Background: an optimization exercise with open tools, aiming at small area. Do not read the settings as production practice.
In this exercise RTL edits were held to simulation tests only and were not proved equivalent to the original.
Not every run is shown, and edits may drop behaviour that the tests do not exercise.
The flow treats the clock pin as an ideal source, which a real chip does not have.
Power and IR drop assume default switching activity.

### Sizing map, run 1

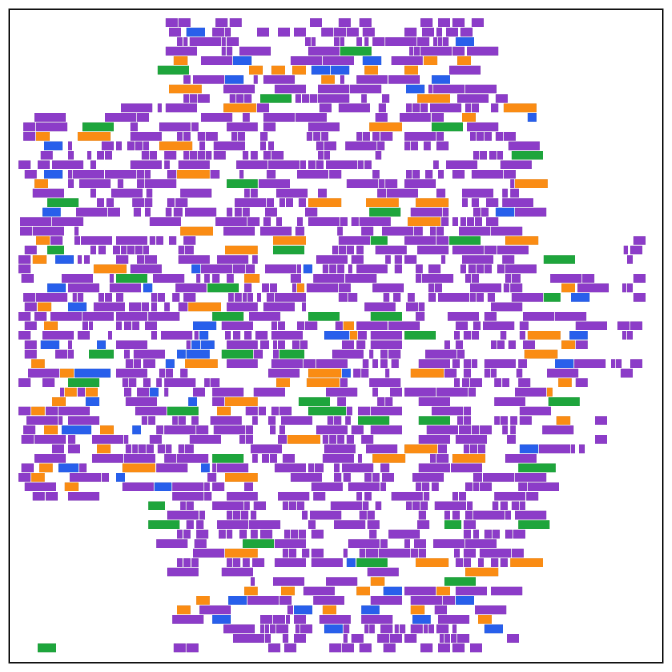
### Routing view, run 1

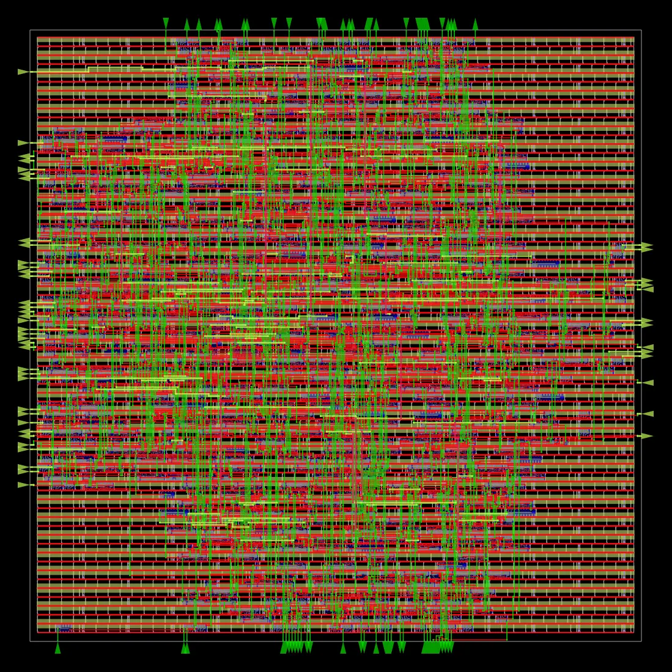
### Where the registers sit, run 1

Other sequential cells in the stronger gray, the rest of the logic in the fainter gray.
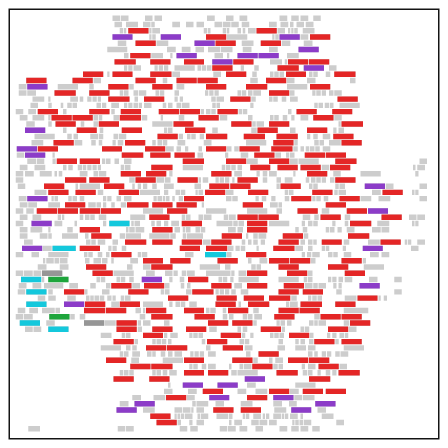
### design/flow/design.v
`timescale 1ns / 1ps
module APB_master #(parameter
    size = 32,
    addr = 8
) (
    input                 clk_APB,
    input                 rst,
    input                 MIW,
    input                 MISEL,
    input  [size-1 : 0]   MIDATA,
    input  [addr-1 : 0] MIADDR,                
    input                 PREADY,
    input  [size-1 : 0]   PRDATA,
    output                PSEL,
    output                PEN,
    output                PW,
    output [size-1 : 0]   PWDATA,
    output [addr-1 : 0] PADDR,
    output [size-1 : 0]   MODATA,
    output  reg [1:0] state, nxt_state);
wire setup;
wire access;
reg pw_r;
reg [size-1:0] pwdat;
reg [addr-1:0] padd;
reg flg, flg_r;
assign setup = (state == 2'd1) ? 1'b1 : 1'b0;
assign access = (state == 2'd2) ? 1'b1 : 1'b0;
assign PSEL = setup | access;
assign PEN = access;
assign MODATA = ((!MIW) & PREADY & access) ? PRDATA : 'd0;
assign PWDATA = pwdat;
assign PADDR = padd;
assign PW = pw_r;
always @(posedge clk_APB,negedge rst) begin
    if(!rst) begin
        pwdat <= 'd0;
        padd <= 'd0;
        pw_r <= 'd0;
    end
    else if((access) && (!flg)) begin
        pwdat <= MIDATA;  
        padd <= MIADDR;
        pw_r <= MIW;
    end
    else begin
        pwdat <= pwdat;
        padd <= padd;
        pw_r <= pw_r;
    end
end
always @(posedge clk_APB, negedge rst) begin
    if(!rst) begin
        flg <= 'd0;
    end
    else begin
        flg <= access;
    end
end
always @(posedge clk_APB, negedge rst) begin
    if(!rst) begin
        state <= 2'd0;
    end
    else begin
        state <= nxt_state;
    end
end
always @(*) begin
    case (state)
        2'd0: begin
            nxt_state = MISEL ? 2'd1 : 2'd0;
        end
        2'd1: begin
            nxt_state = 2'd2;
        end
        2'd2: begin
            if (PREADY) begin
                nxt_state = MISEL ? 2'd1 : 2'd0;
            end
            else begin
                nxt_state = 2'd2;
            end
        end
        2'd3: nxt_state = 2'd0;
    endcase
end
endmodule 
`timescale 1ns / 1ps
module APB_slave #(parameter 
    size = 32,
    addr = 8 
)(
    input                clk_APB,
    input                rst, 
    output               PREADY, 
    output [size-1 : 0]  PRDATA,  
    input                PSEL, 
    input                PEN, 
    input                PW, 
    input  [size-1 : 0]  PWDATA, 
    input  [addr-1:0]    PADDR,
    output [size-1:0]    PRESCALAR);
    reg [size-1:0] device_regs [addr-1:0];
    assign PRESCALAR = device_regs[0];
    always @ (posedge clk_APB,negedge rst) begin
        if(!rst) begin
            device_regs[0][size-1:0] <= 'd0;
            device_regs[1][size-1:0] <= 'd0;
            device_regs[2][size-1:0] <= 'd0;
            device_regs[3][size-1:0] <= 'd0;
            device_regs[4][size-1:0] <= 'hbababab4;
            device_regs[5][size-1:0] <= 'hcacacac5;
            device_regs[6][size-1:0] <= 'd0;
            device_regs[7][size-1:0] <= 'd0;
        end
        else if (PADDR == 'd0 || PADDR == 'd1 || PADDR == 'd2 || PADDR == 'd3) begin
            device_regs[PADDR] <= (PW && PREADY) ? PWDATA : device_regs[PADDR];
        end
        else begin
            device_regs[PADDR] <= device_regs[PADDR];
        end
    end
    assign PRDATA = (!PW && PREADY && (PADDR < 8)) ? device_regs[PADDR[2:0]] : 'd0;
    assign PREADY = PSEL & PEN;  
endmodule
`timescale 1ns / 1ps
module APB_top #(parameter
    size = 32,
    addr = 8
) (
    input                 clk_APB,
    input                 rst,
    input                 MIW,
    input                 MISEL,
    input  [size-1 : 0]   MIDATA,
    input  [addr-1 : 0]   MIADDR,
    output [size-1 : 0]   MODATA,
    output [size-1 : 0]   PRESCALAR
);
    wire              PSEL, PEN, PW, PREADY;
    wire [size-1 : 0] PWDATA, PRDATA;
    wire [addr-1 : 0] PADDR;
    wire [1:0]        state, nxt_state;
    APB_master #(.size(size), .addr(addr)) u_master (
        .clk_APB(clk_APB), .rst(rst), .MIW(MIW), .MISEL(MISEL),
        .MIDATA(MIDATA), .MIADDR(MIADDR), .PREADY(PREADY), .PRDATA(PRDATA),
        .PSEL(PSEL), .PEN(PEN), .PW(PW), .PWDATA(PWDATA), .PADDR(PADDR),
        .MODATA(MODATA), .state(state), .nxt_state(nxt_state));
    APB_slave #(.size(size), .addr(addr)) u_slave (
        .clk_APB(clk_APB), .rst(rst), .PREADY(PREADY), .PRDATA(PRDATA),
        .PSEL(PSEL), .PEN(PEN), .PW(PW), .PWDATA(PWDATA), .PADDR(PADDR),
        .PRESCALAR(PRESCALAR));
endmodule
### design/flow/constraint.sdc
create_clock -name core_clock -period 6.0 [get_ports {clk_APB}]
set_input_delay 1.2000 -clock core_clock [delete_from_list [all_inputs] [get_ports {clk_APB}]]
set_output_delay 1.2000 -clock core_clock [all_outputs]
set_load 0.01 [all_outputs]
### design/flow/run.sh
#!/bin/bash
# synth_recipe.tcl (not shown) runs the flow's synth.tcl, then flattens the netlist and writes it again
# the make line also repeats each setting of config.mk as NAME=value (left out here)
make -C /OpenROAD-flow-scripts/flow DESIGN_CONFIG=/design/flow/config.mk WORK_HOME=/design/flow/orfs CLKGATE_MAP_FILE= SYNTH_SCRIPT=/design/flow/synth_recipe.tcl finish
### design/flow/config.mk
export PLATFORM = sky130hd
export DESIGN_NAME = APB_top
export DESIGN_NICKNAME = APB_top
export VERILOG_FILES = /design/flow/design.v
export SDC_FILE = /design/flow/constraint.sdc
export NUM_CORES = 4
export LEC_CHECK = 0
export CAP_MARGIN = 20
export CORE_MARGIN = 2
export CORE_UTILIZATION = 40
export PLACE_DENSITY = 0.6
export SLEW_MARGIN = 20
==> results.py, run 1 <==
metrics = {
    "yosys": {
        "yosys_warnings": 3,
        "yosysSeqAreaShare_pct": 56.2,
        "synth_fp_nets": 1235,
        "netlist_area_sq_um": 13400,
        "yosys.area.top_type_share_pct": 49.4,
    },
    "clock_network": {
        "cts_inserted_buffers": 31,
        "root_buffer": "clkbuf_16",
        "cts_resized": 0,
        "insertion_delay_ps": 550,
        "cts_hold_buffers": 0,
        "cts_sinks": 300,
    },
    "timing": {
        "fin_crit_sh_pct": 80.0,
        "final.setup_skew_ps": 11.5,
        "max_freq_ghz": 0.208,
        "tightest_slew_ps": 1080,
        "timing.slew.headroom_pct": 27.7,
        "hold_viol_final": 0,
        "layout_min_cycle_time_ps": 4800,
    },
    "setup_path": {
        "crit_top_cell": "nor2_1",
        "slowest_delay_ps": 780,
        "reg2reg_from": "u_master.padd[1]",
        "crit_start": "u_master.padd[1]",
        "cpLargestDelayFamily": "simple AND/OR/NAND/NOR gates",
        "r2r-end": "u_slave.device_regs[0][31]",
        "cp_cell_sequence": "buf_4 > nor2_1 > nand2_2 > nor2_1 > nor3_1 > clkdlybuf4s50_1",
        "regToRegSetupSlack_ps": 2690,
        "crit_required_ps": 4800,
    },
    "status": {
        "status": "complete, no violations",
    },
    "floorplanning": {
        "die_area_sq_um": 35100,
        "initial_core_util_pct": 40.4,
        "die_x_um": 187,
        "core_sq_um": 33300,
    },
    "flow_run": {
        "drv_cap": 0,
    },
    "routing": {
        "first_pass_iters": 5,
        "drt_iter0_drc": 610,
        "num_vias": 8438,
    },
    "final_layout": {
        "nNetsFinal": 1177,
        "drive_gt1_share_pct": 15.7,
    },
    "placement": {
        "pre_cts_ws_ps": 1360,
        "gp_congestion": 0.724,
    },
    "global_route": {
        "grt_max_degree": 122,
        "grt_antenna_before_repair": 0,
        "grt_overflow": 0,
    },
}
## Picture notes: 'Sizing map'
_3 and _4 cells: marked blue, cells 55, share 4.8%. _6 and larger: marked green, cells 41, share 3.5%. _2 cells: marked orange, cells 85, share 7.4%. _0 and _1 cells: marked purple, cells 975, share 84%.

## Picture notes: 'Routing view'
final wirelength: 30,700 um
Routed WL per cell: 19.1 um
post-route met1 wirelength: 14,400 um
GRT Resource Usage Total: 17.4%

## Picture notes: 'Where the registers sit'
u_master.padd: marked cyan, flops 8. u_slave.device_regs: marked red, flops 256. u_master.pwdat: marked purple, flops 32, where widely spread. u_master.state: marked green, flops 2.
Another 2 sequential cells are not colored.
P_seq: 2.74 mW
sequential share of cell area: 49.8%
register area: 7560 sq um

==> run 1: stage by stage <==
| step | hold WS [ps] | utilization, % | instances | instance area [sq um] | power [mW] |
|---|---|---|---|---|---|
| 2_1_floorplan | 418 | - | 1191 | 13400 | 3.95 |
| 3_3_place_gp | 357 | 42.7 | 1548 | 14200 | 4.38 |
| 3_5_place_dp | 358 | 42.7 | 1548 | 14200 | 4.41 |
| 4_1_cts | 367 | 45.6 | 1604 | 15200 | 6.30 |
| 5_1_grt | 369 | 45.6 | 1604 | 15200 | 6.63 |
| 6_report | 365 | 45.6 | 1604 | 15200 | 6.24 |
==> run 1: worst register-to-register path, cell delays in order (launching register included) <==
cell,delay (ps)
dfrtp_2,560
buf_4,390
nor2_1,260
nand2_2,600
nor2_8,960
mux2_2,440
==> run 1: placed cells by master, fill, tap and decap left out, types with 15 or more instances in the layout <==
| cell type | instances |
|---|---|
| dfrtp_1 | 263 |
| clkdlybuf4s50_1 | 106 |
| a31oi_1 | 96 |
| mux2i_1 | 94 |
| o21ai_0 | 72 |
| nor2b_1 | 68 |
| a21oi_1 | 57 |
| mux2_2 | 42 |
| nor2_1 | 38 |
| dfstp_2 | 35 |
| o22ai_1 | 32 |
| nor3_1 | 32 |
| and2_1 | 32 |
| nor3b_1 | 31 |
| clkbuf_16 | 31 |
| mux2_4 | 30 |
| o21ai_1 | 25 |
| clkbuf_1 | 16 |
| buf_4 | 15 |
==> run 1: state kept, by name (all words and copies together), names as in the netlist <==
register             flops
u_master.pw_r            1
u_master.state           2
u_slave.device_regs    256
u_master.pwdat          32
u_master.padd            8
u_master.flg             1
==> run 1: layer usage <==
layer	track usage, %	up-vias	share of wire (%)
li1	-	3993	-
met1	24.9	4179	47
met2	28.0	233	46
met3	3.38	33	5.9
met4	3.27	0	1.5
met5	0	-	0
==> run 1: area by class of cell <==
class | count | area (sq um) | area share [%]
Inverter | 2 | 7.51 | 0.0495
Clock inverter | 4 | 72.6 | 0.478
Timing Repair Buffer | 123 | 1210 | 7.96
Sequential cell | 300 | 7560 | 49.8
Multi-Input combinational cell | 675 | 4870 | 32.1
Tap cell | 448 | 561 | 3.69
Clock buffer | 52 | 905 | 5.96
==> run 1: power by group <==
part | switching, mW | internal, mW
Sequential | 0.321 | 2.42
Clock | 0.767 | 1.10
Combinational | 0.893 | 0.736
Total | 1.98 | 4.26
==> run 1: how the worst min path moves through the flow <==
stage	from	endpoint	slack [ps]	cells past startpoint
after CTS	u_slave.device_regs[5][22]	u_slave.device_regs[5][22]	370	0
final	u_slave.device_regs[4][21]	u_slave.device_regs[4][21]	370	0
after global placement	u_slave.device_regs[5][14]	u_slave.device_regs[5][14]	360	0
after global routing	u_slave.device_regs[5][27]	u_slave.device_regs[5][27]	370	0
after detailed placement	u_slave.device_regs[5][22]	u_slave.device_regs[5][22]	360	0
after floorplan	u_master.state[1]	u_master.state[1]	420	1
==> run 1: Yosys cell counts <==
cell       count
a31oi_1       96
a211oi_2       1
buf_4         10
nand3_2        1
clkbuf_1     152
buf_2         34
dfrtp_1      265
dfstp_2       35
nand2_2        1
and2_1        32
nand3_1        1
nor3_4         1
mux2i_1       94
mux2_4        30
nor4b_4        1
nor2b_1       69
buf_6         15
nor3b_2        2
mux2_2        42
inv_1          2
nor3_1        32
a211oi_1       4
nor2_8         1
o2bb2ai_1      1
buf_12         3
o21ai_0       72
a21oi_1       57
nor2_1        38
o21ai_1       25
nand2b_1       2
nand2_1        6
nor3b_1       31
o22ai_1       32
nor2_2         1
nand3b_4       1
and3_1         1
==> run 1: cells by family after synthesis <==
family | after synthesis | share of synthesized area, %
flip-flops | 300 | 56.2
AO/OA/AOI/OAI | 288 | 12.1
AND/OR/NAND/NOR | 221 | 9.99
buffers and inverters | 216 | 7.83
multiplexers | 166 | 13.9
### I/O pins on the die edge, run 1

Pins as bars across the die edge, other pins in gray.
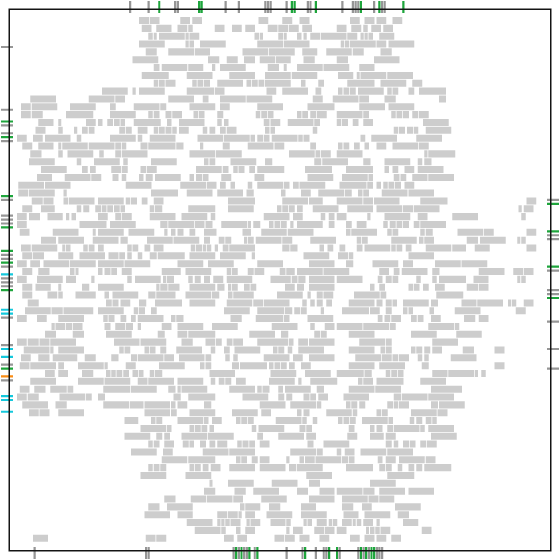

==> inputs of run 2 (changes only) <==
==> design/flow/design.v (replaced) <==
`timescale 1ns / 1ps
module APB_top #(parameter
    size = 32,
    addr = 8
) (
    input                 clk_APB,
    input                 rst,
    input                 MIW,
    input                 MISEL,
    input  [size-1 : 0]   MIDATA,
    input  [addr-1 : 0]   MIADDR,
    output [size-1 : 0]   MODATA,
    output [size-1 : 0]   PRESCALAR
);
    reg ph_s, ph_a;
    reg [2:0] op;
    reg v1, v2, v3;
    reg [size-1:0] r0, r1, r2, r3, pwdat;
    wire hi = (MIADDR[addr-1:3] == 0);
    wire a0 = hi & (MIADDR[2:0] == 3'd0);
    wire we1 = ph_a & MIW & hi & (MIADDR[2:0] == 3'd1);
    wire we2 = ph_a & MIW & hi & (MIADDR[2:0] == 3'd2);
    wire we3 = ph_a & MIW & hi & (MIADDR[2:0] == 3'd3);
    wire rd_ok = !MIW & hi & (MIADDR[2:1] != 2'b11);
    wire [2:0] op_nxt = (rd_ok ? MIADDR[2:0] : {2'b11, MIW & a0}) ^ 3'b110;
    wire we0 = ph_a & (op == (3'd7 ^ 3'b110));
    always @(posedge clk_APB, negedge rst) begin
        if (!rst) begin
            ph_s <= 1'b0;
            ph_a <= 1'b0;
        end else begin
            ph_s <= MISEL & !ph_s;
            ph_a <= ph_s;
        end
    end
    always @(posedge clk_APB, negedge rst) begin
        if (!rst)
            op <= 3'd0;
        else if (ph_a)
            op <= op_nxt;
    end
    always @(posedge clk_APB, negedge rst) begin
        if (!rst) begin
            v1 <= 1'b0;
            v2 <= 1'b0;
            v3 <= 1'b0;
        end else begin
            v1 <= v1 | we1;
            v2 <= v2 | we2;
            v3 <= v3 | we3;
        end
    end
    always @(posedge clk_APB, negedge rst) begin
        if (!rst)
            r0 <= 'd0;
        else if (we0)
            r0 <= pwdat;
    end
    always @(posedge clk_APB) begin
        if (ph_a)
            pwdat <= MIDATA;
        if (we1)
            r1 <= MIDATA;
        if (we2)
            r2 <= MIDATA;
        if (we3)
            r3 <= MIDATA;
    end
    wire rd = ph_a & !MIW;
    wire s0 = rd & (op == (3'd0 ^ 3'b110));
    wire s1 = rd & (op == (3'd1 ^ 3'b110)) & v1;
    wire s2 = rd & (op == (3'd2 ^ 3'b110)) & v2;
    wire s3 = rd & (op == (3'd3 ^ 3'b110)) & v3;
    wire s4 = rd & (op == (3'd4 ^ 3'b110));
    wire s5 = rd & (op == (3'd5 ^ 3'b110));
    assign MODATA = ({size{s0}} & r0) | ({size{s1}} & r1) |
                    ({size{s2}} & r2) | ({size{s3}} & r3) |
                    ({size{s4}} & 32'hbababab4) | ({size{s5}} & 32'hcacacac5);
    assign PRESCALAR = r0;
endmodule
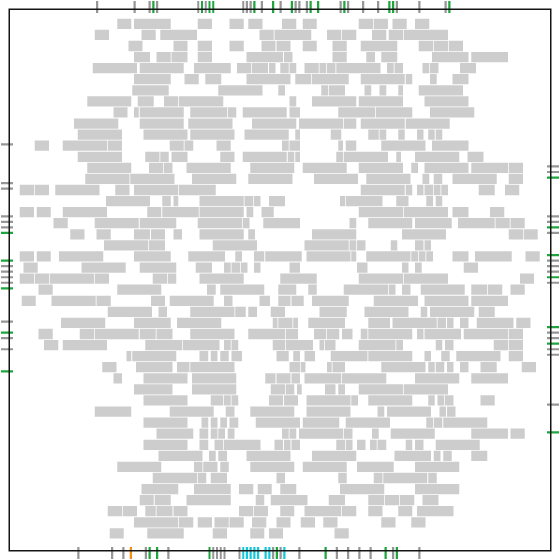
*I/O pins on the die edge, run 2*
Pins as bars across the die edge, other pins in gray.
MIADDR: marked cyan, pins 8, direction input, edge bottom. MISEL: marked orange, pins 1, direction input, edge bottom. PRESCALAR: marked green, pins 32, direction output, edge 13 top, 7 right, 7 bottom, 5 left.

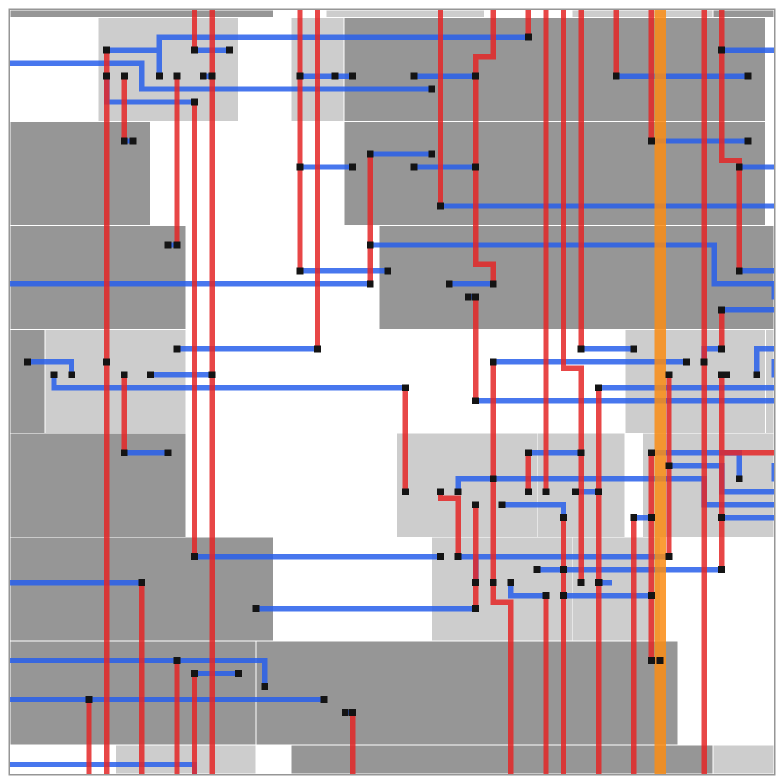
*Close-up of the layout, run 2*
Window x 23 to 43, y 89 to 109 um. Cells in gray, sequential cells in the stronger gray; small squares are vias.
metal 1: marked blue. metal 2: marked red. metal 4: marked orange.
Netlist names of flops here include r1 (2), r2 (2). 15 logic cells have their middle in the window. Most frequent: edfxtp_1 (6), a32o_1 (3). Sequential cells in the window: 6.

==> results.py, run 2 <==
metrics = {
    "status": {
        "status": "complete, no violations",
    },
    "timing": {
        "max_freq_ghz": 0.207,
        "tightest_slew_ps": 960,
        "hold_viol_final": 0,
        "final.setup_skew_ps": 6.68,
        "timing.slew.headroom_pct": 36.0,
        "layout_min_cycle_time_ps": 4830,
        "fin_crit_sh_pct": 80.4,
    },
    "floorplanning": {
        "die_x_um": 133,
        "die_area_sq_um": 17600,
    },
    "final_layout": {
        "multi_input_area_sq_um": 1560,
        "post-route-util_pct": 51.7,
        "drive_gt1_share_pct": 9.24,
        "layout_common_cells": "edfxtp_1, clkdlybuf4s50_1, nand3_1",
        "final_common_cell": "edfxtp_1",
        "seq_area_sq_um": 4850,
    },
    "yosys": {
        "netlist_area_sq_um": 6620,
        "synth_edf_count": 128,
        "synthTopCellsByCount": "edfxtp_1, nand3_1, dfrtp_1, mux2_1, nand4_1",
        "yosys.area.top_type_share_pct": 58.1,
        "yosysSeqAreaShare_pct": 73.2,
        "async_reset_ff_share_pct": 23.8,
    },
    "placement": {
        "gp_congestion": 0.749,
    },
    "clock_network": {
        "cts_sinks": 168,
        "cts_hold_buffers": 0,
        "cts_inserted_buffers": 17,
    },
    "global_route": {
        "grt_overflow": 0,
        "grt_antenna_before_repair": 0,
        "grt_max_degree": 41,
    },
    "setup_path": {
        "crit_required_ps": 4800,
        "reg2reg_from": "ph_a",
    },
    "routing": {
        "drt-wirelength-per-cell_um": 20.4,
    },
}
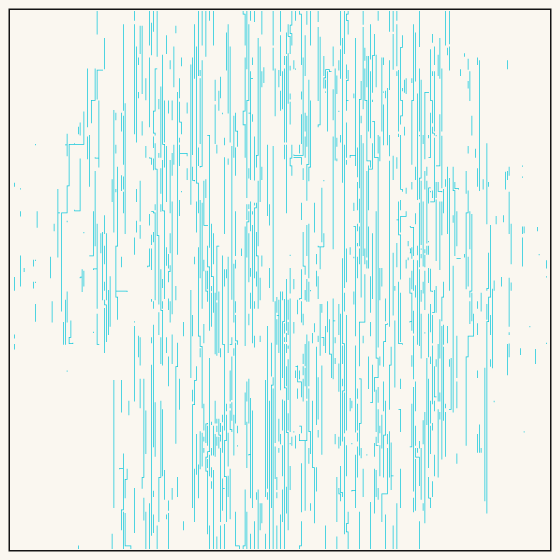
*M2 wires, run 2*
The longest straight run is 47.1 um. The wires run mostly vertical. 505 nets have wire on it. The layer holds 51% of the routed length. The layer carries 7,960 um of wire.
routing usage on met2: 30.3%
final wirelength: 15,500 um

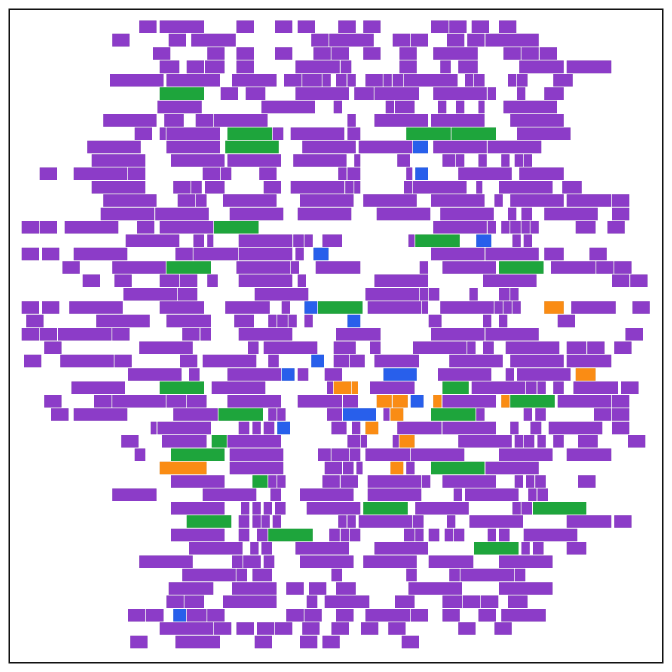
*Sizing map, run 2*
_6 and larger: marked green, cells 24, share 4.4%. _0 and _1 cells: marked purple, cells 491, share 91%. _3 and _4 cells: marked blue, cells 13, share 2.4%. _2 cells: marked orange, cells 13, share 2.4%.

-- run 2: per-stage QoR --
| step | hold WS, ps | std cells | cell area (sq um) | worst slack [ps] | total power, mW |
|---|---|---|---|---|---|
| 5_1_grt | 411 | 761 | 8450 | 1020 | 2.74 |
| 3_5_place_dp | 373 | 729 | 7840 | 1170 | 1.55 |
| 2_1_floorplan | 354 | 428 | 6620 | 2560 | 1.41 |
| 4_1_cts | 387 | 761 | 8450 | 1170 | 2.67 |
| 3_3_place_gp | 370 | 728 | 7820 | 1200 | 1.55 |
| 6_report | 385 | 761 | 8450 | 1170 | 2.65 |
-- run 2: layout make-up --
type | count | share of cell area [%]
clock buffer | 19 | 5.12
multi-input combinational | 221 | 18.5
tap | 220 | 3.26
timing repair buffer | 115 | 13.4
inverter | 5 | 0.222
sequential | 168 | 57.4
clock inverter | 13 | 2.09
-- run 2: path summary, 6_finish.rpt --
kind                              endpoint  slack [ps]  depth (start not counted)
worst max-delay path            MODATA[10]        1170                          6
max in group asynchronous             ph_a        4790                          1
worst max register to register      r3[27]        3270                          3
worst min-delay path                  ph_a         380                          0
worst min register to register        ph_a         380                          0
min in group asynchronous           r0[25]         780                          1
-- run 2: routing by layer --
metal / GRT usage [%] / share of wire (%) / vias up
met2: 30.3 / 51 / 126
met5: 0 / 0 / -
met4: 6.63 / 1.0 / 0
met3: 5.10 / 5.1 / 10
met1: 23.8 / 43 / 2007
li1: - / - / 1866
-- run 2: critical path, cell delays in order --
cell and delay (ps):
clkdlybuf4s50_1 570, and4bb_1 810, buf_4 280, nand3_1 90, nand4_1 120, clkdlybuf4s50_1 550
-- run 2: logic make-up after synthesis --
family	count (synthesis)	share of synthesized area, %
flops	168	73.2
simple gates	149	13.2
compound gates	40	4.77
buf+inv	39	3.39
mux	32	5.45
-- run 2: power by group --
group | internal, mW | switching, mW
clock | 0.694 | 0.433
combinational | 0.110 | 0.0728
sequential | 1.30 | 0.0382
total | 2.11 | 0.545
### Routing view, run 2

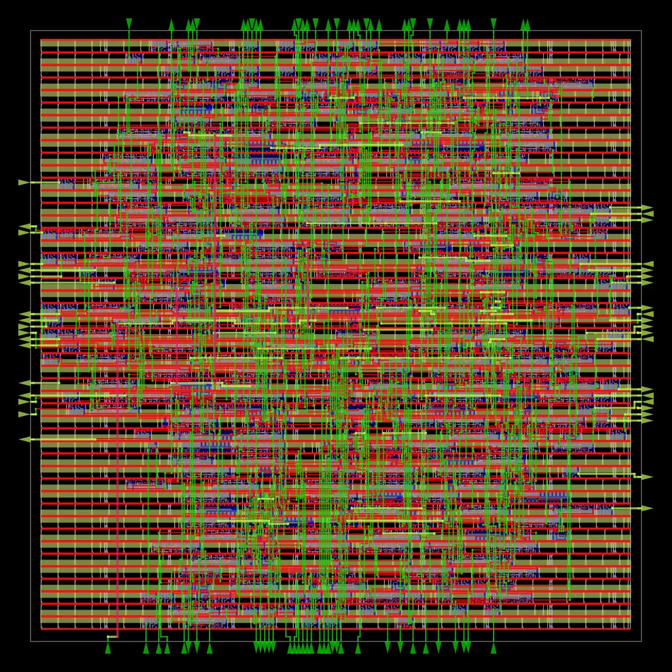

==> inputs of run 3 (changes only) <==
==> design/flow/flow/run.sh (new file) <==
#!/bin/bash
# Standard layout (bash standard.sh), with two changes that only affect cell choice:
#  * port buffers are buf_1 instead of the buffer buffer_ports picks by default;
#  * CTS uses small clock buffers and inserts no dummy loads.
set -euo pipefail
export BUFFER_PORTS_ARGS="-buffer_cell sky130_fd_sc_hd__buf_1"
export CTS_ARGS="-sink_clustering_enable -repair_clock_nets -dont_use_dummy_load -buf_list {sky130_fd_sc_hd__clkbuf_4 sky130_fd_sc_hd__clkbuf_8}"
bash standard.sh > standard.log 2>&1
==> design/flow/standard.sh (new file) <==
#!/bin/bash
# synth_recipe.tcl (not shown) runs the flow's synth.tcl, then flattens the netlist and writes it again
# the make line also repeats each setting of config.mk as NAME=value (left out here)
make -C /OpenROAD-flow-scripts/flow DESIGN_CONFIG=/design/flow/config.mk WORK_HOME=/design/flow/orfs CLKGATE_MAP_FILE= SYNTH_SCRIPT=/design/flow/synth_recipe.tcl "${@:-finish}"
removed: design/flow/run.sh
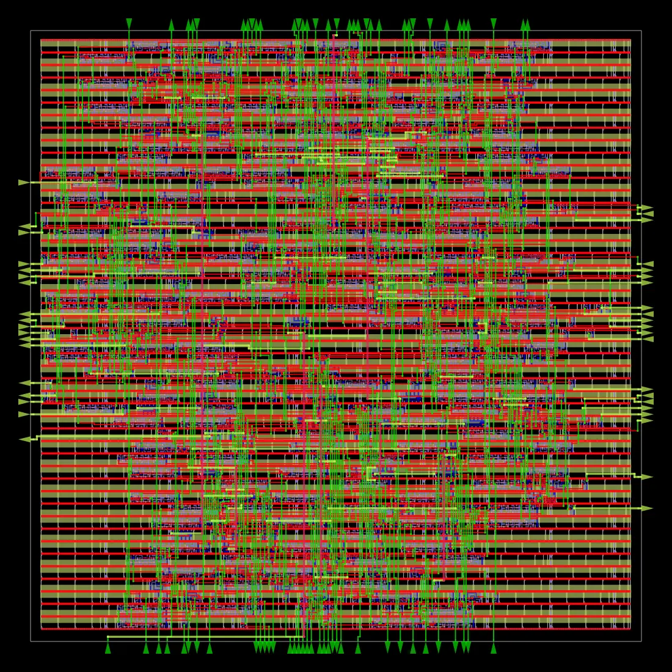
*Routing view, run 3*
post-route met1 wirelength: 6690 um
via count: 4,120
metal2 WL: 8040 um
final wirelength: 16,000 um

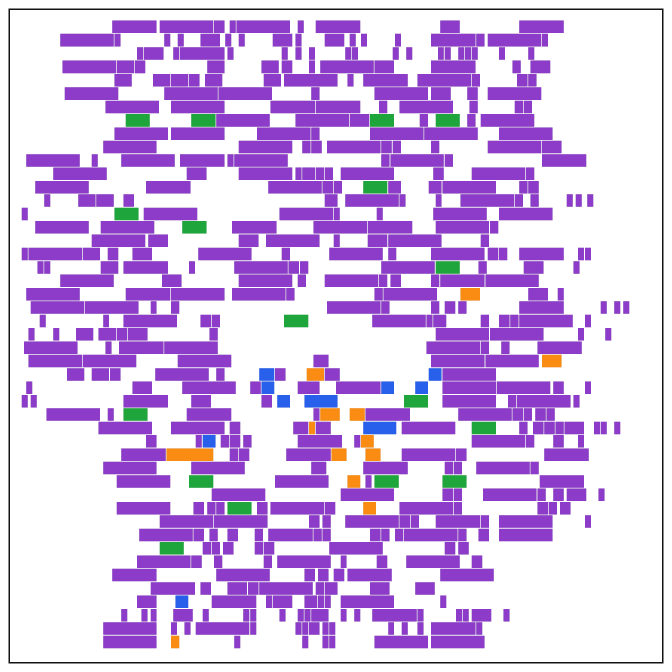
*Sizing map, run 3*
_0 and _1 cells: marked purple, cells 485, share 92%. _2 cells: marked orange, cells 13, share 2.5%. _3 and _4 cells: marked blue, cells 10, share 1.9%. _6 and larger: marked green, cells 17, share 3.2%.
Non-clk bufs: 114
P&R area growth vs syn: 11.8%

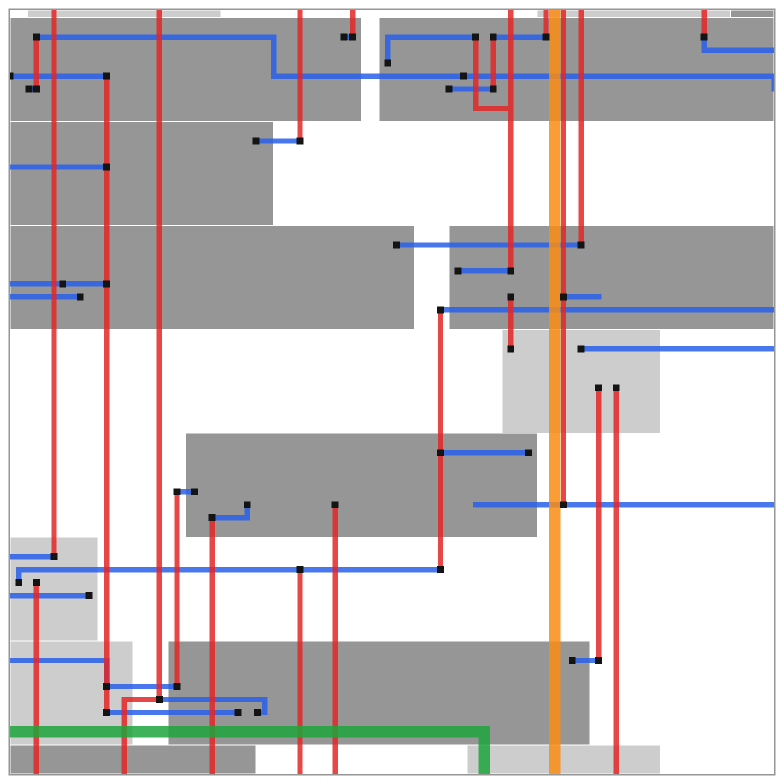
*Close-up of the layout, run 3*
Window x 23 to 43, y 89 to 109 um. Cells in gray, sequential cells in the stronger gray; small squares are vias.
metal 3: marked green. metal 2: marked red. metal 4: marked orange. metal 1: marked blue.
Netlist names of flops here include r0 (2), r2 (2). Most frequent: edfxtp_1 (5), dfrtp_1 (2). 10 logic cells have their middle in the window. Sequential cells in the window: 7.

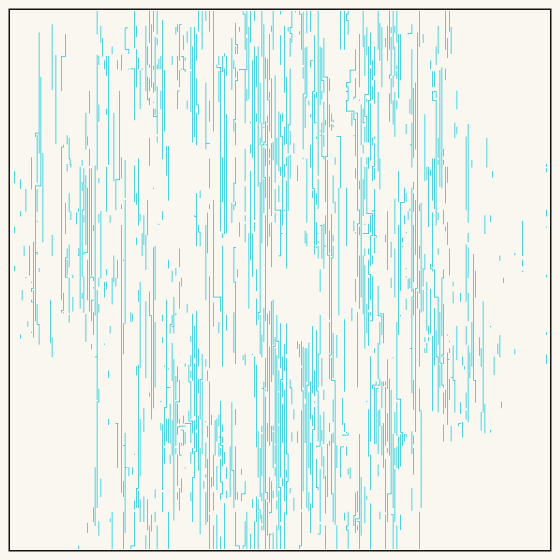
*M2 wires, run 3*
495 nets have wire on it. The longest straight run is 65.6 um. The layer holds 50% of the routed length. The wires run mostly vertical.
routing usage on met2: 31.0%

==> results.py, run 3 <==
metrics = {
    "floorplanning": {
        "fp-row-count": 47,
        "die_area_sq_um": 17600,
    },
    "status": {
        "status": "complete, no violations",
    },
    "yosys": {
        "synth_edf_count": 128,
        "synth_most_common_cell": "edfxtp_1",
        "yosysSeqAreaShare_pct": 73.2,
        "synth_compound_area_share_pct": 4.77,
        "synthTopCellsByCount": "edfxtp_1, nand3_1, dfrtp_1, mux2_1, nand4_1",
        "yosys.area.top_type_share_pct": 58.1,
        "netlist_area_sq_um": 6620,
        "synth_xor_xnor_area_share_pct": 0,
        "async_reset_ff_share_pct": 23.8,
        "synth_top_family_by_area": "simple AND/OR/NAND/NOR gates",
    },
    "timing": {
        "hold_viol_final": 0,
        "fin_crit_sh_pct": 69.4,
        "max_freq_ghz": 0.240,
        "timing.slew.headroom_pct": 31.3,
        "rsz0062_at_grt": "no",
        "tightest_slew_ps": 1030,
        "layout_min_cycle_time_ps": 4160,
        "whs_ps": 374,
        "final.setup_skew_ps": 20.1,
    },
    "clock_network": {
        "cts_inserted_buffers": 17,
        "cts_hold_buffers": 0,
    },
    "setup_path": {
        "crit_top_cell": "buf_1",
        "path_buf_inv": 2,
        "cp_cell_sequence": "buf_1 > and4bb_1 > nand3_1 > nand4_1 > buf_1",
        "cp.depth": 5,
        "cp_slowest_cell": "and4bb_1",
        "slowest_delay_ps": 1030,
        "reg2reg_depth": 2,
        "cpLargestDelayFamily": "simple AND/OR/NAND/NOR gates",
        "worstPathArrival_ps": 2960,
    },
    "final_layout": {
        "layout_common_cells": "edfxtp_1, buf_1, nand3_1",
        "diodes": 0,
        "final_common_cell": "edfxtp_1",
        "drive_gt1_share_pct": 7.62,
    },
    "worst_hold_path": {
        "holdPathStages": 0,
    },
    "global_route": {
        "grt_pass1_wl_um": 25100,
        "grt_max_degree": 45,
        "grt_overflow": 0,
        "grt_antenna_before_repair": 0,
    },
    "routing": {
        "drt-wirelength-per-cell_um": 21.5,
    },
    "power": {
        "power_frac_seq_pct": 64.9,
        "combPwrFrac_pct": 6.2,
        "clkPwrFrac_pct": 28.9,
        "intPower_mw": 1.60,
        "p_switching_uw": 453,
    },
    "placement": {
        "gp_congestion": 0.731,
    },
}
## run 3: final timing paths
check,start,slack (ps),endpoint
worst max register to register,op[0],3390,r0[0]
worst min register to register,ph_s,370,ph_a
min in group asynchronous,rst,850,r0[16]
worst max-delay path,MIW,1840,MODATA[10]
worst min-delay path,ph_s,370,ph_a
max in group asynchronous,rst,4700,ph_a
## run 3: per-layer routing
metal / up-vias / GRT usage [%] / routed length [um]
met5: - / 0 / 0
met4: 0 / 7.53 / 348
met3: 24 / 5.02 / 925
met2: 140 / 31.0 / 8040
met1: 2112 / 23.5 / 6690
li1: 1844 / - / -
## run 3: cell families after synthesis
kind of cell,Yosys count
AO/OA/AOI/OAI,40
buffers and inverters,39
flip-flops,168
multiplexers,32
AND/OR/NAND/NOR,149
## run 3: metrics by stage
stage / utilization (%) / std cells / power, mW / cell area [sq um] / setup WS, ps
global route: 45.2 / 745 / 2.13 / 7390 / 1640
finish: 45.2 / 745 / 2.05 / 7390 / 1840
CTS: 45.2 / 745 / 2.07 / 7390 / 1820
global placement: 43.8 / 728 / 1.48 / 7160 / 1570
floorplan: - / 428 / 1.41 / 6620 / 2560
detailed placement: 43.8 / 728 / 1.49 / 7160 / 1840
## run 3: layout make-up
cell class	count	area, sq um
Fill cell	1527	8950
Tap cell	220	275
Clock buffer	17	234
Sequential cell	168	4850
Timing Repair Buffer	114	455
Multi-Input combinational cell	221	1570
Inverter	5	18.8
## run 3: power by group through the flow
stage	sequential, mW	combinational [mW]	clock, mW
after global routing	1.34	0.143	0.648
after global placement	1.36	0.126	0
final	1.33	0.128	0.593
after CTS	1.33	0.132	0.608
after floorplan	1.37	0.0430	0
after detailed placement	1.36	0.132	0
### I/O pins on the die edge, run 3

Pins as bars across the die edge, other pins in gray.
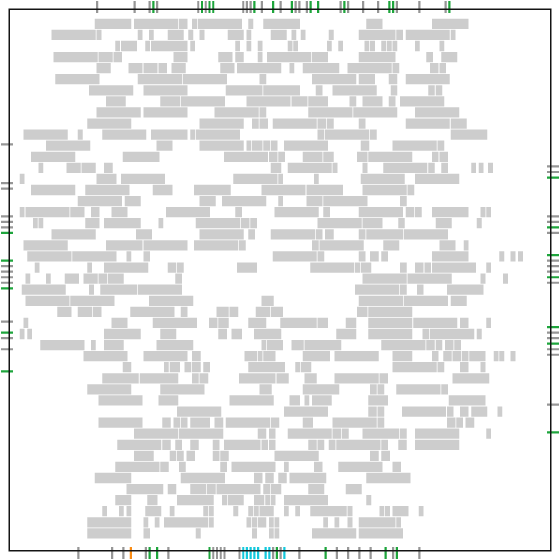

==> inputs of run 4 (changes only) <==
==> design/flow/flow/run.sh (replaced) <==
#!/bin/bash
# The standard layout (standard.sh) with three changes that only affect cell choice:
#  * synthesis is the standard synthesis script, but ABC maps the combinational
#    logic with an area-oriented script (flow/area.abc) instead of abc_speed;
#    flip-flop mapping, flattening and renaming are unchanged;
#  * port buffers are buf_1 instead of the buffer buffer_ports picks by default;
#  * CTS uses small clock buffers and inserts no dummy loads.
set -euo pipefail
W=$PWD
sed "s#source \$::env(SCRIPTS_DIR)/synth.tcl#source $W/my_synth.tcl#" synth_recipe.tcl > my_synth_recipe.tcl
grep -q "source $W/my_synth.tcl" my_synth_recipe.tcl
sed "s#log_cmd abc {\*}\$abc_args#log_cmd abc -script $W/flow/area.abc {*}[lrange \$abc_args 2 end]#" \
    "$FLOW_HOME/scripts/synth.tcl" > my_synth.tcl
grep -q "flow/area.abc" my_synth.tcl
sed "s#SYNTH_SCRIPT=[^ ]*synth_recipe.tcl#SYNTH_SCRIPT=$W/my_synth_recipe.tcl#" standard.sh > my_standard.sh
grep -q "my_synth_recipe.tcl" my_standard.sh
export BUFFER_PORTS_ARGS="-buffer_cell sky130_fd_sc_hd__buf_1"
export CTS_ARGS="-sink_clustering_enable -repair_clock_nets -dont_use_dummy_load -buf_list {sky130_fd_sc_hd__clkbuf_4 sky130_fd_sc_hd__clkbuf_8}"
bash my_standard.sh > standard.log 2>&1
==> design/flow/flow/area.abc (new file) <==
&get -n
&st
&dch -f
&nf -R 1000
&st
&syn2
&dch -f
&nf -R 1000
&put
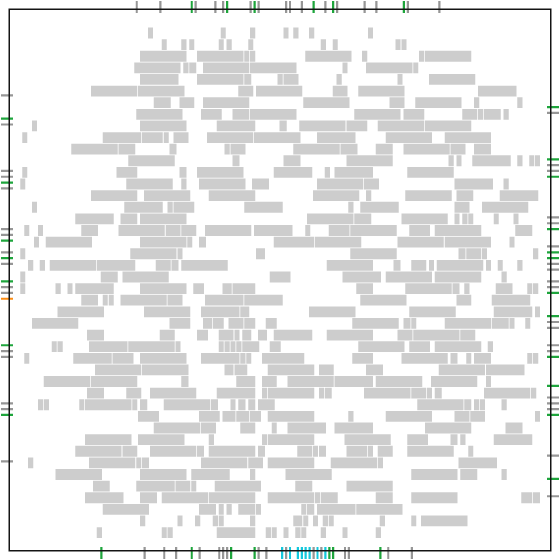
*I/O pins on the die edge, run 4*
Pins as bars across the die edge, other pins in gray.
MIADDR: marked cyan, pins 8, direction input, edge bottom. PRESCALAR: marked green, pins 32, direction output, edge 12 right, 7 left, 7 bottom, 6 top. MISEL: marked orange, pins 1, direction input, edge left.
All pins by edge: 31 bottom, 31 right, 24 left, 22 top.

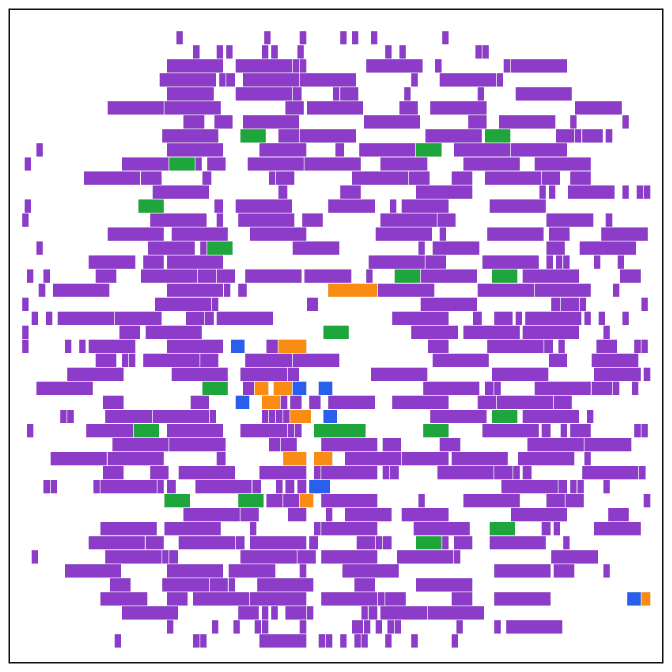
*Sizing map, run 4*
_3 and _4 cells: marked blue, cells 7, share 1.5%. _0 and _1 cells: marked purple, cells 425, share 92%. _2 cells: marked orange, cells 10, share 2.2%. _6 and larger: marked green, cells 18, share 3.9%.

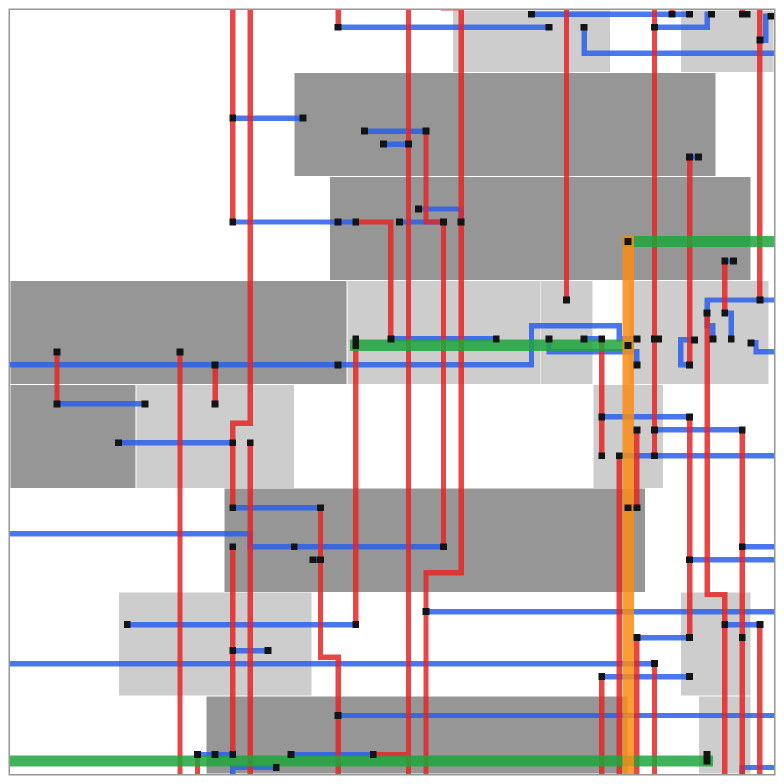
*Close-up of the layout, run 4*
Window x 22 to 42, y 85 to 105 um. Cells in gray, sequential cells in the stronger gray; small squares are vias.
metal 2: marked red. metal 4: marked orange. metal 3: marked green. metal 1: marked blue.
15 logic cells have their middle in the window. Most frequent: edfxtp_1 (4). Sequential cells in the window: 5. Netlist names of flops here include r1 (2).

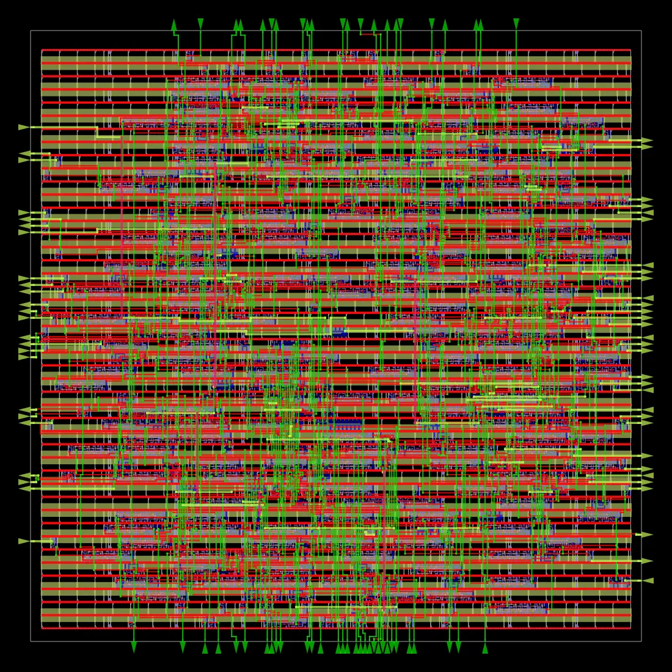
*Routing view, run 4*
Routed WL per cell: 20.7 um
post-route met1 wirelength: 5780 um
metal2 WL: 6470 um

==> results.py, run 4 <==
metrics = {
    "setup_path": {
        "cp_slowest_cell": "dfrtp_2",
        "worstPathArrival_ps": 3180,
        "reg2reg_from": "ph_a",
        "slowest_delay_ps": 1010,
        "cp_cell_sequence": "nand2_1 > nor2_1 > and4b_2 > a222oi_1 > nand2_1 > buf_1",
        "crit_top_cell": "nand2_1",
        "crit_start": "ph_a",
    },
    "timing": {
        "fin_crit_sh_pct": 73.0,
        "final.setup_skew_ps": 17.1,
        "rsz0062_at_grt": "no",
        "timing.slew.headroom_pct": 34.7,
        "hold_viol_final": 0,
        "max_freq_ghz": 0.228,
        "layout_min_cycle_time_ps": 4380,
        "tightest_slew_ps": 979,
    },
    "power": {
        "clkPwrFrac_pct": 28.6,
        "combPwrFrac_pct": 4.8,
        "intPower_mw": 1.59,
        "power_frac_seq_pct": 66.5,
        "p_switching_uw": 427,
    },
    "routing": {
        "num_vias": 3622,
        "wl_um": 13300,
        "first_pass_iters": 6,
        "drc": 0,
        "drt.antenna.violating_nets": 0,
    },
    "status": {
        "status": "complete, no violations",
    },
    "clock_network": {
        "cts_inserted_buffers": 17,
        "cts_resized": 0,
        "cts_hold_buffers": 0,
    },
    "yosys": {
        "ys_types": 21,
        "netlist_area_sq_um": 5990,
        "async_reset_ff_share_pct": 23.8,
        "synth_most_common_cell": "edfxtp_1",
        "yosysSeqAreaShare_pct": 80.8,
        "synthTopCellsByCount": "edfxtp_1, nand2_1, dfrtp_1, a222oi_1, mux2_1",
        "yosys.area.top_type_share_pct": 64.1,
        "synth_edf_count": 128,
    },
    "global_route": {
        "grt_max_degree": 41,
        "grt_overflow": 0,
        "grt_pass1_wl_um": 20500,
        "grt_antenna_before_repair": 0,
    },
    "final_layout": {
        "layout_common_cells": "edfxtp_1, buf_1, nand2_1",
        "fill_cells": 1261,
        "area_growth_pct": 16.2,
        "fin_area_sq_um": 6970,
        "final_common_cell": "edfxtp_1",
        "drive_gt1_share_pct": 7.61,
        "diodes": 0,
    },
    "worst_hold_path": {
        "hold_path_startpoint": "ph_s",
    },
    "floorplanning": {
        "fp-row-count": 44,
        "die_area_sq_um": 16000,
        "core_sq_um": 14600,
    },
    "placement": {
        "gp_congestion": 0.720,
        "placed_area_sq_um": 6710,
    },
}
==> run 4: cell count changes in the layout (fill, tap and decap cells not counted), moves of 12 or more <==
cell	before	now
nand3_1	69	0
nand2_1	5	44
a222oi_1	0	32
a21oi_1	1	26
nand4_1	24	0
and3_1	12	0
nor2b_1	13	1
==> run 4: cell families after synthesis <==
logic type	count (synthesis)	synth area share (%)
mux	32	6.01
simple gates	65	5.07
compound gates	61	7.91
buf+inv	3	0.188
flops	168	80.8
==> run 4: final timing paths <==
check	slack (ps)	endpoint	depth (start not counted)
worst min-delay path	370	ph_a	0
max in group asynchronous	4690	ph_a	2
worst max register to register	3400	r3[29]	2
worst min register to register	370	ph_a	0
worst max-delay path	1620	MODATA[0]	6
min in group asynchronous	860	r0[2]	2
==> run 4: routing by layer <==
layer  GRT usage, %  share of wire (%)
met3           4.93                6.9
met5              0                  0
met4           5.75                1.2
met2           27.1                 49
met1           23.1                 43
==> run 4: cell type report <==
cell class	count	area, sq um	share of cell area (%)
Inverter	3	11.3	0.162
Clock buffer	17	234	3.36
Multi-Input combinational cell	158	1170	16.8
Timing Repair Buffer	114	475	6.82
Tap cell	184	230	3.30
Sequential cell	168	4850	69.6
==> run 4: power groups by stage <==
stage,sequential [mW],combinational [mW],clock [mW]
3_3_place_gp,1.37,0.0969,0
3_5_place_dp,1.37,0.100,0
4_1_cts,1.34,0.101,0.597
2_1_floorplan,1.37,0.0254,0
5_1_grt,1.35,0.110,0.646
6_report,1.34,0.0978,0.578
==> run 4: through the flow <==
step | total power, mW | utilization (%) | worst slack [ps] | hold slack (ps) | instances
global placement | 1.46 | 46.0 | 1970 | 366 | 626
floorplan | 1.40 | - | 828 | 354 | 329
global route | 2.11 | 47.8 | 1270 | 375 | 644
finish | 2.02 | 47.8 | 1620 | 372 | 644
CTS | 2.04 | 47.6 | 1510 | 376 | 643
detailed placement | 1.47 | 46.0 | 1930 | 372 | 626
==> run 4: critical path, delay by kind of cell, from the launching register on <==
| kind | cells | cell delay, ps |
|---|---|---|
| flops | 1 | 1010 |
| simple gates | 4 | 1380 |
| buf+inv | 1 | 160 |
| compound gates | 1 | 200 |
### M2 wires, run 4

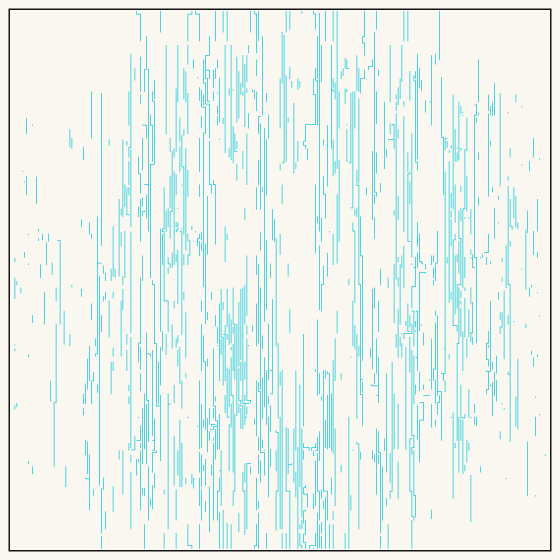

==> inputs of run 5 (changes only) <==
--- a/design/flow/flow/run.sh
+++ b/design/flow/flow/run.sh
@@ -17,3 +17,3 @@
 export BUFFER_PORTS_ARGS="-buffer_cell sky130_fd_sc_hd__buf_1"
-export CTS_ARGS="-sink_clustering_enable -repair_clock_nets -dont_use_dummy_load -buf_list {sky130_fd_sc_hd__clkbuf_4 sky130_fd_sc_hd__clkbuf_8}"
+export CTS_ARGS="-sink_clustering_enable -repair_clock_nets -dont_use_dummy_load -sink_clustering_size 10 -sink_clustering_max_diameter 60 -buf_list {sky130_fd_sc_hd__clkbuf_4 sky130_fd_sc_hd__clkbuf_8}"
 bash my_standard.sh > standard.log 2>&1
--- a/design/flow/config.mk
+++ b/design/flow/config.mk
@@ -7,6 +7,6 @@
 export LEC_CHECK = 0
-export CAP_MARGIN = 20
+export CAP_MARGIN = 0
 export CORE_MARGIN = 2
-export CORE_UTILIZATION = 40
-export PLACE_DENSITY = 0.6
-export SLEW_MARGIN = 20
+export CORE_UTILIZATION = 60
+export PLACE_DENSITY = 0.75
+export SLEW_MARGIN = 0
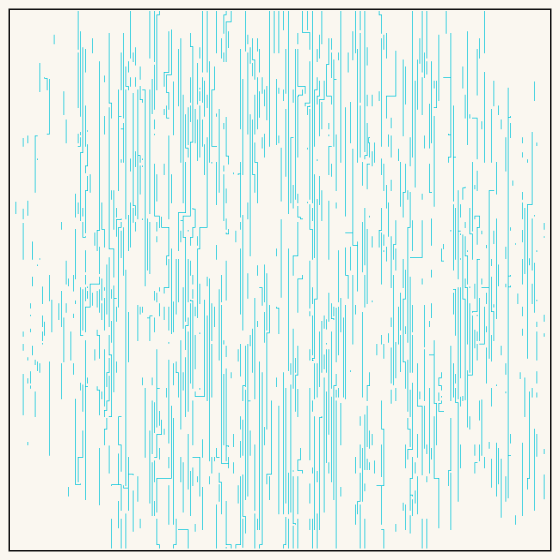
*M2 wires, run 5*
The longest straight run is 78.9 um. The layer carries 6,150 um of wire. The layer holds 50% of the routed length. The wires run mostly vertical. 447 nets have wire on it.

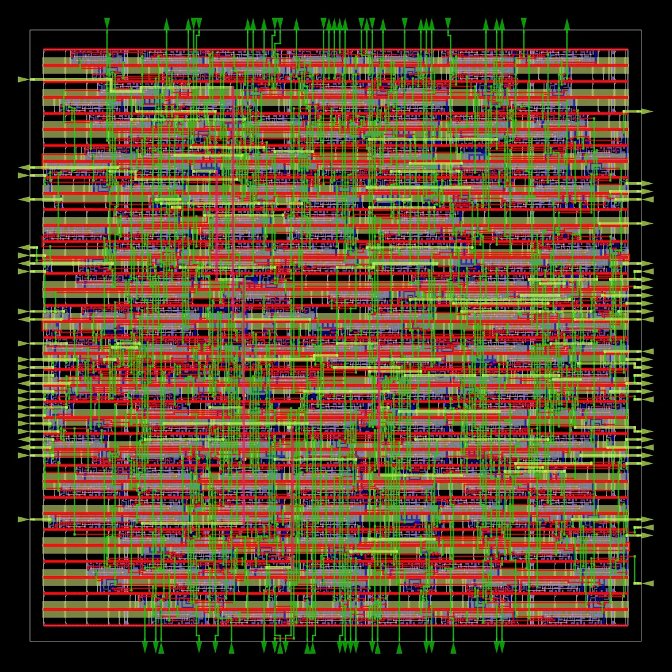
*Routing view, run 5*
post-route met1 wirelength: 5120 um
metal2 WL: 6150 um
met3 wire len: 930 um

==> results.py, run 5 <==
metrics = {
    "routing": {
        "drt.antenna.violating_nets": 0,
        "drt-wirelength-per-cell_um": 20.8,
        "wl_um": 12300,
        "first_pass_iters": 5,
        "drc": 0,
    },
    "final_layout": {
        "drive_gt1_share_pct": 7.38,
        "fin_area_sq_um": 6890,
        "diodes": 0,
        "final_common_cell": "edfxtp_1",
        "fill_cells": 680,
        "area_growth_pct": 14.9,
        "final_cells": 594,
    },
    "placement": {
        "placed_area_sq_um": 6650,
        "dp.cells": 577,
        "gp_congestion": 0.756,
    },
    "timing": {
        "hold_viol_final": 0,
        "final.setup_skew_ps": 20.6,
        "max_freq_ghz": 0.224,
        "layout_min_cycle_time_ps": 4470,
        "tightest_slew_ps": 1070,
        "timing.slew.headroom_pct": 28.5,
        "rsz0062_at_grt": "no",
    },
    "floorplanning": {
        "fp-row-count": 36,
        "die_area_sq_um": 10800,
        "core_sq_um": 9730,
    },
    "setup_path": {
        "worstPathArrival_ps": 3270,
        "regToRegSetupSlack_ps": 3290,
        "crit_top_cell": "nand2_1",
        "cp_slowest_cell": "dfrtp_2",
    },
    "yosys": {
        "netlist_area_sq_um": 5990,
        "synth_compound_area_share_pct": 7.91,
        "synth_edf_count": 128,
        "async_reset_ff_share_pct": 23.8,
        "synthAdderAreaFrac_pct": 0,
        "synth_xor_xnor_area_share_pct": 0,
        "synth_top_family_by_area": "compound AO/OA/AOI/OAI gates",
        "yosys.area.top_type_share_pct": 64.1,
        "synth_most_common_cell": "edfxtp_1",
    },
    "clock_network": {
        "clkSlewWorstSetupHoldPaths_ps": 80,
        "cts_inserted_buffers": 17,
        "cts_resized": 0,
        "cts_hold_buffers": 0,
    },
    "global_route": {
        "grt_antenna_before_repair": 0,
        "grt_overflow": 0,
        "grt_max_degree": 41,
    },
    "status": {
        "status": "complete, no violations",
    },
}
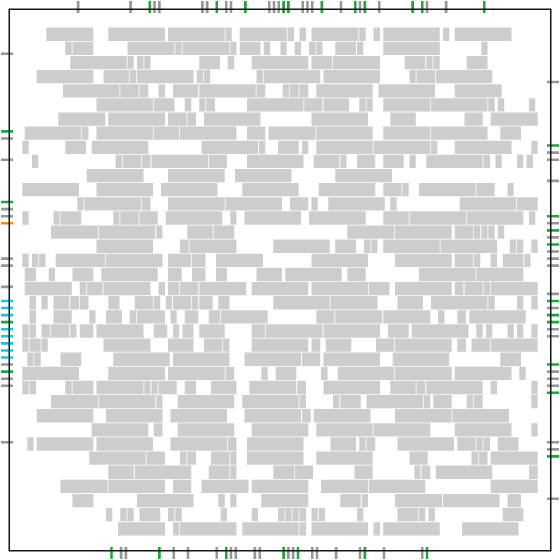
*I/O pins on the die edge, run 5*
Pins as bars across the die edge, other pins in gray.
PRESCALAR: marked green, pins 32, direction output, edge 11 top, 10 right, 7 bottom, 4 left. MIADDR: marked cyan, pins 8, direction input, edge left. MISEL: marked orange, pins 1, direction input, edge left.
All pins by edge: 30 top, 29 right, 25 left, 24 bottom.

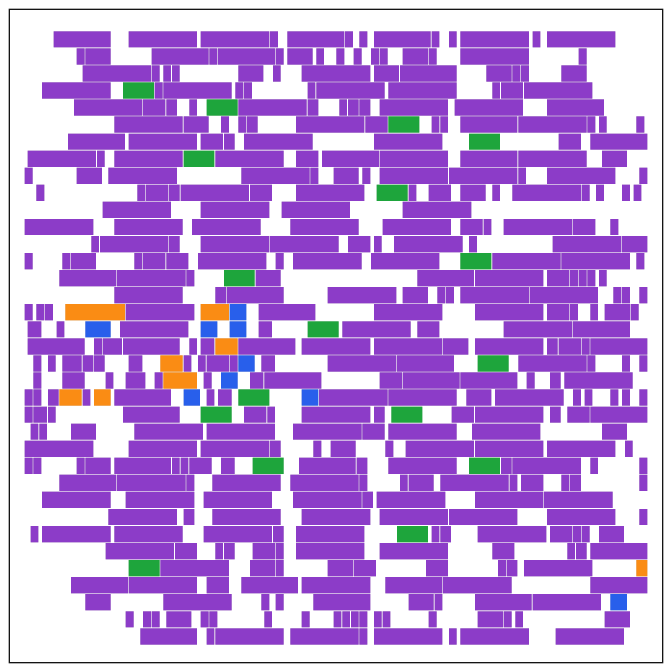
*Sizing map, run 5*
_0 and _1 cells: marked purple, cells 427, share 93%. _6 and larger: marked green, cells 17, share 3.7%. _3 and _4 cells: marked blue, cells 9, share 2.0%. _2 cells: marked orange, cells 8, share 1.7%.

run 5: cell counts after synthesis:
No cell type changed its count.
run 5: cell families (layout without fill, tap and decap cells):
group / Yosys count / after routing
AO/OA/AOI/OAI: 61 / 61
buffers and inverters: 3 / 135
flip-flops: 168 / 168
multiplexers: 32 / 32
AND/OR/NAND/NOR: 65 / 65
run 5: area by class of cell:
type / instances / area [sq um] / area share, %
well taps: 133 / 166 / 2.42
multi-input cells: 158 / 1170 / 16.9
repair buffers: 115 / 463 / 6.72
flip-flops and latches: 168 / 4850 / 70.4
clock buffers: 17 / 234 / 3.40
inverters: 3 / 11.3 / 0.163
run 5: path summary, 6_finish.rpt:
| kind | from | end | depth (start not counted) |
|---|---|---|---|
| setup / recovery | ph_a | MODATA[26] | 7 |
| hold reg to reg | ph_s | ph_a | 0 |
| hold / removal | ph_s | ph_a | 0 |
| setup reg to reg | ph_a | r1[24] | 3 |
| max in group asynchronous | rst | ph_a | 2 |
| min in group asynchronous | rst | r0[25] | 2 |
run 5: report_power, final:
| group | internal (mW) | switching (mW) |
|---|---|---|
| clock | 0.250 | 0.325 |
| combinational | 0.0388 | 0.0605 |
| sequential | 1.30 | 0.0393 |
run 5: worst max-delay path: cells and delay by family, from the launching register on:
| kind | cells | cell delay [ps] |
|---|---|---|
| and+or+nand+nor | 4 | 1130 |
| AOI/OAI and AO/OA | 1 | 150 |
| buffers and inverters | 2 | 520 |
| DFF | 1 | 1020 |
run 5: per-stage QoR:
step | util, % | hold slack (ps) | setup WS [ps]
after floorplan | - | 354 | 828
after global placement | 68.4 | 363 | 1960
after detailed placement | 68.4 | 372 | 1900
after CTS | 70.8 | 393 | 1500
after global routing | 70.8 | 406 | 1260
final | 70.8 | 390 | 1530
run 5: routing by layer:
metal / vias up / wire [um] / GRT usage [%]
li1: 1604 / - / -
met1: 1780 / 5120 / 32.3
met2: 168 / 6150 / 39.1
met3: 16 / 930 / 5.95
met4: 0 / 145 / 8.01
met5: - / 0 / 0
### Close-up of the layout, run 5

Window x 16 to 36, y 68 to 88 um. Cells in gray, sequential cells in the stronger gray; small squares are vias.
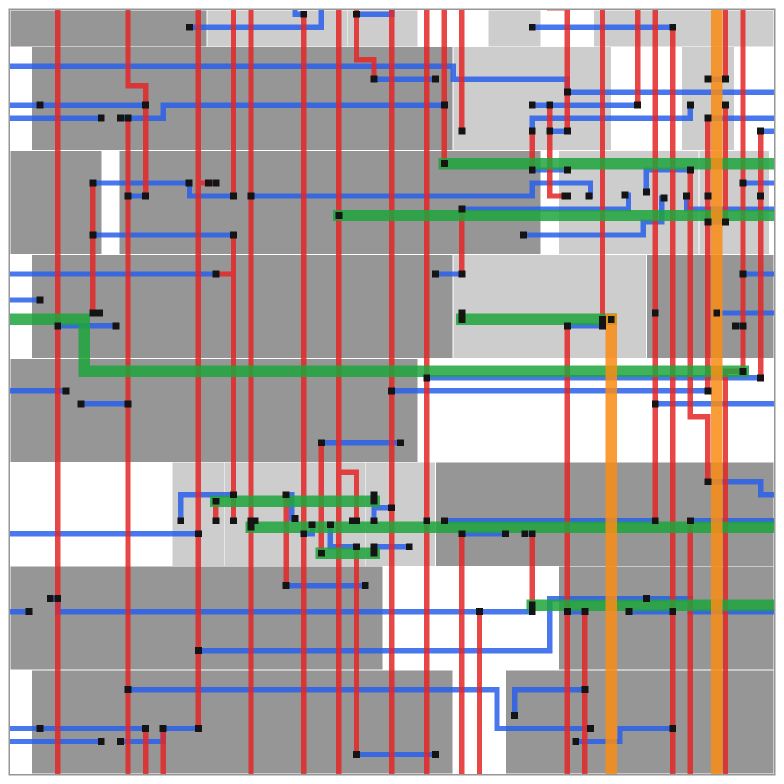

==> inputs of run 6 (changes only) <==
--- a/design/flow/flow/run.sh
+++ b/design/flow/flow/run.sh
@@ -6,3 +6,4 @@
 #  * port buffers are buf_1 instead of the buffer buffer_ports picks by default;
-#  * CTS uses small clock buffers and inserts no dummy loads.
+#  * CTS uses clkbuf_4 and inserts no dummy loads; flow/post_cts.tcl then
+#    upsizes the leaf buffers with the most flip-flops to clkbuf_8.
 set -euo pipefail
@@ -17,3 +18,5 @@
 export BUFFER_PORTS_ARGS="-buffer_cell sky130_fd_sc_hd__buf_1"
-export CTS_ARGS="-sink_clustering_enable -repair_clock_nets -dont_use_dummy_load -sink_clustering_size 10 -sink_clustering_max_diameter 60 -buf_list {sky130_fd_sc_hd__clkbuf_4 sky130_fd_sc_hd__clkbuf_8}"
+export CTS_ARGS="-sink_clustering_enable -repair_clock_nets -dont_use_dummy_load -buf_list {sky130_fd_sc_hd__clkbuf_4}"
+export POST_CTS_TCL=$W/flow/post_cts.tcl
+export CLK_LEAF_UPSIZE_FANOUT=11
 bash my_standard.sh > standard.log 2>&1
==> design/flow/flow/post_cts.tcl (new file) <==
# After CTS: a leaf clock buffer (clkbuf_4) that drives many flip-flops is
# upsized to clkbuf_8, so that the flip-flop clock pins keep a sharp slew;
# the rest of the tree stays clkbuf_4. Then placement is legalised again.
set thr $::env(CLK_LEAF_UPSIZE_FANOUT)
set block [ord::get_db_block]
set n 0
foreach inst [$block getInsts] {
  if { [[$inst getMaster] getName] ne "sky130_fd_sc_hd__clkbuf_4" } { continue }
  set net [[$inst findITerm X] getNet]
  if { $net eq "NULL" } { continue }
  set loads [expr { [llength [$net getITerms]] - 1 }]
  if { $loads >= $thr } {
    replace_cell [$inst getName] sky130_fd_sc_hd__clkbuf_8
    incr n
  }
}
puts "post_cts: upsized $n clock buffers to clkbuf_8"
detailed_placement
check_placement -verbose
--- a/design/flow/config.mk
+++ b/design/flow/config.mk
@@ -7,6 +7,6 @@
 export LEC_CHECK = 0
-export CAP_MARGIN = 0
+export CAP_MARGIN = 20
 export CORE_MARGIN = 2
-export CORE_UTILIZATION = 60
-export PLACE_DENSITY = 0.75
-export SLEW_MARGIN = 0
+export CORE_UTILIZATION = 40
+export PLACE_DENSITY = 0.6
+export SLEW_MARGIN = 20
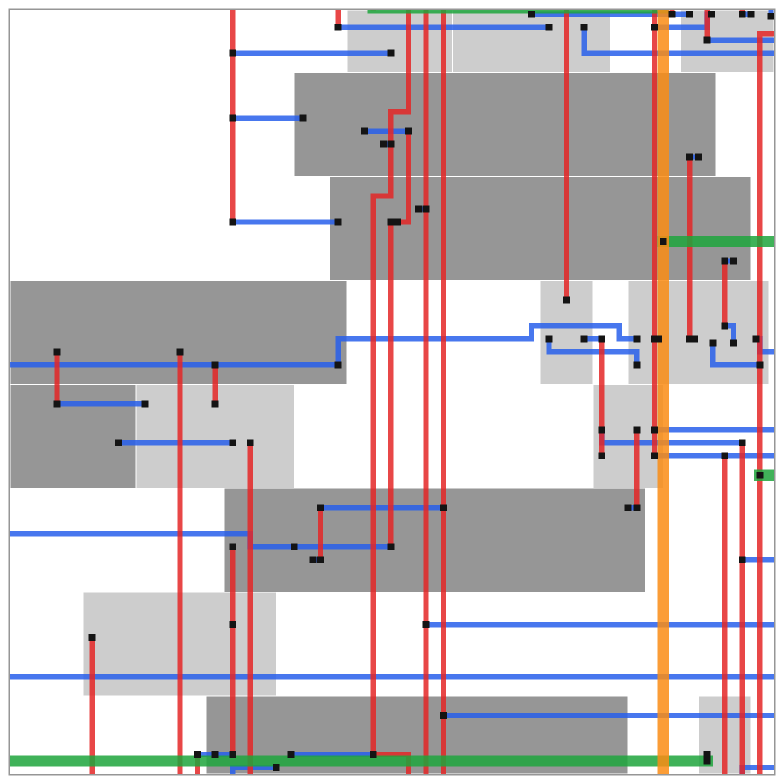
*Close-up of the layout, run 6*
Window x 22 to 42, y 85 to 105 um. Cells in gray, sequential cells in the stronger gray; small squares are vias.
metal 1: marked blue. metal 4: marked orange. metal 3: marked green. metal 2: marked red.
Netlist names of flops here include r1 (2). Sequential cells in the window: 5. 14 logic cells have their middle in the window. Most frequent: edfxtp_1 (4), a222oi_1 (2), mux2_1 (2).

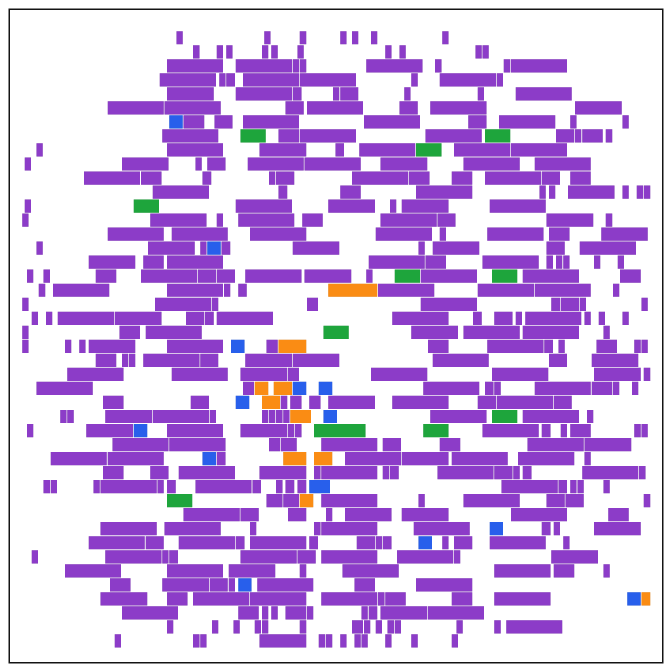
*Sizing map, run 6*
_3 and _4 cells: marked blue, cells 14, share 3.0%. _2 cells: marked orange, cells 10, share 2.2%. _0 and _1 cells: marked purple, cells 425, share 92%. _6 and larger: marked green, cells 11, share 2.4%.

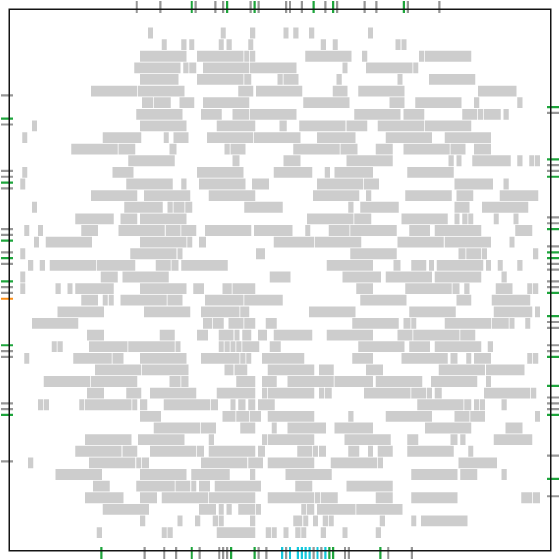
*I/O pins on the die edge, run 6*
Pins as bars across the die edge, other pins in gray.
PRESCALAR: marked green, pins 32, direction output, edge 12 right, 7 left, 7 bottom, 6 top. MIADDR: marked cyan, pins 8, direction input, edge bottom. MISEL: marked orange, pins 1, direction input, edge left.

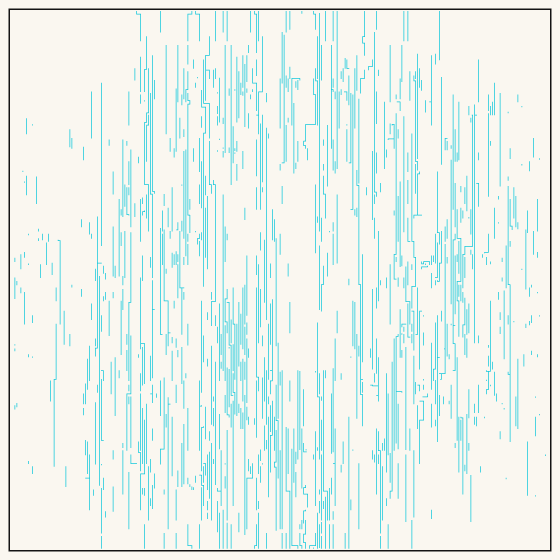
*M2 wires, run 6*
The longest straight run is 55.8 um. The wires run mostly vertical. The layer carries 6,470 um of wire. 450 nets have wire on it.

==> results.py, run 6 <==
metrics = {
    "yosys": {
        "async_reset_ff_share_pct": 23.8,
        "yosys.area.top_type_share_pct": 64.1,
    },
    "final_layout": {
        "seq_area_sq_um": 4850,
        "area_growth_pct": 15.5,
        "fill_cells": 1269,
        "multi_input_area_sq_um": 1170,
        "diodes": 0,
        "drive_gt1_share_pct": 7.61,
        "final_common_cell": "edfxtp_1",
    },
    "routing": {
        "drt.antenna.violating_nets": 0,
        "wl_um": 13200,
        "drc": 0,
        "drt-wirelength-per-cell_um": 20.6,
    },
    "timing": {
        "final.setup_skew_ps": 32.1,
        "layout_min_cycle_time_ps": 4390,
    },
    "setup_path": {
        "path_buf_inv": 1,
        "regToRegSetupSlack_ps": 3400,
        "r2r-end": "r3[12]",
        "worstPathArrival_ps": 3190,
        "cpLargestDelayFamily": "simple AND/OR/NAND/NOR gates",
        "crit_start": "ph_a",
        "cp_slowest_cell": "dfrtp_2",
        "reg2reg_depth": 2,
    },
    "global_route": {
        "grt_overflow": 0,
        "grt_max_degree": 41,
    },
    "worst_hold_path": {
        "hold-path-endpoint": "ph_a",
    },
    "status": {
        "status": "complete, no violations",
    },
    "floorplanning": {
        "core_sq_um": 14600,
        "die_area_sq_um": 16000,
    },
    "clock_network": {
        "clkSlewWorstSetupHoldPaths_ps": 90,
    },
}
-- run 6: changes by cell type in the layout (fill, tap and decap cells not counted), sizes merged --
cell  previous run  this run
buf            114       113
-- run 6: routing by layer --
metal  share of wire (%)  track usage (%)  wire, um  vias to the layer above
met5                   0                0         0                        -
met4                 1.2             6.33       153                        0
met3                 7.4             4.93       974                       12
met2                  49             27.0      6470                      148
met1                  43             23.0      5640                     1836
li1                    -                -         -                     1603
-- run 6: how the worst max path moves through the flow --
stage	endpoint	slack [ps]	depth (start not counted)
global placement	MODATA[26]	1970	6
global route	MODATA[21]	1280	6
finish	MODATA[21]	1610	6
detailed placement	MODATA[26]	1930	6
floorplan	MODATA[11]	830	4
-- run 6: cells by family after synthesis --
| family | Yosys count | share of synthesized area, % |
|---|---|---|
| and+or+nand+nor | 65 | 5.07 |
| muxes | 32 | 6.01 |
| DFF | 168 | 80.8 |
| AOI/OAI and AO/OA | 61 | 7.91 |
| buffers and inverters | 3 | 0.188 |
-- run 6: power breakdown --
group | total [mW] | switching, mW | internal (mW)
logic | 0.0979 | 0.0592 | 0.0387
registers | 1.34 | 0.0400 | 1.30
clock network | 0.521 | 0.319 | 0.202
total | 1.96 | 0.418 | 1.54
-- run 6: metrics by stage --
stage	utilization [%]	area (sq um)	instances	setup slack (ps)	hold WS, ps
final	47.5	6920	644	1610	413
after global routing	47.5	6920	644	1280	421
after detailed placement	46.0	6710	626	1930	372
after global placement	46.0	6710	626	1970	366
after floorplan	-	5990	329	828	354
-- run 6: final cells by class --
class	count	area share, %
clock buffers	17	2.75
inverters	3	0.163
flip-flops and latches	168	70.0
repair buffers	114	6.87
well taps	184	3.33
multi-input cells	158	16.9
-- run 6: worst register-to-register path, delay by kind of cell, from the launching register on --
| kind | cells | cell delay [ps] |
|---|---|---|
| simple gates | 2 | 1200 |
| flops | 1 | 1020 |
### Routing view, run 6

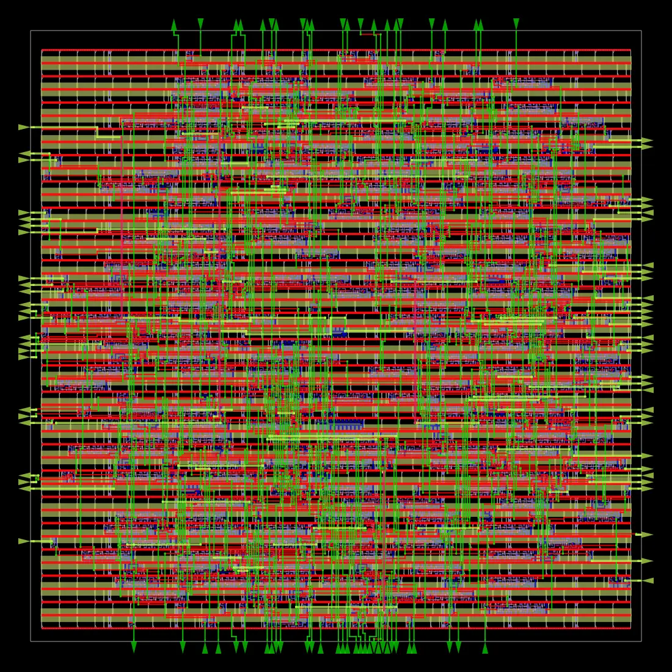

==> inputs of run 7 (changes only) <==
--- a/design/flow/config.mk
+++ b/design/flow/config.mk
@@ -9,4 +9,4 @@
 export CORE_MARGIN = 2
-export CORE_UTILIZATION = 40
-export PLACE_DENSITY = 0.6
+export CORE_UTILIZATION = 60
+export PLACE_DENSITY = 0.75
 export SLEW_MARGIN = 20
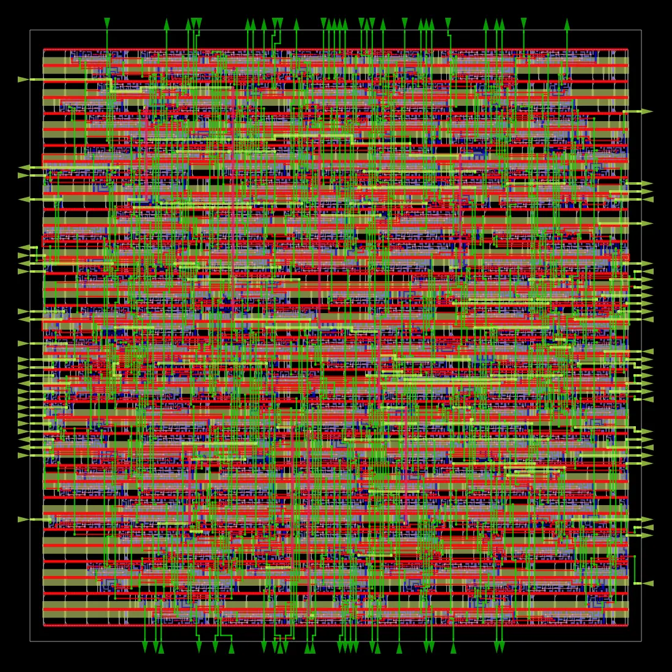
*Routing view, run 7*
Routed WL per cell: 20.9 um
final wirelength: 12,400 um

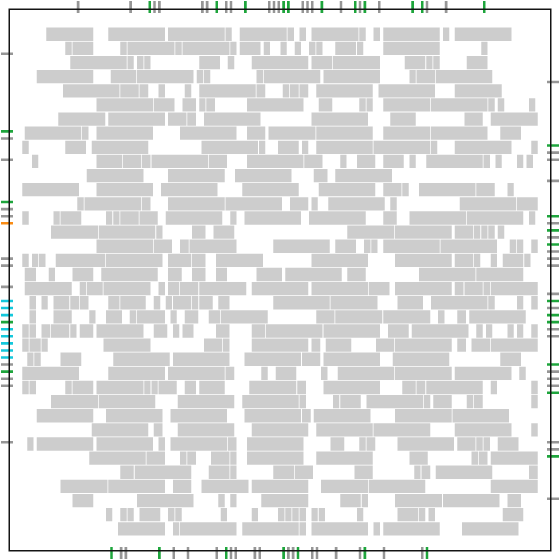
*I/O pins on the die edge, run 7*
Pins as bars across the die edge, other pins in gray.
PRESCALAR: marked green, pins 32, direction output, edge 11 top, 10 right, 7 bottom, 4 left. MISEL: marked orange, pins 1, direction input, edge left. MIADDR: marked cyan, pins 8, direction input, edge left.
All pins by edge: 30 top, 29 right, 25 left, 24 bottom.

==> results.py, run 7 <==
metrics = {
    "final_layout": {
        "area_growth_pct": 14.0,
        "nNetsFinal": 507,
        "fin_area_sq_um": 6830,
        "layout_common_cells": "edfxtp_1, buf_1, nand2_1",
        "drive_gt1_share_pct": 7.38,
        "diodes": 0,
        "post-route-util_pct": 70.2,
        "final_common_cell": "edfxtp_1",
    },
    "floorplanning": {
        "core_sq_um": 9730,
        "fp-row-count": 36,
        "die_area_sq_um": 10800,
        "die_h_um": 104,
    },
    "status": {
        "status": "complete, no violations",
    },
    "global_route": {
        "use_met3_pct": 5.95,
        "first_global_vias": 3735,
        "grt_antenna_before_repair": 0,
        "grt_overflow": 0,
        "busiest_layer": "met2",
        "grt_max_degree": 41,
        "grt_use_met1_pct": 31.3,
    },
    "power": {
        "intPower_mw": 1.53,
        "p_sw_share_pct": 21.4,
        "power_density_nw_per_um2": 285,
        "p_switching_uw": 417,
        "power_frac_seq_pct": 68.9,
        "clkPwrFrac_pct": 26.0,
        "combPwrFrac_pct": 5.1,
        "leakage_nw": 2.52,
    },
    "placement": {
        "dp_hpwl_um": 7200,
        "placed_area_sq_um": 6650,
        "io_buffer_count": 107,
    },
    "yosys": {
        "yosysSeqAreaShare_pct": 80.8,
        "netlist_area_sq_um": 5990,
        "synth_flop_cell": "edfxtp_1",
        "syn_inst": 329,
        "synth_area_leaders": "edfxtp_1, dfrtp_1, mux2_1",
        "async_reset_ff_share_pct": 23.8,
        "avgSynthCellArea_sq_um": 18.2,
        "synth_most_common_cell": "edfxtp_1",
        "synthTopCellsByCount": "edfxtp_1, nand2_1, dfrtp_1, a222oi_1, mux2_1",
        "yosys.area.top_type_share_pct": 64.1,
        "ys_types": 21,
        "yosys_warnings": 1,
    },
    "worst_hold_path": {
        "hp-class": "reg2reg",
    },
    "routing": {
        "drc": 0,
        "drt.antenna.violating_nets": 0,
        "routed_via_density": 5.99,
    },
    "timing": {
        "fin_crit_sh_pct": 74.7,
        "final.setup_skew_ps": 30.7,
        "timing.slew.headroom_pct": 29.4,
        "tightest_slew_ps": 1060,
        "setup_viol": 0,
        "rsz0062_at_grt": "no",
        "layout_min_cycle_time_ps": 4480,
    },
    "clock_network": {
        "insertion_delay_ps": 440,
        "clkSlewWorstSetupHoldPaths_ps": 80,
    },
    "setup_path": {
        "worstPathArrival_ps": 3280,
        "cp-start-kind": "flop",
        "critical_path_class": "reg2out",
    },
}
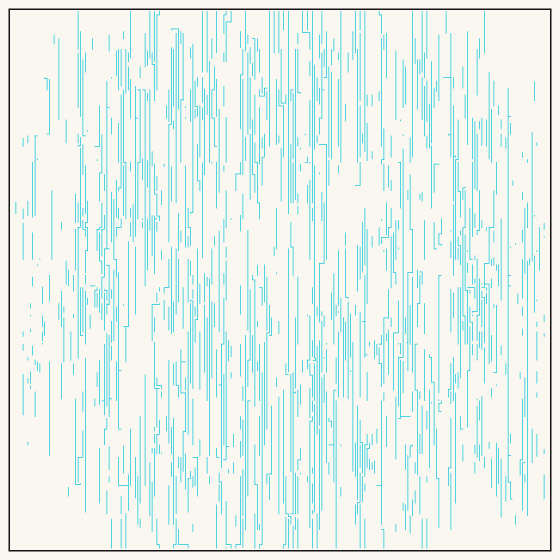
*M2 wires, run 7*
The layer carries 6,260 um of wire. The wires run mostly vertical. The longest straight run is 75.8 um. The layer holds 50% of the routed length. 448 nets have wire on it.
routing usage on met2: 39.1%
via count: 3,556

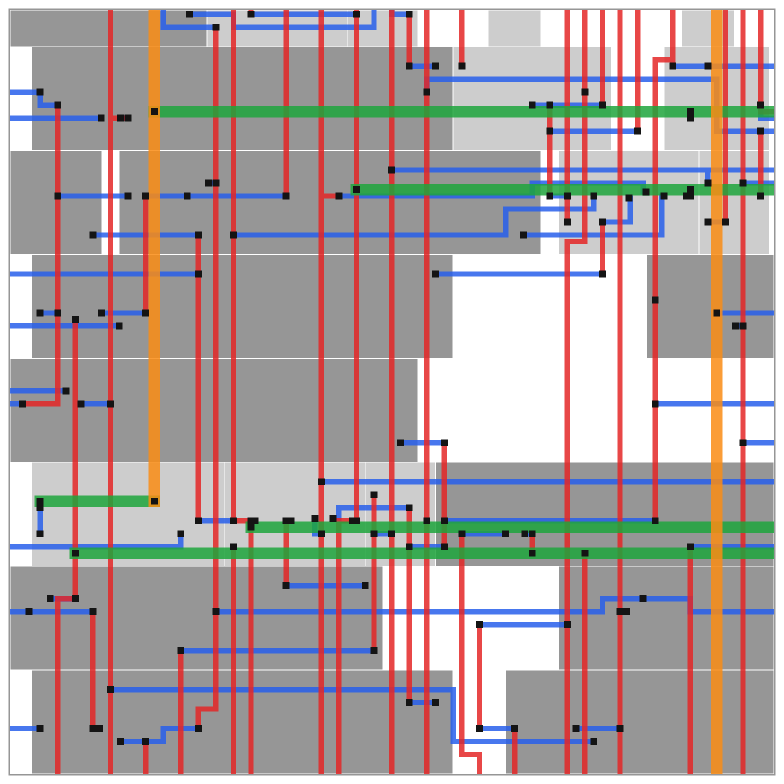
*Close-up of the layout, run 7*
Window x 16 to 36, y 68 to 88 um. Cells in gray, sequential cells in the stronger gray; small squares are vias.
metal 1: marked blue. metal 3: marked green. metal 4: marked orange. metal 2: marked red.
Sequential cells in the window: 9. Most frequent: edfxtp_1 (9), a21oi_1 (2), a222oi_1 (2). 16 logic cells have their middle in the window. Netlist names of flops here include r1 (3), r2 (3), r3 (3).

[run 7: cell counts after synthesis]
No cell type changed its count.
[run 7: area by class of cell]
cell class	count	area (sq um)
Inverter	3	11.3
Timing Repair Buffer	115	463
Fill cell	698	2900
Tap cell	133	166
Sequential cell	168	4850
Multi-Input combinational cell	158	1170
Clock buffer	17	178
[run 7: final timing paths]
| path | start | to | slack, ps | depth (start not counted) |
|---|---|---|---|---|
| min in group asynchronous | rst | r0[19] | 840 | 2 |
| max in group asynchronous | rst | ph_a | 4690 | 2 |
| hold reg to reg | ph_s | ph_a | 390 | 0 |
| hold / removal | ph_s | ph_a | 390 | 0 |
| setup / recovery | ph_a | MODATA[26] | 1520 | 7 |
| setup reg to reg | ph_a | r1[15] | 3310 | 3 |
[run 7: kinds of logic (layout without fill, tap and decap cells)]
family | count (synthesis) | count (layout) | synth area share (%)
flip-flops | 168 | 168 | 80.8
AND/OR/NAND/NOR | 65 | 65 | 5.07
AO/OA/AOI/OAI | 61 | 61 | 7.91
multiplexers | 32 | 32 | 6.01
buffers and inverters | 3 | 135 | 0.188
[run 7: power groups by stage]
| stage | Clock [mW] | Sequential [mW] | Combinational (mW) |
|---|---|---|---|
| 3_3_place_gp | 0 | 1.36 | 0.0964 |
| 2_1_floorplan | 0 | 1.37 | 0.0254 |
| 6_report | 0.506 | 1.34 | 0.0994 |
| 5_1_grt | 0.553 | 1.35 | 0.109 |
| 3_5_place_dp | 0 | 1.37 | 0.101 |
[run 7: per-layer routing]
layer / vias to the layer above / share of wire [%]
met1: 1767 / 41
met3: 21 / 6.9
li1: 1606 / -
met4: 0 / 1.6
met2: 162 / 50
met5: - / 0
[run 7: per-stage QoR]
step                      std cells  setup slack [ps]  hold slack (ps)
after floorplan                 329               828              354
after global routing            594              1290              406
final                           594              1520              392
after detailed placement        577              1900              372
after global placement          577              1960              363
[run 7: critical path: stages (launching register included)]
cell and delay [ps]:
dfrtp_2 1030, nand2_1 250, nor2_1 200, and3_1 590, buf_4 380, a222oi_1 150, nand2_1 90, buf_1 150
### Sizing map, run 7

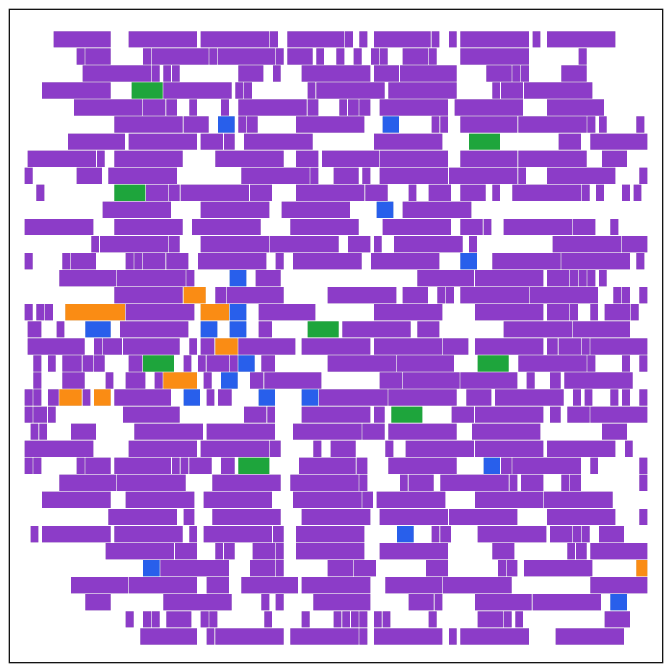

==> inputs of run 8 (changes only) <==
--- a/design/flow/flow/run.sh
+++ b/design/flow/flow/run.sh
@@ -7,3 +7,3 @@
 #  * CTS uses clkbuf_4 and inserts no dummy loads; flow/post_cts.tcl then
-#    upsizes the leaf buffers with the most flip-flops to clkbuf_8.
+#    sizes each leaf buffer for the slew at its flip-flops.
 set -euo pipefail
@@ -20,3 +20,2 @@
 export POST_CTS_TCL=$W/flow/post_cts.tcl
-export CLK_LEAF_UPSIZE_FANOUT=11
 bash my_standard.sh > standard.log 2>&1
==> design/flow/flow/post_cts.tcl (replaced) <==
set target 0.110
if { [info exists ::env(CLK_SLEW_TARGET)] } { set target $::env(CLK_SLEW_TARGET) }
set sizes {sky130_fd_sc_hd__clkbuf_2 sky130_fd_sc_hd__clkbuf_4 sky130_fd_sc_hd__clkbuf_8 sky130_fd_sc_hd__clkbuf_16}

proc leaf_max_slew { inst } {
  set net [[$inst findITerm X] getNet]
  set m 0
  foreach it [$net getITerms] {
    if { [$it isOutputSignal] } { continue }
    set p [get_pins [[$it getInst] getName]/[[$it getMTerm] getName]]
    set s [get_property $p slew_max]
    if { $s > $m } { set m $s }
  }
  return $m
}

set block [ord::get_db_block]
set leaves {}
foreach inst [$block getInsts] {
  if { ![string match sky130_fd_sc_hd__clkbuf_* [[$inst getMaster] getName]] } { continue }
  set net [[$inst findITerm X] getNet]
  if { $net eq "NULL" } { continue }
  if { [$net getSigType] ne "CLOCK" } { continue }
  set leaf 1
  foreach it [$net getITerms] {
    if { [$it isOutputSignal] } { continue }
    if { [string match *clkbuf* [[[$it getInst] getMaster] getName]] } { set leaf 0 }
  }
  if { $leaf } { lappend leaves $inst }
}
estimate_parasitics -placement
foreach inst $leaves {
  foreach sz $sizes {
    replace_cell [$inst getName] $sz
    estimate_parasitics -placement
    if { [leaf_max_slew $inst] <= $target } { break }
  }
  puts "post_cts: [$inst getName] -> $sz, estimated slew [leaf_max_slew $inst]"
}
detailed_placement
check_placement -verbose
estimate_parasitics -placement
--- a/design/flow/config.mk
+++ b/design/flow/config.mk
@@ -7,3 +7,3 @@
 export LEC_CHECK = 0
-export CAP_MARGIN = 20
+export CAP_MARGIN = 0
 export CORE_MARGIN = 2
@@ -11,2 +11,2 @@
 export PLACE_DENSITY = 0.75
-export SLEW_MARGIN = 20
+export SLEW_MARGIN = 0
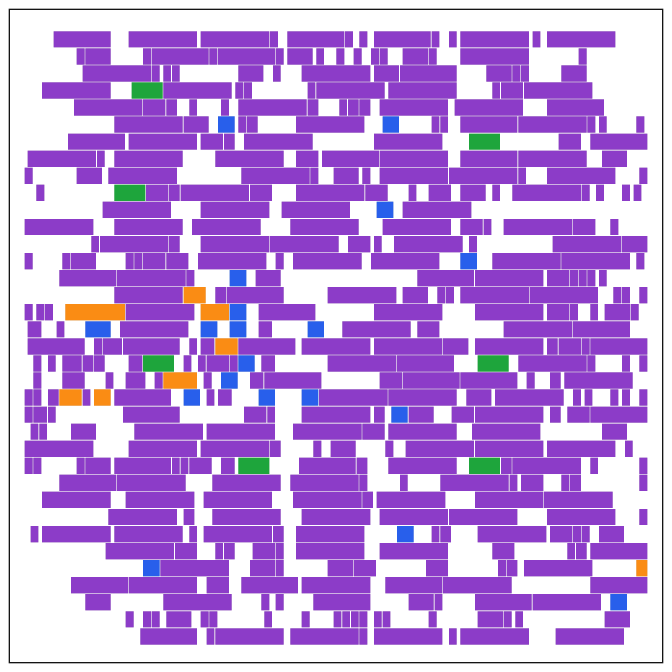
*Sizing map, run 8*
_3 and _4 cells: marked blue, cells 19, share 4.1%. _6 and larger: marked green, cells 7, share 1.5%. _2 cells: marked orange, cells 8, share 1.7%. _0 and _1 cells: marked purple, cells 427, share 93%.
Final Cell Area: 6830 sq um
Non-clk bufs: 115
final worst setup slack: 1410 ps
P&R area growth vs syn: 13.9%

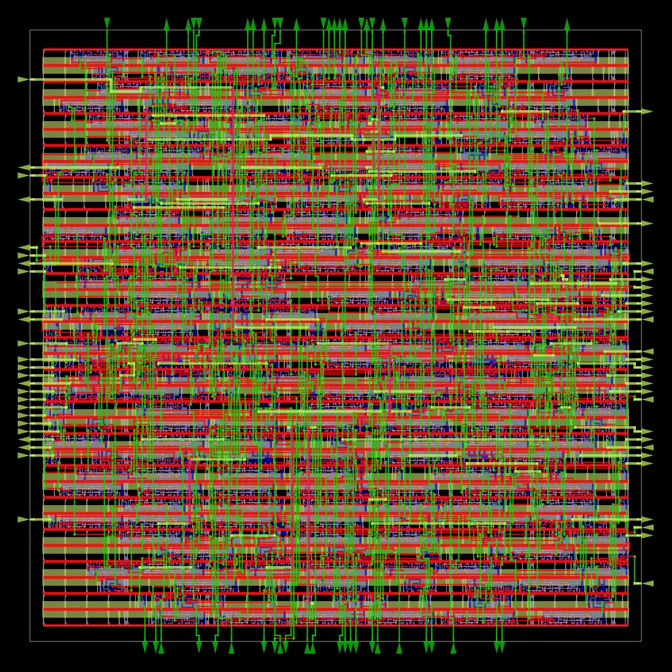
*Routing view, run 8*
met3 wire len: 846 um
Top Metal Used: met4
post-route met1 wirelength: 5090 um

==> results.py, run 8 <==
metrics = {
    "yosys": {
        "netlist_area_sq_um": 5990,
        "yosysSeqAreaShare_pct": 80.8,
        "async_reset_ff_share_pct": 23.8,
        "synth_seq_cells": 168,
        "avgSynthCellArea_sq_um": 18.2,
        "synth_most_common_cell": "edfxtp_1",
        "yosys.area.top_type_share_pct": 64.1,
        "synth_flop_cell": "edfxtp_1",
        "synth_area_leaders": "edfxtp_1, dfrtp_1, mux2_1",
        "syn_inst": 329,
    },
    "power": {
        "p_switching_uw": 412,
        "combPwrFrac_pct": 5.1,
        "power_density_nw_per_um2": 283,
        "leakage_nw": 2.52,
        "power_frac_seq_pct": 69.5,
        "p_sw_share_pct": 21.3,
        "clkPwrFrac_pct": 25.4,
    },
    "setup_path": {
        "critical_path_class": "reg2out",
        "worstPathArrival_ps": 3390,
        "cp-start-kind": "flop",
    },
    "floorplanning": {
        "die_h_um": 104,
        "fp-row-count": 36,
        "die_area_sq_um": 10800,
    },
    "clock_network": {
        "clkSlewWorstSetupHoldPaths_ps": 80,
    },
    "global_route": {
        "grt_overflow": 0,
        "first_global_vias": 3733,
        "grt_antenna_before_repair": 0,
        "grt_max_degree": 41,
    },
    "final_layout": {
        "layout_common_cells": "edfxtp_1, buf_1, nand2_1",
        "final_cells": 594,
        "diodes": 0,
        "drive_gt1_share_pct": 7.38,
        "nNetsFinal": 507,
        "final_common_cell": "edfxtp_1",
        "fill_cells": 702,
    },
    "timing": {
        "final.setup_skew_ps": 29.4,
        "setup_viol": 0,
        "timing.slew.headroom_pct": 28.0,
        "layout_min_cycle_time_ps": 4590,
        "rsz0062_at_grt": "no",
    },
    "placement": {
        "io_buffer_count": 107,
        "dp.cells": 577,
        "placed_area_sq_um": 6650,
        "pre_cts_ws_ps": 1900,
    },
    "routing": {
        "wl_um": 12400,
        "drc": 0,
        "num_vias": 3574,
        "drt-wirelength-per-cell_um": 20.8,
    },
    "worst_hold_path": {
        "hp-class": "reg2reg",
    },
    "status": {
        "status": "complete, no violations",
    },
}
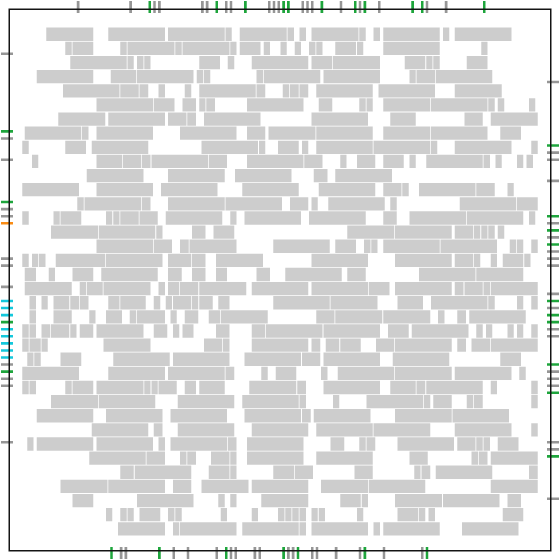
*I/O pins on the die edge, run 8*
Pins as bars across the die edge, other pins in gray.
MIADDR: marked cyan, pins 8, direction input, edge left. MISEL: marked orange, pins 1, direction input, edge left. PRESCALAR: marked green, pins 32, direction output, edge 11 top, 10 right, 7 bottom, 4 left.
All pins by edge: 30 top, 29 right, 25 left, 24 bottom.

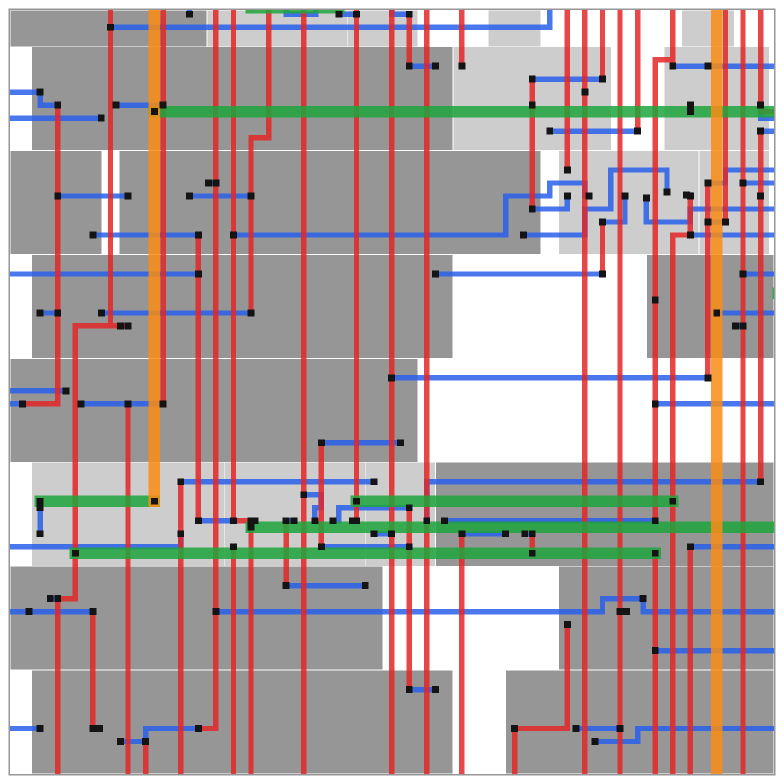
*Close-up of the layout, run 8*
Window x 16 to 36, y 68 to 88 um. Cells in gray, sequential cells in the stronger gray; small squares are vias.
metal 1: marked blue. metal 3: marked green. metal 4: marked orange. metal 2: marked red.
16 logic cells have their middle in the window. Sequential cells in the window: 9. Netlist names of flops here include r1 (3), r2 (3), r3 (3). Most frequent: edfxtp_1 (9), a21oi_1 (2), a222oi_1 (2).

-- run 8: cell counts after synthesis --
Identical to the previous run, type by type.
-- run 8: worst paths after layout --
| check | endpoint | slack, ps | from | depth (start not counted) |
|---|---|---|---|---|
| max in group asynchronous | ph_a | 4800 | rst | 2 |
| setup / recovery | MODATA[26] | 1410 | ph_a | 7 |
| hold / removal | ph_a | 390 | ph_s | 0 |
| min in group asynchronous | r0[12] | 740 | rst | 2 |
| hold reg to reg | ph_a | 390 | ph_s | 0 |
| setup reg to reg | r1[19] | 3290 | ph_a | 3 |
-- run 8: power groups by stage --
| stage | sequential, mW | combinational, mW | clock (mW) |
|---|---|---|---|
| after floorplan | 1.37 | 0.0254 | 0 |
| after global placement | 1.36 | 0.0964 | 0 |
| after detailed placement | 1.37 | 0.101 | 0 |
| after global routing | 1.35 | 0.109 | 0.542 |
| final | 1.34 | 0.0993 | 0.490 |
-- run 8: cell type report --
class	count	area, sq um	share of cell area, %
timing repair buffer	115	463	6.78
tap	133	166	2.44
inverter	3	11.3	0.165
clock buffer	17	171	2.51
sequential	168	4850	71.0
multi-input combinational	158	1170	17.1
-- run 8: routing by layer --
layer  share of wire (%)  routed length, um  track usage [%]
met2                  51               6290             39.0
met4                 1.3                159             9.46
met5                   0                  0                0
met3                 6.8                846             5.76
met1                  41               5090             31.2
-- run 8: through the flow --
stage | util, % | hold WS (ps)
2_1_floorplan | - | 354
3_3_place_gp | 68.4 | 363
3_5_place_dp | 68.4 | 372
5_1_grt | 70.2 | 406
6_report | 70.2 | 385
-- run 8: worst max-delay path: stages, from the launching register on --
cell and delay (ps):
dfrtp_2 1030, nand2_1 260, nor2_1 200, and3_1 580
buf_4 370, a222oi_1 150, nand2_1 100, buf_1 150
-- run 8: logic make-up (layout without fill, tap and decap cells) --
group,count (synthesis),after routing,synth area share [%]
flip-flops,168,168,80.8
AND/OR/NAND/NOR,65,65,5.07
AO/OA/AOI/OAI,61,61,7.91
multiplexers,32,32,6.01
buffers and inverters,3,135,0.188
==> inputs of run 9 (changes only) <==
--- a/design/flow/config.mk
+++ b/design/flow/config.mk
@@ -7,3 +7,3 @@
 export LEC_CHECK = 0
-export CAP_MARGIN = 0
+export CAP_MARGIN = 20
 export CORE_MARGIN = 2
@@ -11,2 +11,2 @@
 export PLACE_DENSITY = 0.75
-export SLEW_MARGIN = 0
+export SLEW_MARGIN = 20
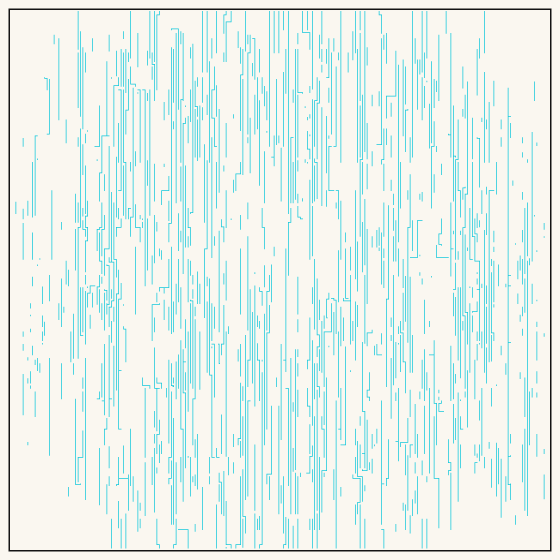
*M2 wires, run 9*
The wires run mostly vertical. The layer carries 6,290 um of wire. The layer holds 51% of the routed length. The longest straight run is 76.3 um.

==> results.py, run 9 <==
metrics = {
    "status": {
        "status": "complete, no violations",
    },
    "yosys": {
        "syn_inst": 329,
        "netlist_area_sq_um": 5990,
        "async_reset_ff_share_pct": 23.8,
        "avgSynthCellArea_sq_um": 18.2,
        "synth_seq_cells": 168,
        "synth_top_cell_by_area": "edfxtp_1",
        "yosys.area.top_type_share_pct": 64.1,
        "synth_area_leaders": "edfxtp_1, dfrtp_1, mux2_1",
        "synth_most_common_cell": "edfxtp_1",
        "synth_flop_cell": "edfxtp_1",
    },
    "routing": {
        "drc": 0,
        "num_vias": 3574,
        "wl_met3_um": 846,
        "wl_um": 12400,
        "drt-wirelength-per-cell_um": 20.8,
        "top_layer_used": "met4",
    },
    "setup_path": {
        "slowest_delay_ps": 1030,
        "cp_max_fo": 40,
        "cp-start-kind": "flop",
        "critical_path_class": "reg2out",
        "cpLargestDelayFamily": "simple AND/OR/NAND/NOR gates",
        "cp_slowest_cell": "dfrtp_2",
        "cp_cell_sequence": "nand2_1 > nor2_1 > and3_1 > buf_4 > a222oi_1 > nand2_1 > buf_1",
        "worstPathArrival_ps": 3390,
        "crit_top_cell": "nand2_1",
        "path_buf_inv": 2,
    },
    "power": {
        "power_density_nw_per_um2": 283,
        "combPwrFrac_pct": 5.1,
        "p_switching_uw": 412,
        "p_sw_share_pct": 21.3,
        "leakage_nw": 2.52,
        "power_frac_seq_pct": 69.5,
    },
    "timing": {
        "layout_min_cycle_time_ps": 4590,
        "setup_viol": 0,
        "timing.slew.headroom_pct": 28.0,
        "final.setup_skew_ps": 29.4,
        "finalWorstSetupSlack_ps": 1410,
        "rsz0062_at_grt": "no",
        "fin_crit_sh_pct": 76.4,
        "max_freq_ghz": 0.218,
    },
    "final_layout": {
        "final_common_cell": "edfxtp_1",
        "fin_area_sq_um": 6830,
        "drive_gt1_share_pct": 7.38,
        "nNetsFinal": 507,
        "layout_common_cells": "edfxtp_1, buf_1, nand2_1",
        "diodes": 0,
    },
    "placement": {
        "io_buffer_count": 107,
        "pre_cts_ws_ps": 1900,
        "placed_area_sq_um": 6650,
    },
    "floorplanning": {
        "fp-row-count": 36,
        "die_area_sq_um": 10800,
        "die_h_um": 104,
    },
    "global_route": {
        "grt_max_degree": 41,
        "grt.total_usage_pct": 23.8,
        "first_global_vias": 3733,
        "grt_antenna_before_repair": 0,
    },
    "clock_network": {
        "clkSlewWorstSetupHoldPaths_ps": 80,
        "cts_sinks": 168,
    },
    "worst_hold_path": {
        "hp-class": "reg2reg",
    },
}
==> run 9: cell counts in the layout (fill, tap and decap cells not counted) <==
No cell type changed its count.
==> run 9: power by group through the flow <==
| stage | clock (mW) | sequential [mW] | combinational, mW |
|---|---|---|---|
| after global routing | 0.542 | 1.35 | 0.109 |
| after floorplan | 0 | 1.37 | 0.0254 |
| after detailed placement | 0 | 1.37 | 0.101 |
| final | 0.490 | 1.34 | 0.0993 |
| after global placement | 0 | 1.36 | 0.0964 |
==> run 9: metal layers <==
metal	up-vias	track usage (%)
li1	1604	-
met2	170	39.0
met1	1783	31.2
met4	0	9.46
met3	17	5.76
met5	-	0
==> run 9: path summary, 6_finish.rpt <==
kind                       start    endpoint  cells after the start
min in group asynchronous    rst      r0[12]                      2
setup / recovery            ph_a  MODATA[26]                      7
hold / removal              ph_s        ph_a                      0
max in group asynchronous    rst        ph_a                      2
setup reg to reg            ph_a      r1[19]                      3
hold reg to reg             ph_s        ph_a                      0
==> run 9: per-stage QoR <==
step           total power [mW]  instances  utilization [%]  hold WS (ps)
2_1_floorplan              1.40        329                -           354
3_3_place_gp               1.46        577             68.4           363
3_5_place_dp               1.47        577             68.4           372
5_1_grt                    2.00        594             70.2           406
6_report                   1.93        594             70.2           385
==> run 9: final cells by class <==
type                    instances  area [sq um]
clock buffers                  17           171
multi-input cells             158          1170
repair buffers                115           463
well taps                     133           166
inverters                       3          11.3
fillers                       702          2900
flip-flops and latches        168          4850
==> run 9: cell families (layout without fill, tap and decap cells) <==
group | Yosys count | after routing | share of synthesized area (%)
flip-flops | 168 | 168 | 80.8
AND/OR/NAND/NOR | 65 | 65 | 5.07
AO/OA/AOI/OAI | 61 | 61 | 7.91
multiplexers | 32 | 32 | 6.01
buffers and inverters | 3 | 135 | 0.188
==> inputs of run 10 (changes only) <==
--- a/design/flow/config.mk
+++ b/design/flow/config.mk
@@ -9,4 +9,4 @@
 export CORE_MARGIN = 2
-export CORE_UTILIZATION = 60
-export PLACE_DENSITY = 0.75
+export CORE_UTILIZATION = 70
+export PLACE_DENSITY = 0.8
 export SLEW_MARGIN = 20
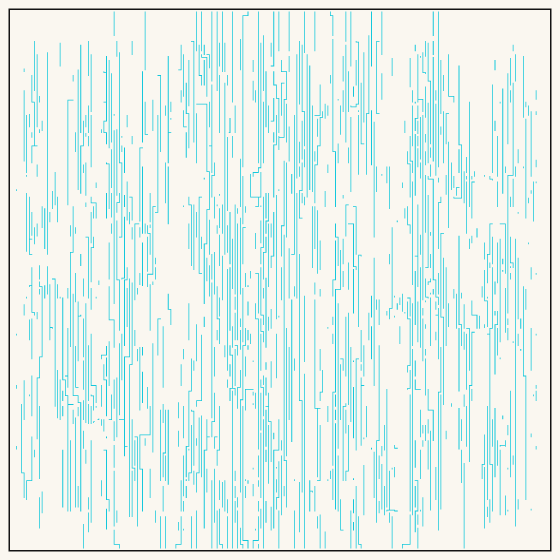
*M2 wires, run 10*
The layer carries 6,240 um of wire. The layer holds 51% of the routed length. The longest straight run is 51.3 um. The wires run mostly vertical. 457 nets have wire on it.
via count: 3,671
routing usage on met2: 45.9%

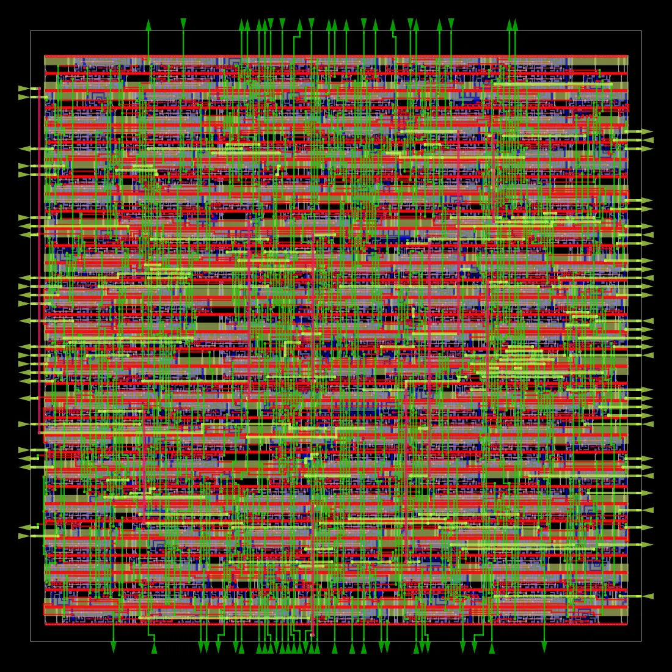
*Routing view, run 10*
Routed WL per cell: 21.6 um
metal2 WL: 6240 um
met3 wire len: 1150 um
post-route met1 wirelength: 4630 um
final wirelength: 12,300 um

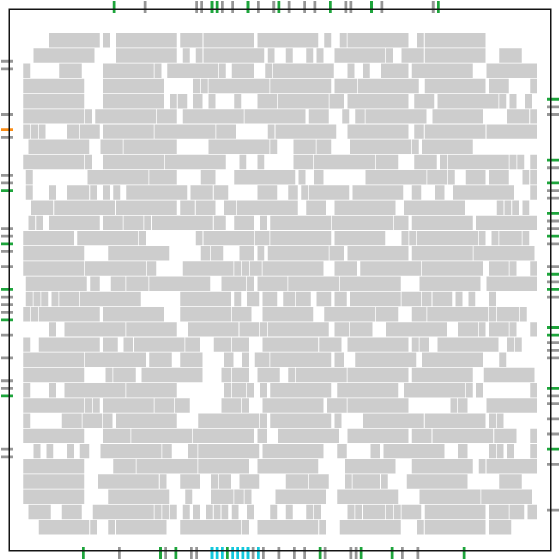
*I/O pins on the die edge, run 10*
Pins as bars across the die edge, other pins in gray.
MISEL: marked orange, pins 1, direction input, edge left. PRESCALAR: marked green, pins 32, direction output, edge 11 right, 8 bottom, 8 top, 5 left. MIADDR: marked cyan, pins 8, direction input, edge bottom.
All pins by edge: 31 right, 30 bottom, 25 left, 22 top.

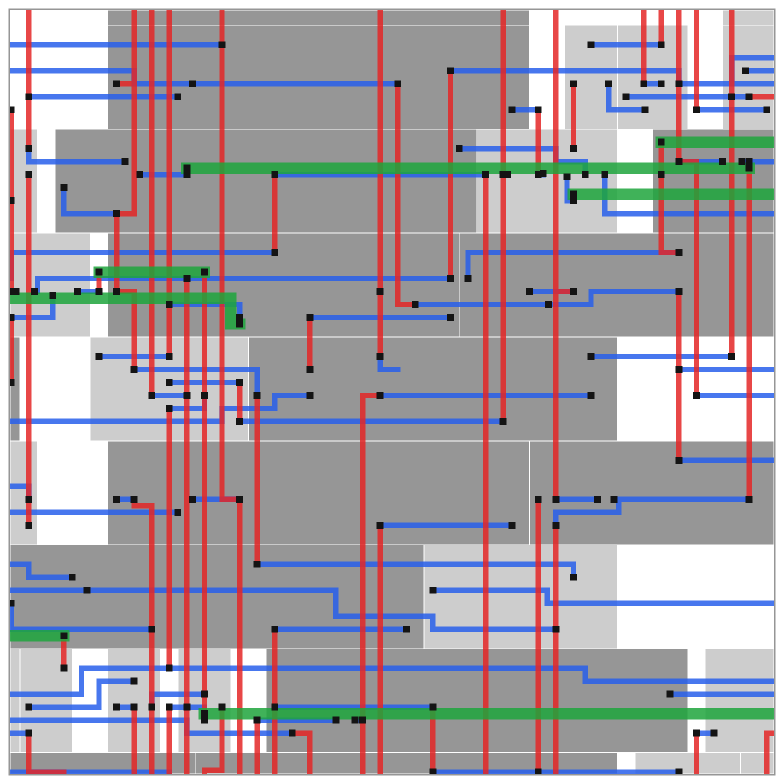
*Close-up of the layout, run 10*
Window x 14 to 34, y 62 to 82 um. Cells in gray, sequential cells in the stronger gray; small squares are vias.
metal 3: marked green. metal 2: marked red. metal 1: marked blue.
21 logic cells have their middle in the window. Sequential cells in the window: 9. Netlist names of flops here include r2 (3), r3 (2). Most frequent: edfxtp_1 (7), nand2_1 (5).

==> results.py, run 10 <==
metrics = {
    "status": {
        "status": "complete, no violations",
    },
    "power": {
        "combPwrFrac_pct": 5.2,
        "power_density_nw_per_um2": 280,
        "leakage_nw": 2.53,
    },
    "yosys": {
        "synth_flop_cell": "edfxtp_1",
        "yosys.area.top_type_share_pct": 64.1,
        "synth_most_common_cell": "edfxtp_1",
        "synth_seq_cells": 168,
    },
    "timing": {
        "final.setup_skew_ps": 31.4,
        "timing.slew.headroom_pct": 34.8,
        "whs_ps": 402,
        "max_freq_ghz": 0.216,
    },
    "setup_path": {
        "crit_top_cell": "nand2_1",
        "cp-start-kind": "flop",
        "cp_slowest_cell": "dfrtp_2",
        "path_buf_inv": 2,
    },
    "floorplanning": {
        "fp-row-count": 33,
        "die_area_sq_um": 9320,
    },
    "global_route": {
        "grt_antenna_before_repair": 1,
        "grt_use_met1_pct": 36.9,
        "first_global_vias": 3655,
        "use_met3_pct": 5.82,
    },
    "worst_hold_path": {
        "hp-class": "reg2reg",
    },
    "clock_network": {
        "clkSlewWorstSetupHoldPaths_ps": 80,
        "cts_sinks": 168,
    },
    "final_layout": {
        "multi_input_area_sq_um": 1170,
        "final_cells": 568,
        "drive_gt1_share_pct": 7.58,
        "final_common_cell": "edfxtp_1",
        "fill_cells": 436,
    },
    "placement": {
        "placed_area_sq_um": 6630,
        "dp.cells": 549,
    },
}
-- run 10: path summary, 6_finish.rpt --
path	start	slack, ps	to	depth (start not counted)
max	ph_a	1360	MODATA[6]	7
min	ph_s	400	ph_a	0
max reg2reg	ph_a	3440	r0[7]	2
min reg2reg	ph_s	400	ph_a	0
max in group asynchronous	rst	4800	ph_a	2
min in group asynchronous	rst	730	r0[0]	2
-- run 10: final cells by class --
cell class	instances	area share (%)
Antenna cell	1	0.0367
Sequential cell	168	71.1
Inverter	3	0.165
Multi-Input combinational cell	158	17.1
Clock buffer	17	2.24
Timing Repair Buffer	116	7.38
Tap cell	105	1.93
-- run 10: layer usage --
layer,vias to the layer above,routed length [um]
met5,-,0
met4,0,269
met3,24,1150
met2,234,6240
met1,1808,4630
li1,1605,-
-- run 10: cells by family after synthesis --
| group | after synthesis | share of synthesized area, % |
|---|---|---|
| flops | 168 | 80.8 |
| simple gates | 65 | 5.07 |
| compound gates | 61 | 7.91 |
| mux | 32 | 6.01 |
| buf+inv | 3 | 0.188 |
-- run 10: power by group through the flow --
stage	clock [mW]	combinational (mW)	sequential (mW)
final	0.467	0.0989	1.34
after global routing	0.515	0.111	1.35
after detailed placement	0	0.100	1.37
after global placement	0	0.0952	1.36
after floorplan	0	0.0254	1.37
-- run 10: worst register-to-register path, stage by stage (launching register included) --
cell	delay, ps
dfrtp_2	1000
and4_2	1040
mux2_1	410
-- run 10: per-stage QoR --
step | util (%) | setup slack [ps]
finish | 82.5 | 1360
global route | 82.5 | 1110
detailed placement | 80.3 | 1810
global placement | 80.3 | 1880
floorplan | - | 828

separate check: timing with driven ports:
The flow's constraints put no driver on any port. The routed layouts listed below were extracted and timed again, unchanged, in two steps.
Step 1, drivers: a clkbuf_16 drives clk_APB and a buf_2 each remaining input, both assumed.
Step 2 times the ports against the registers' clock, not the clock port: input delays grow and output delays shrink by t, the midpoint of the rising clock arrivals with the driver on.
a / b / c = ideal / step 1 / step 2; a / b = the first two.
run	shift t [ns]	slack for setup (ns)	clock arrival spread, ns	slew at the worst register clock pin (ns)	worst data-port slew with drivers (ns)
run 1	0.592	1.201 / 1.149 / 1.413	0.014 / 0.014	0.07 / 0.07	0.06
run 2	0.466	1.174 / 1.132 / 1.132	0.009 / 0.008	0.07 / 0.07	0.05
run 3	0.476	1.836 / 1.815 / 1.815	0.022 / 0.022	0.09 / 0.09	0.06
run 4	0.463	1.617 / 1.583 / 1.936	0.019 / 0.019	0.08 / 0.08	0.06
run 5	0.461	1.533 / 1.500 / 1.844	0.031 / 0.031	0.09 / 0.09	0.05
run 6	0.459	1.612 / 1.578 / 1.943	0.032 / 0.033	0.10 / 0.10	0.06
run 7	0.459	1.516 / 1.482 / 1.815	0.033 / 0.032	0.10 / 0.10	0.05
run 8	0.567	1.414 / 1.380 / 1.836	0.034 / 0.034	0.10 / 0.10	0.05
run 9	0.567	1.414 / 1.380 / 1.836	0.034 / 0.034	0.10 / 0.10	0.05
run 10	0.549	1.361 / 1.326 / 1.763	0.038 / 0.038	0.11 / 0.11	0.05
After both steps every run listed still meets setup and hold. For run 2, which loses most, drivers alone change the setup slack by -0.042 ns; drivers and shift together by -0.042 ns.
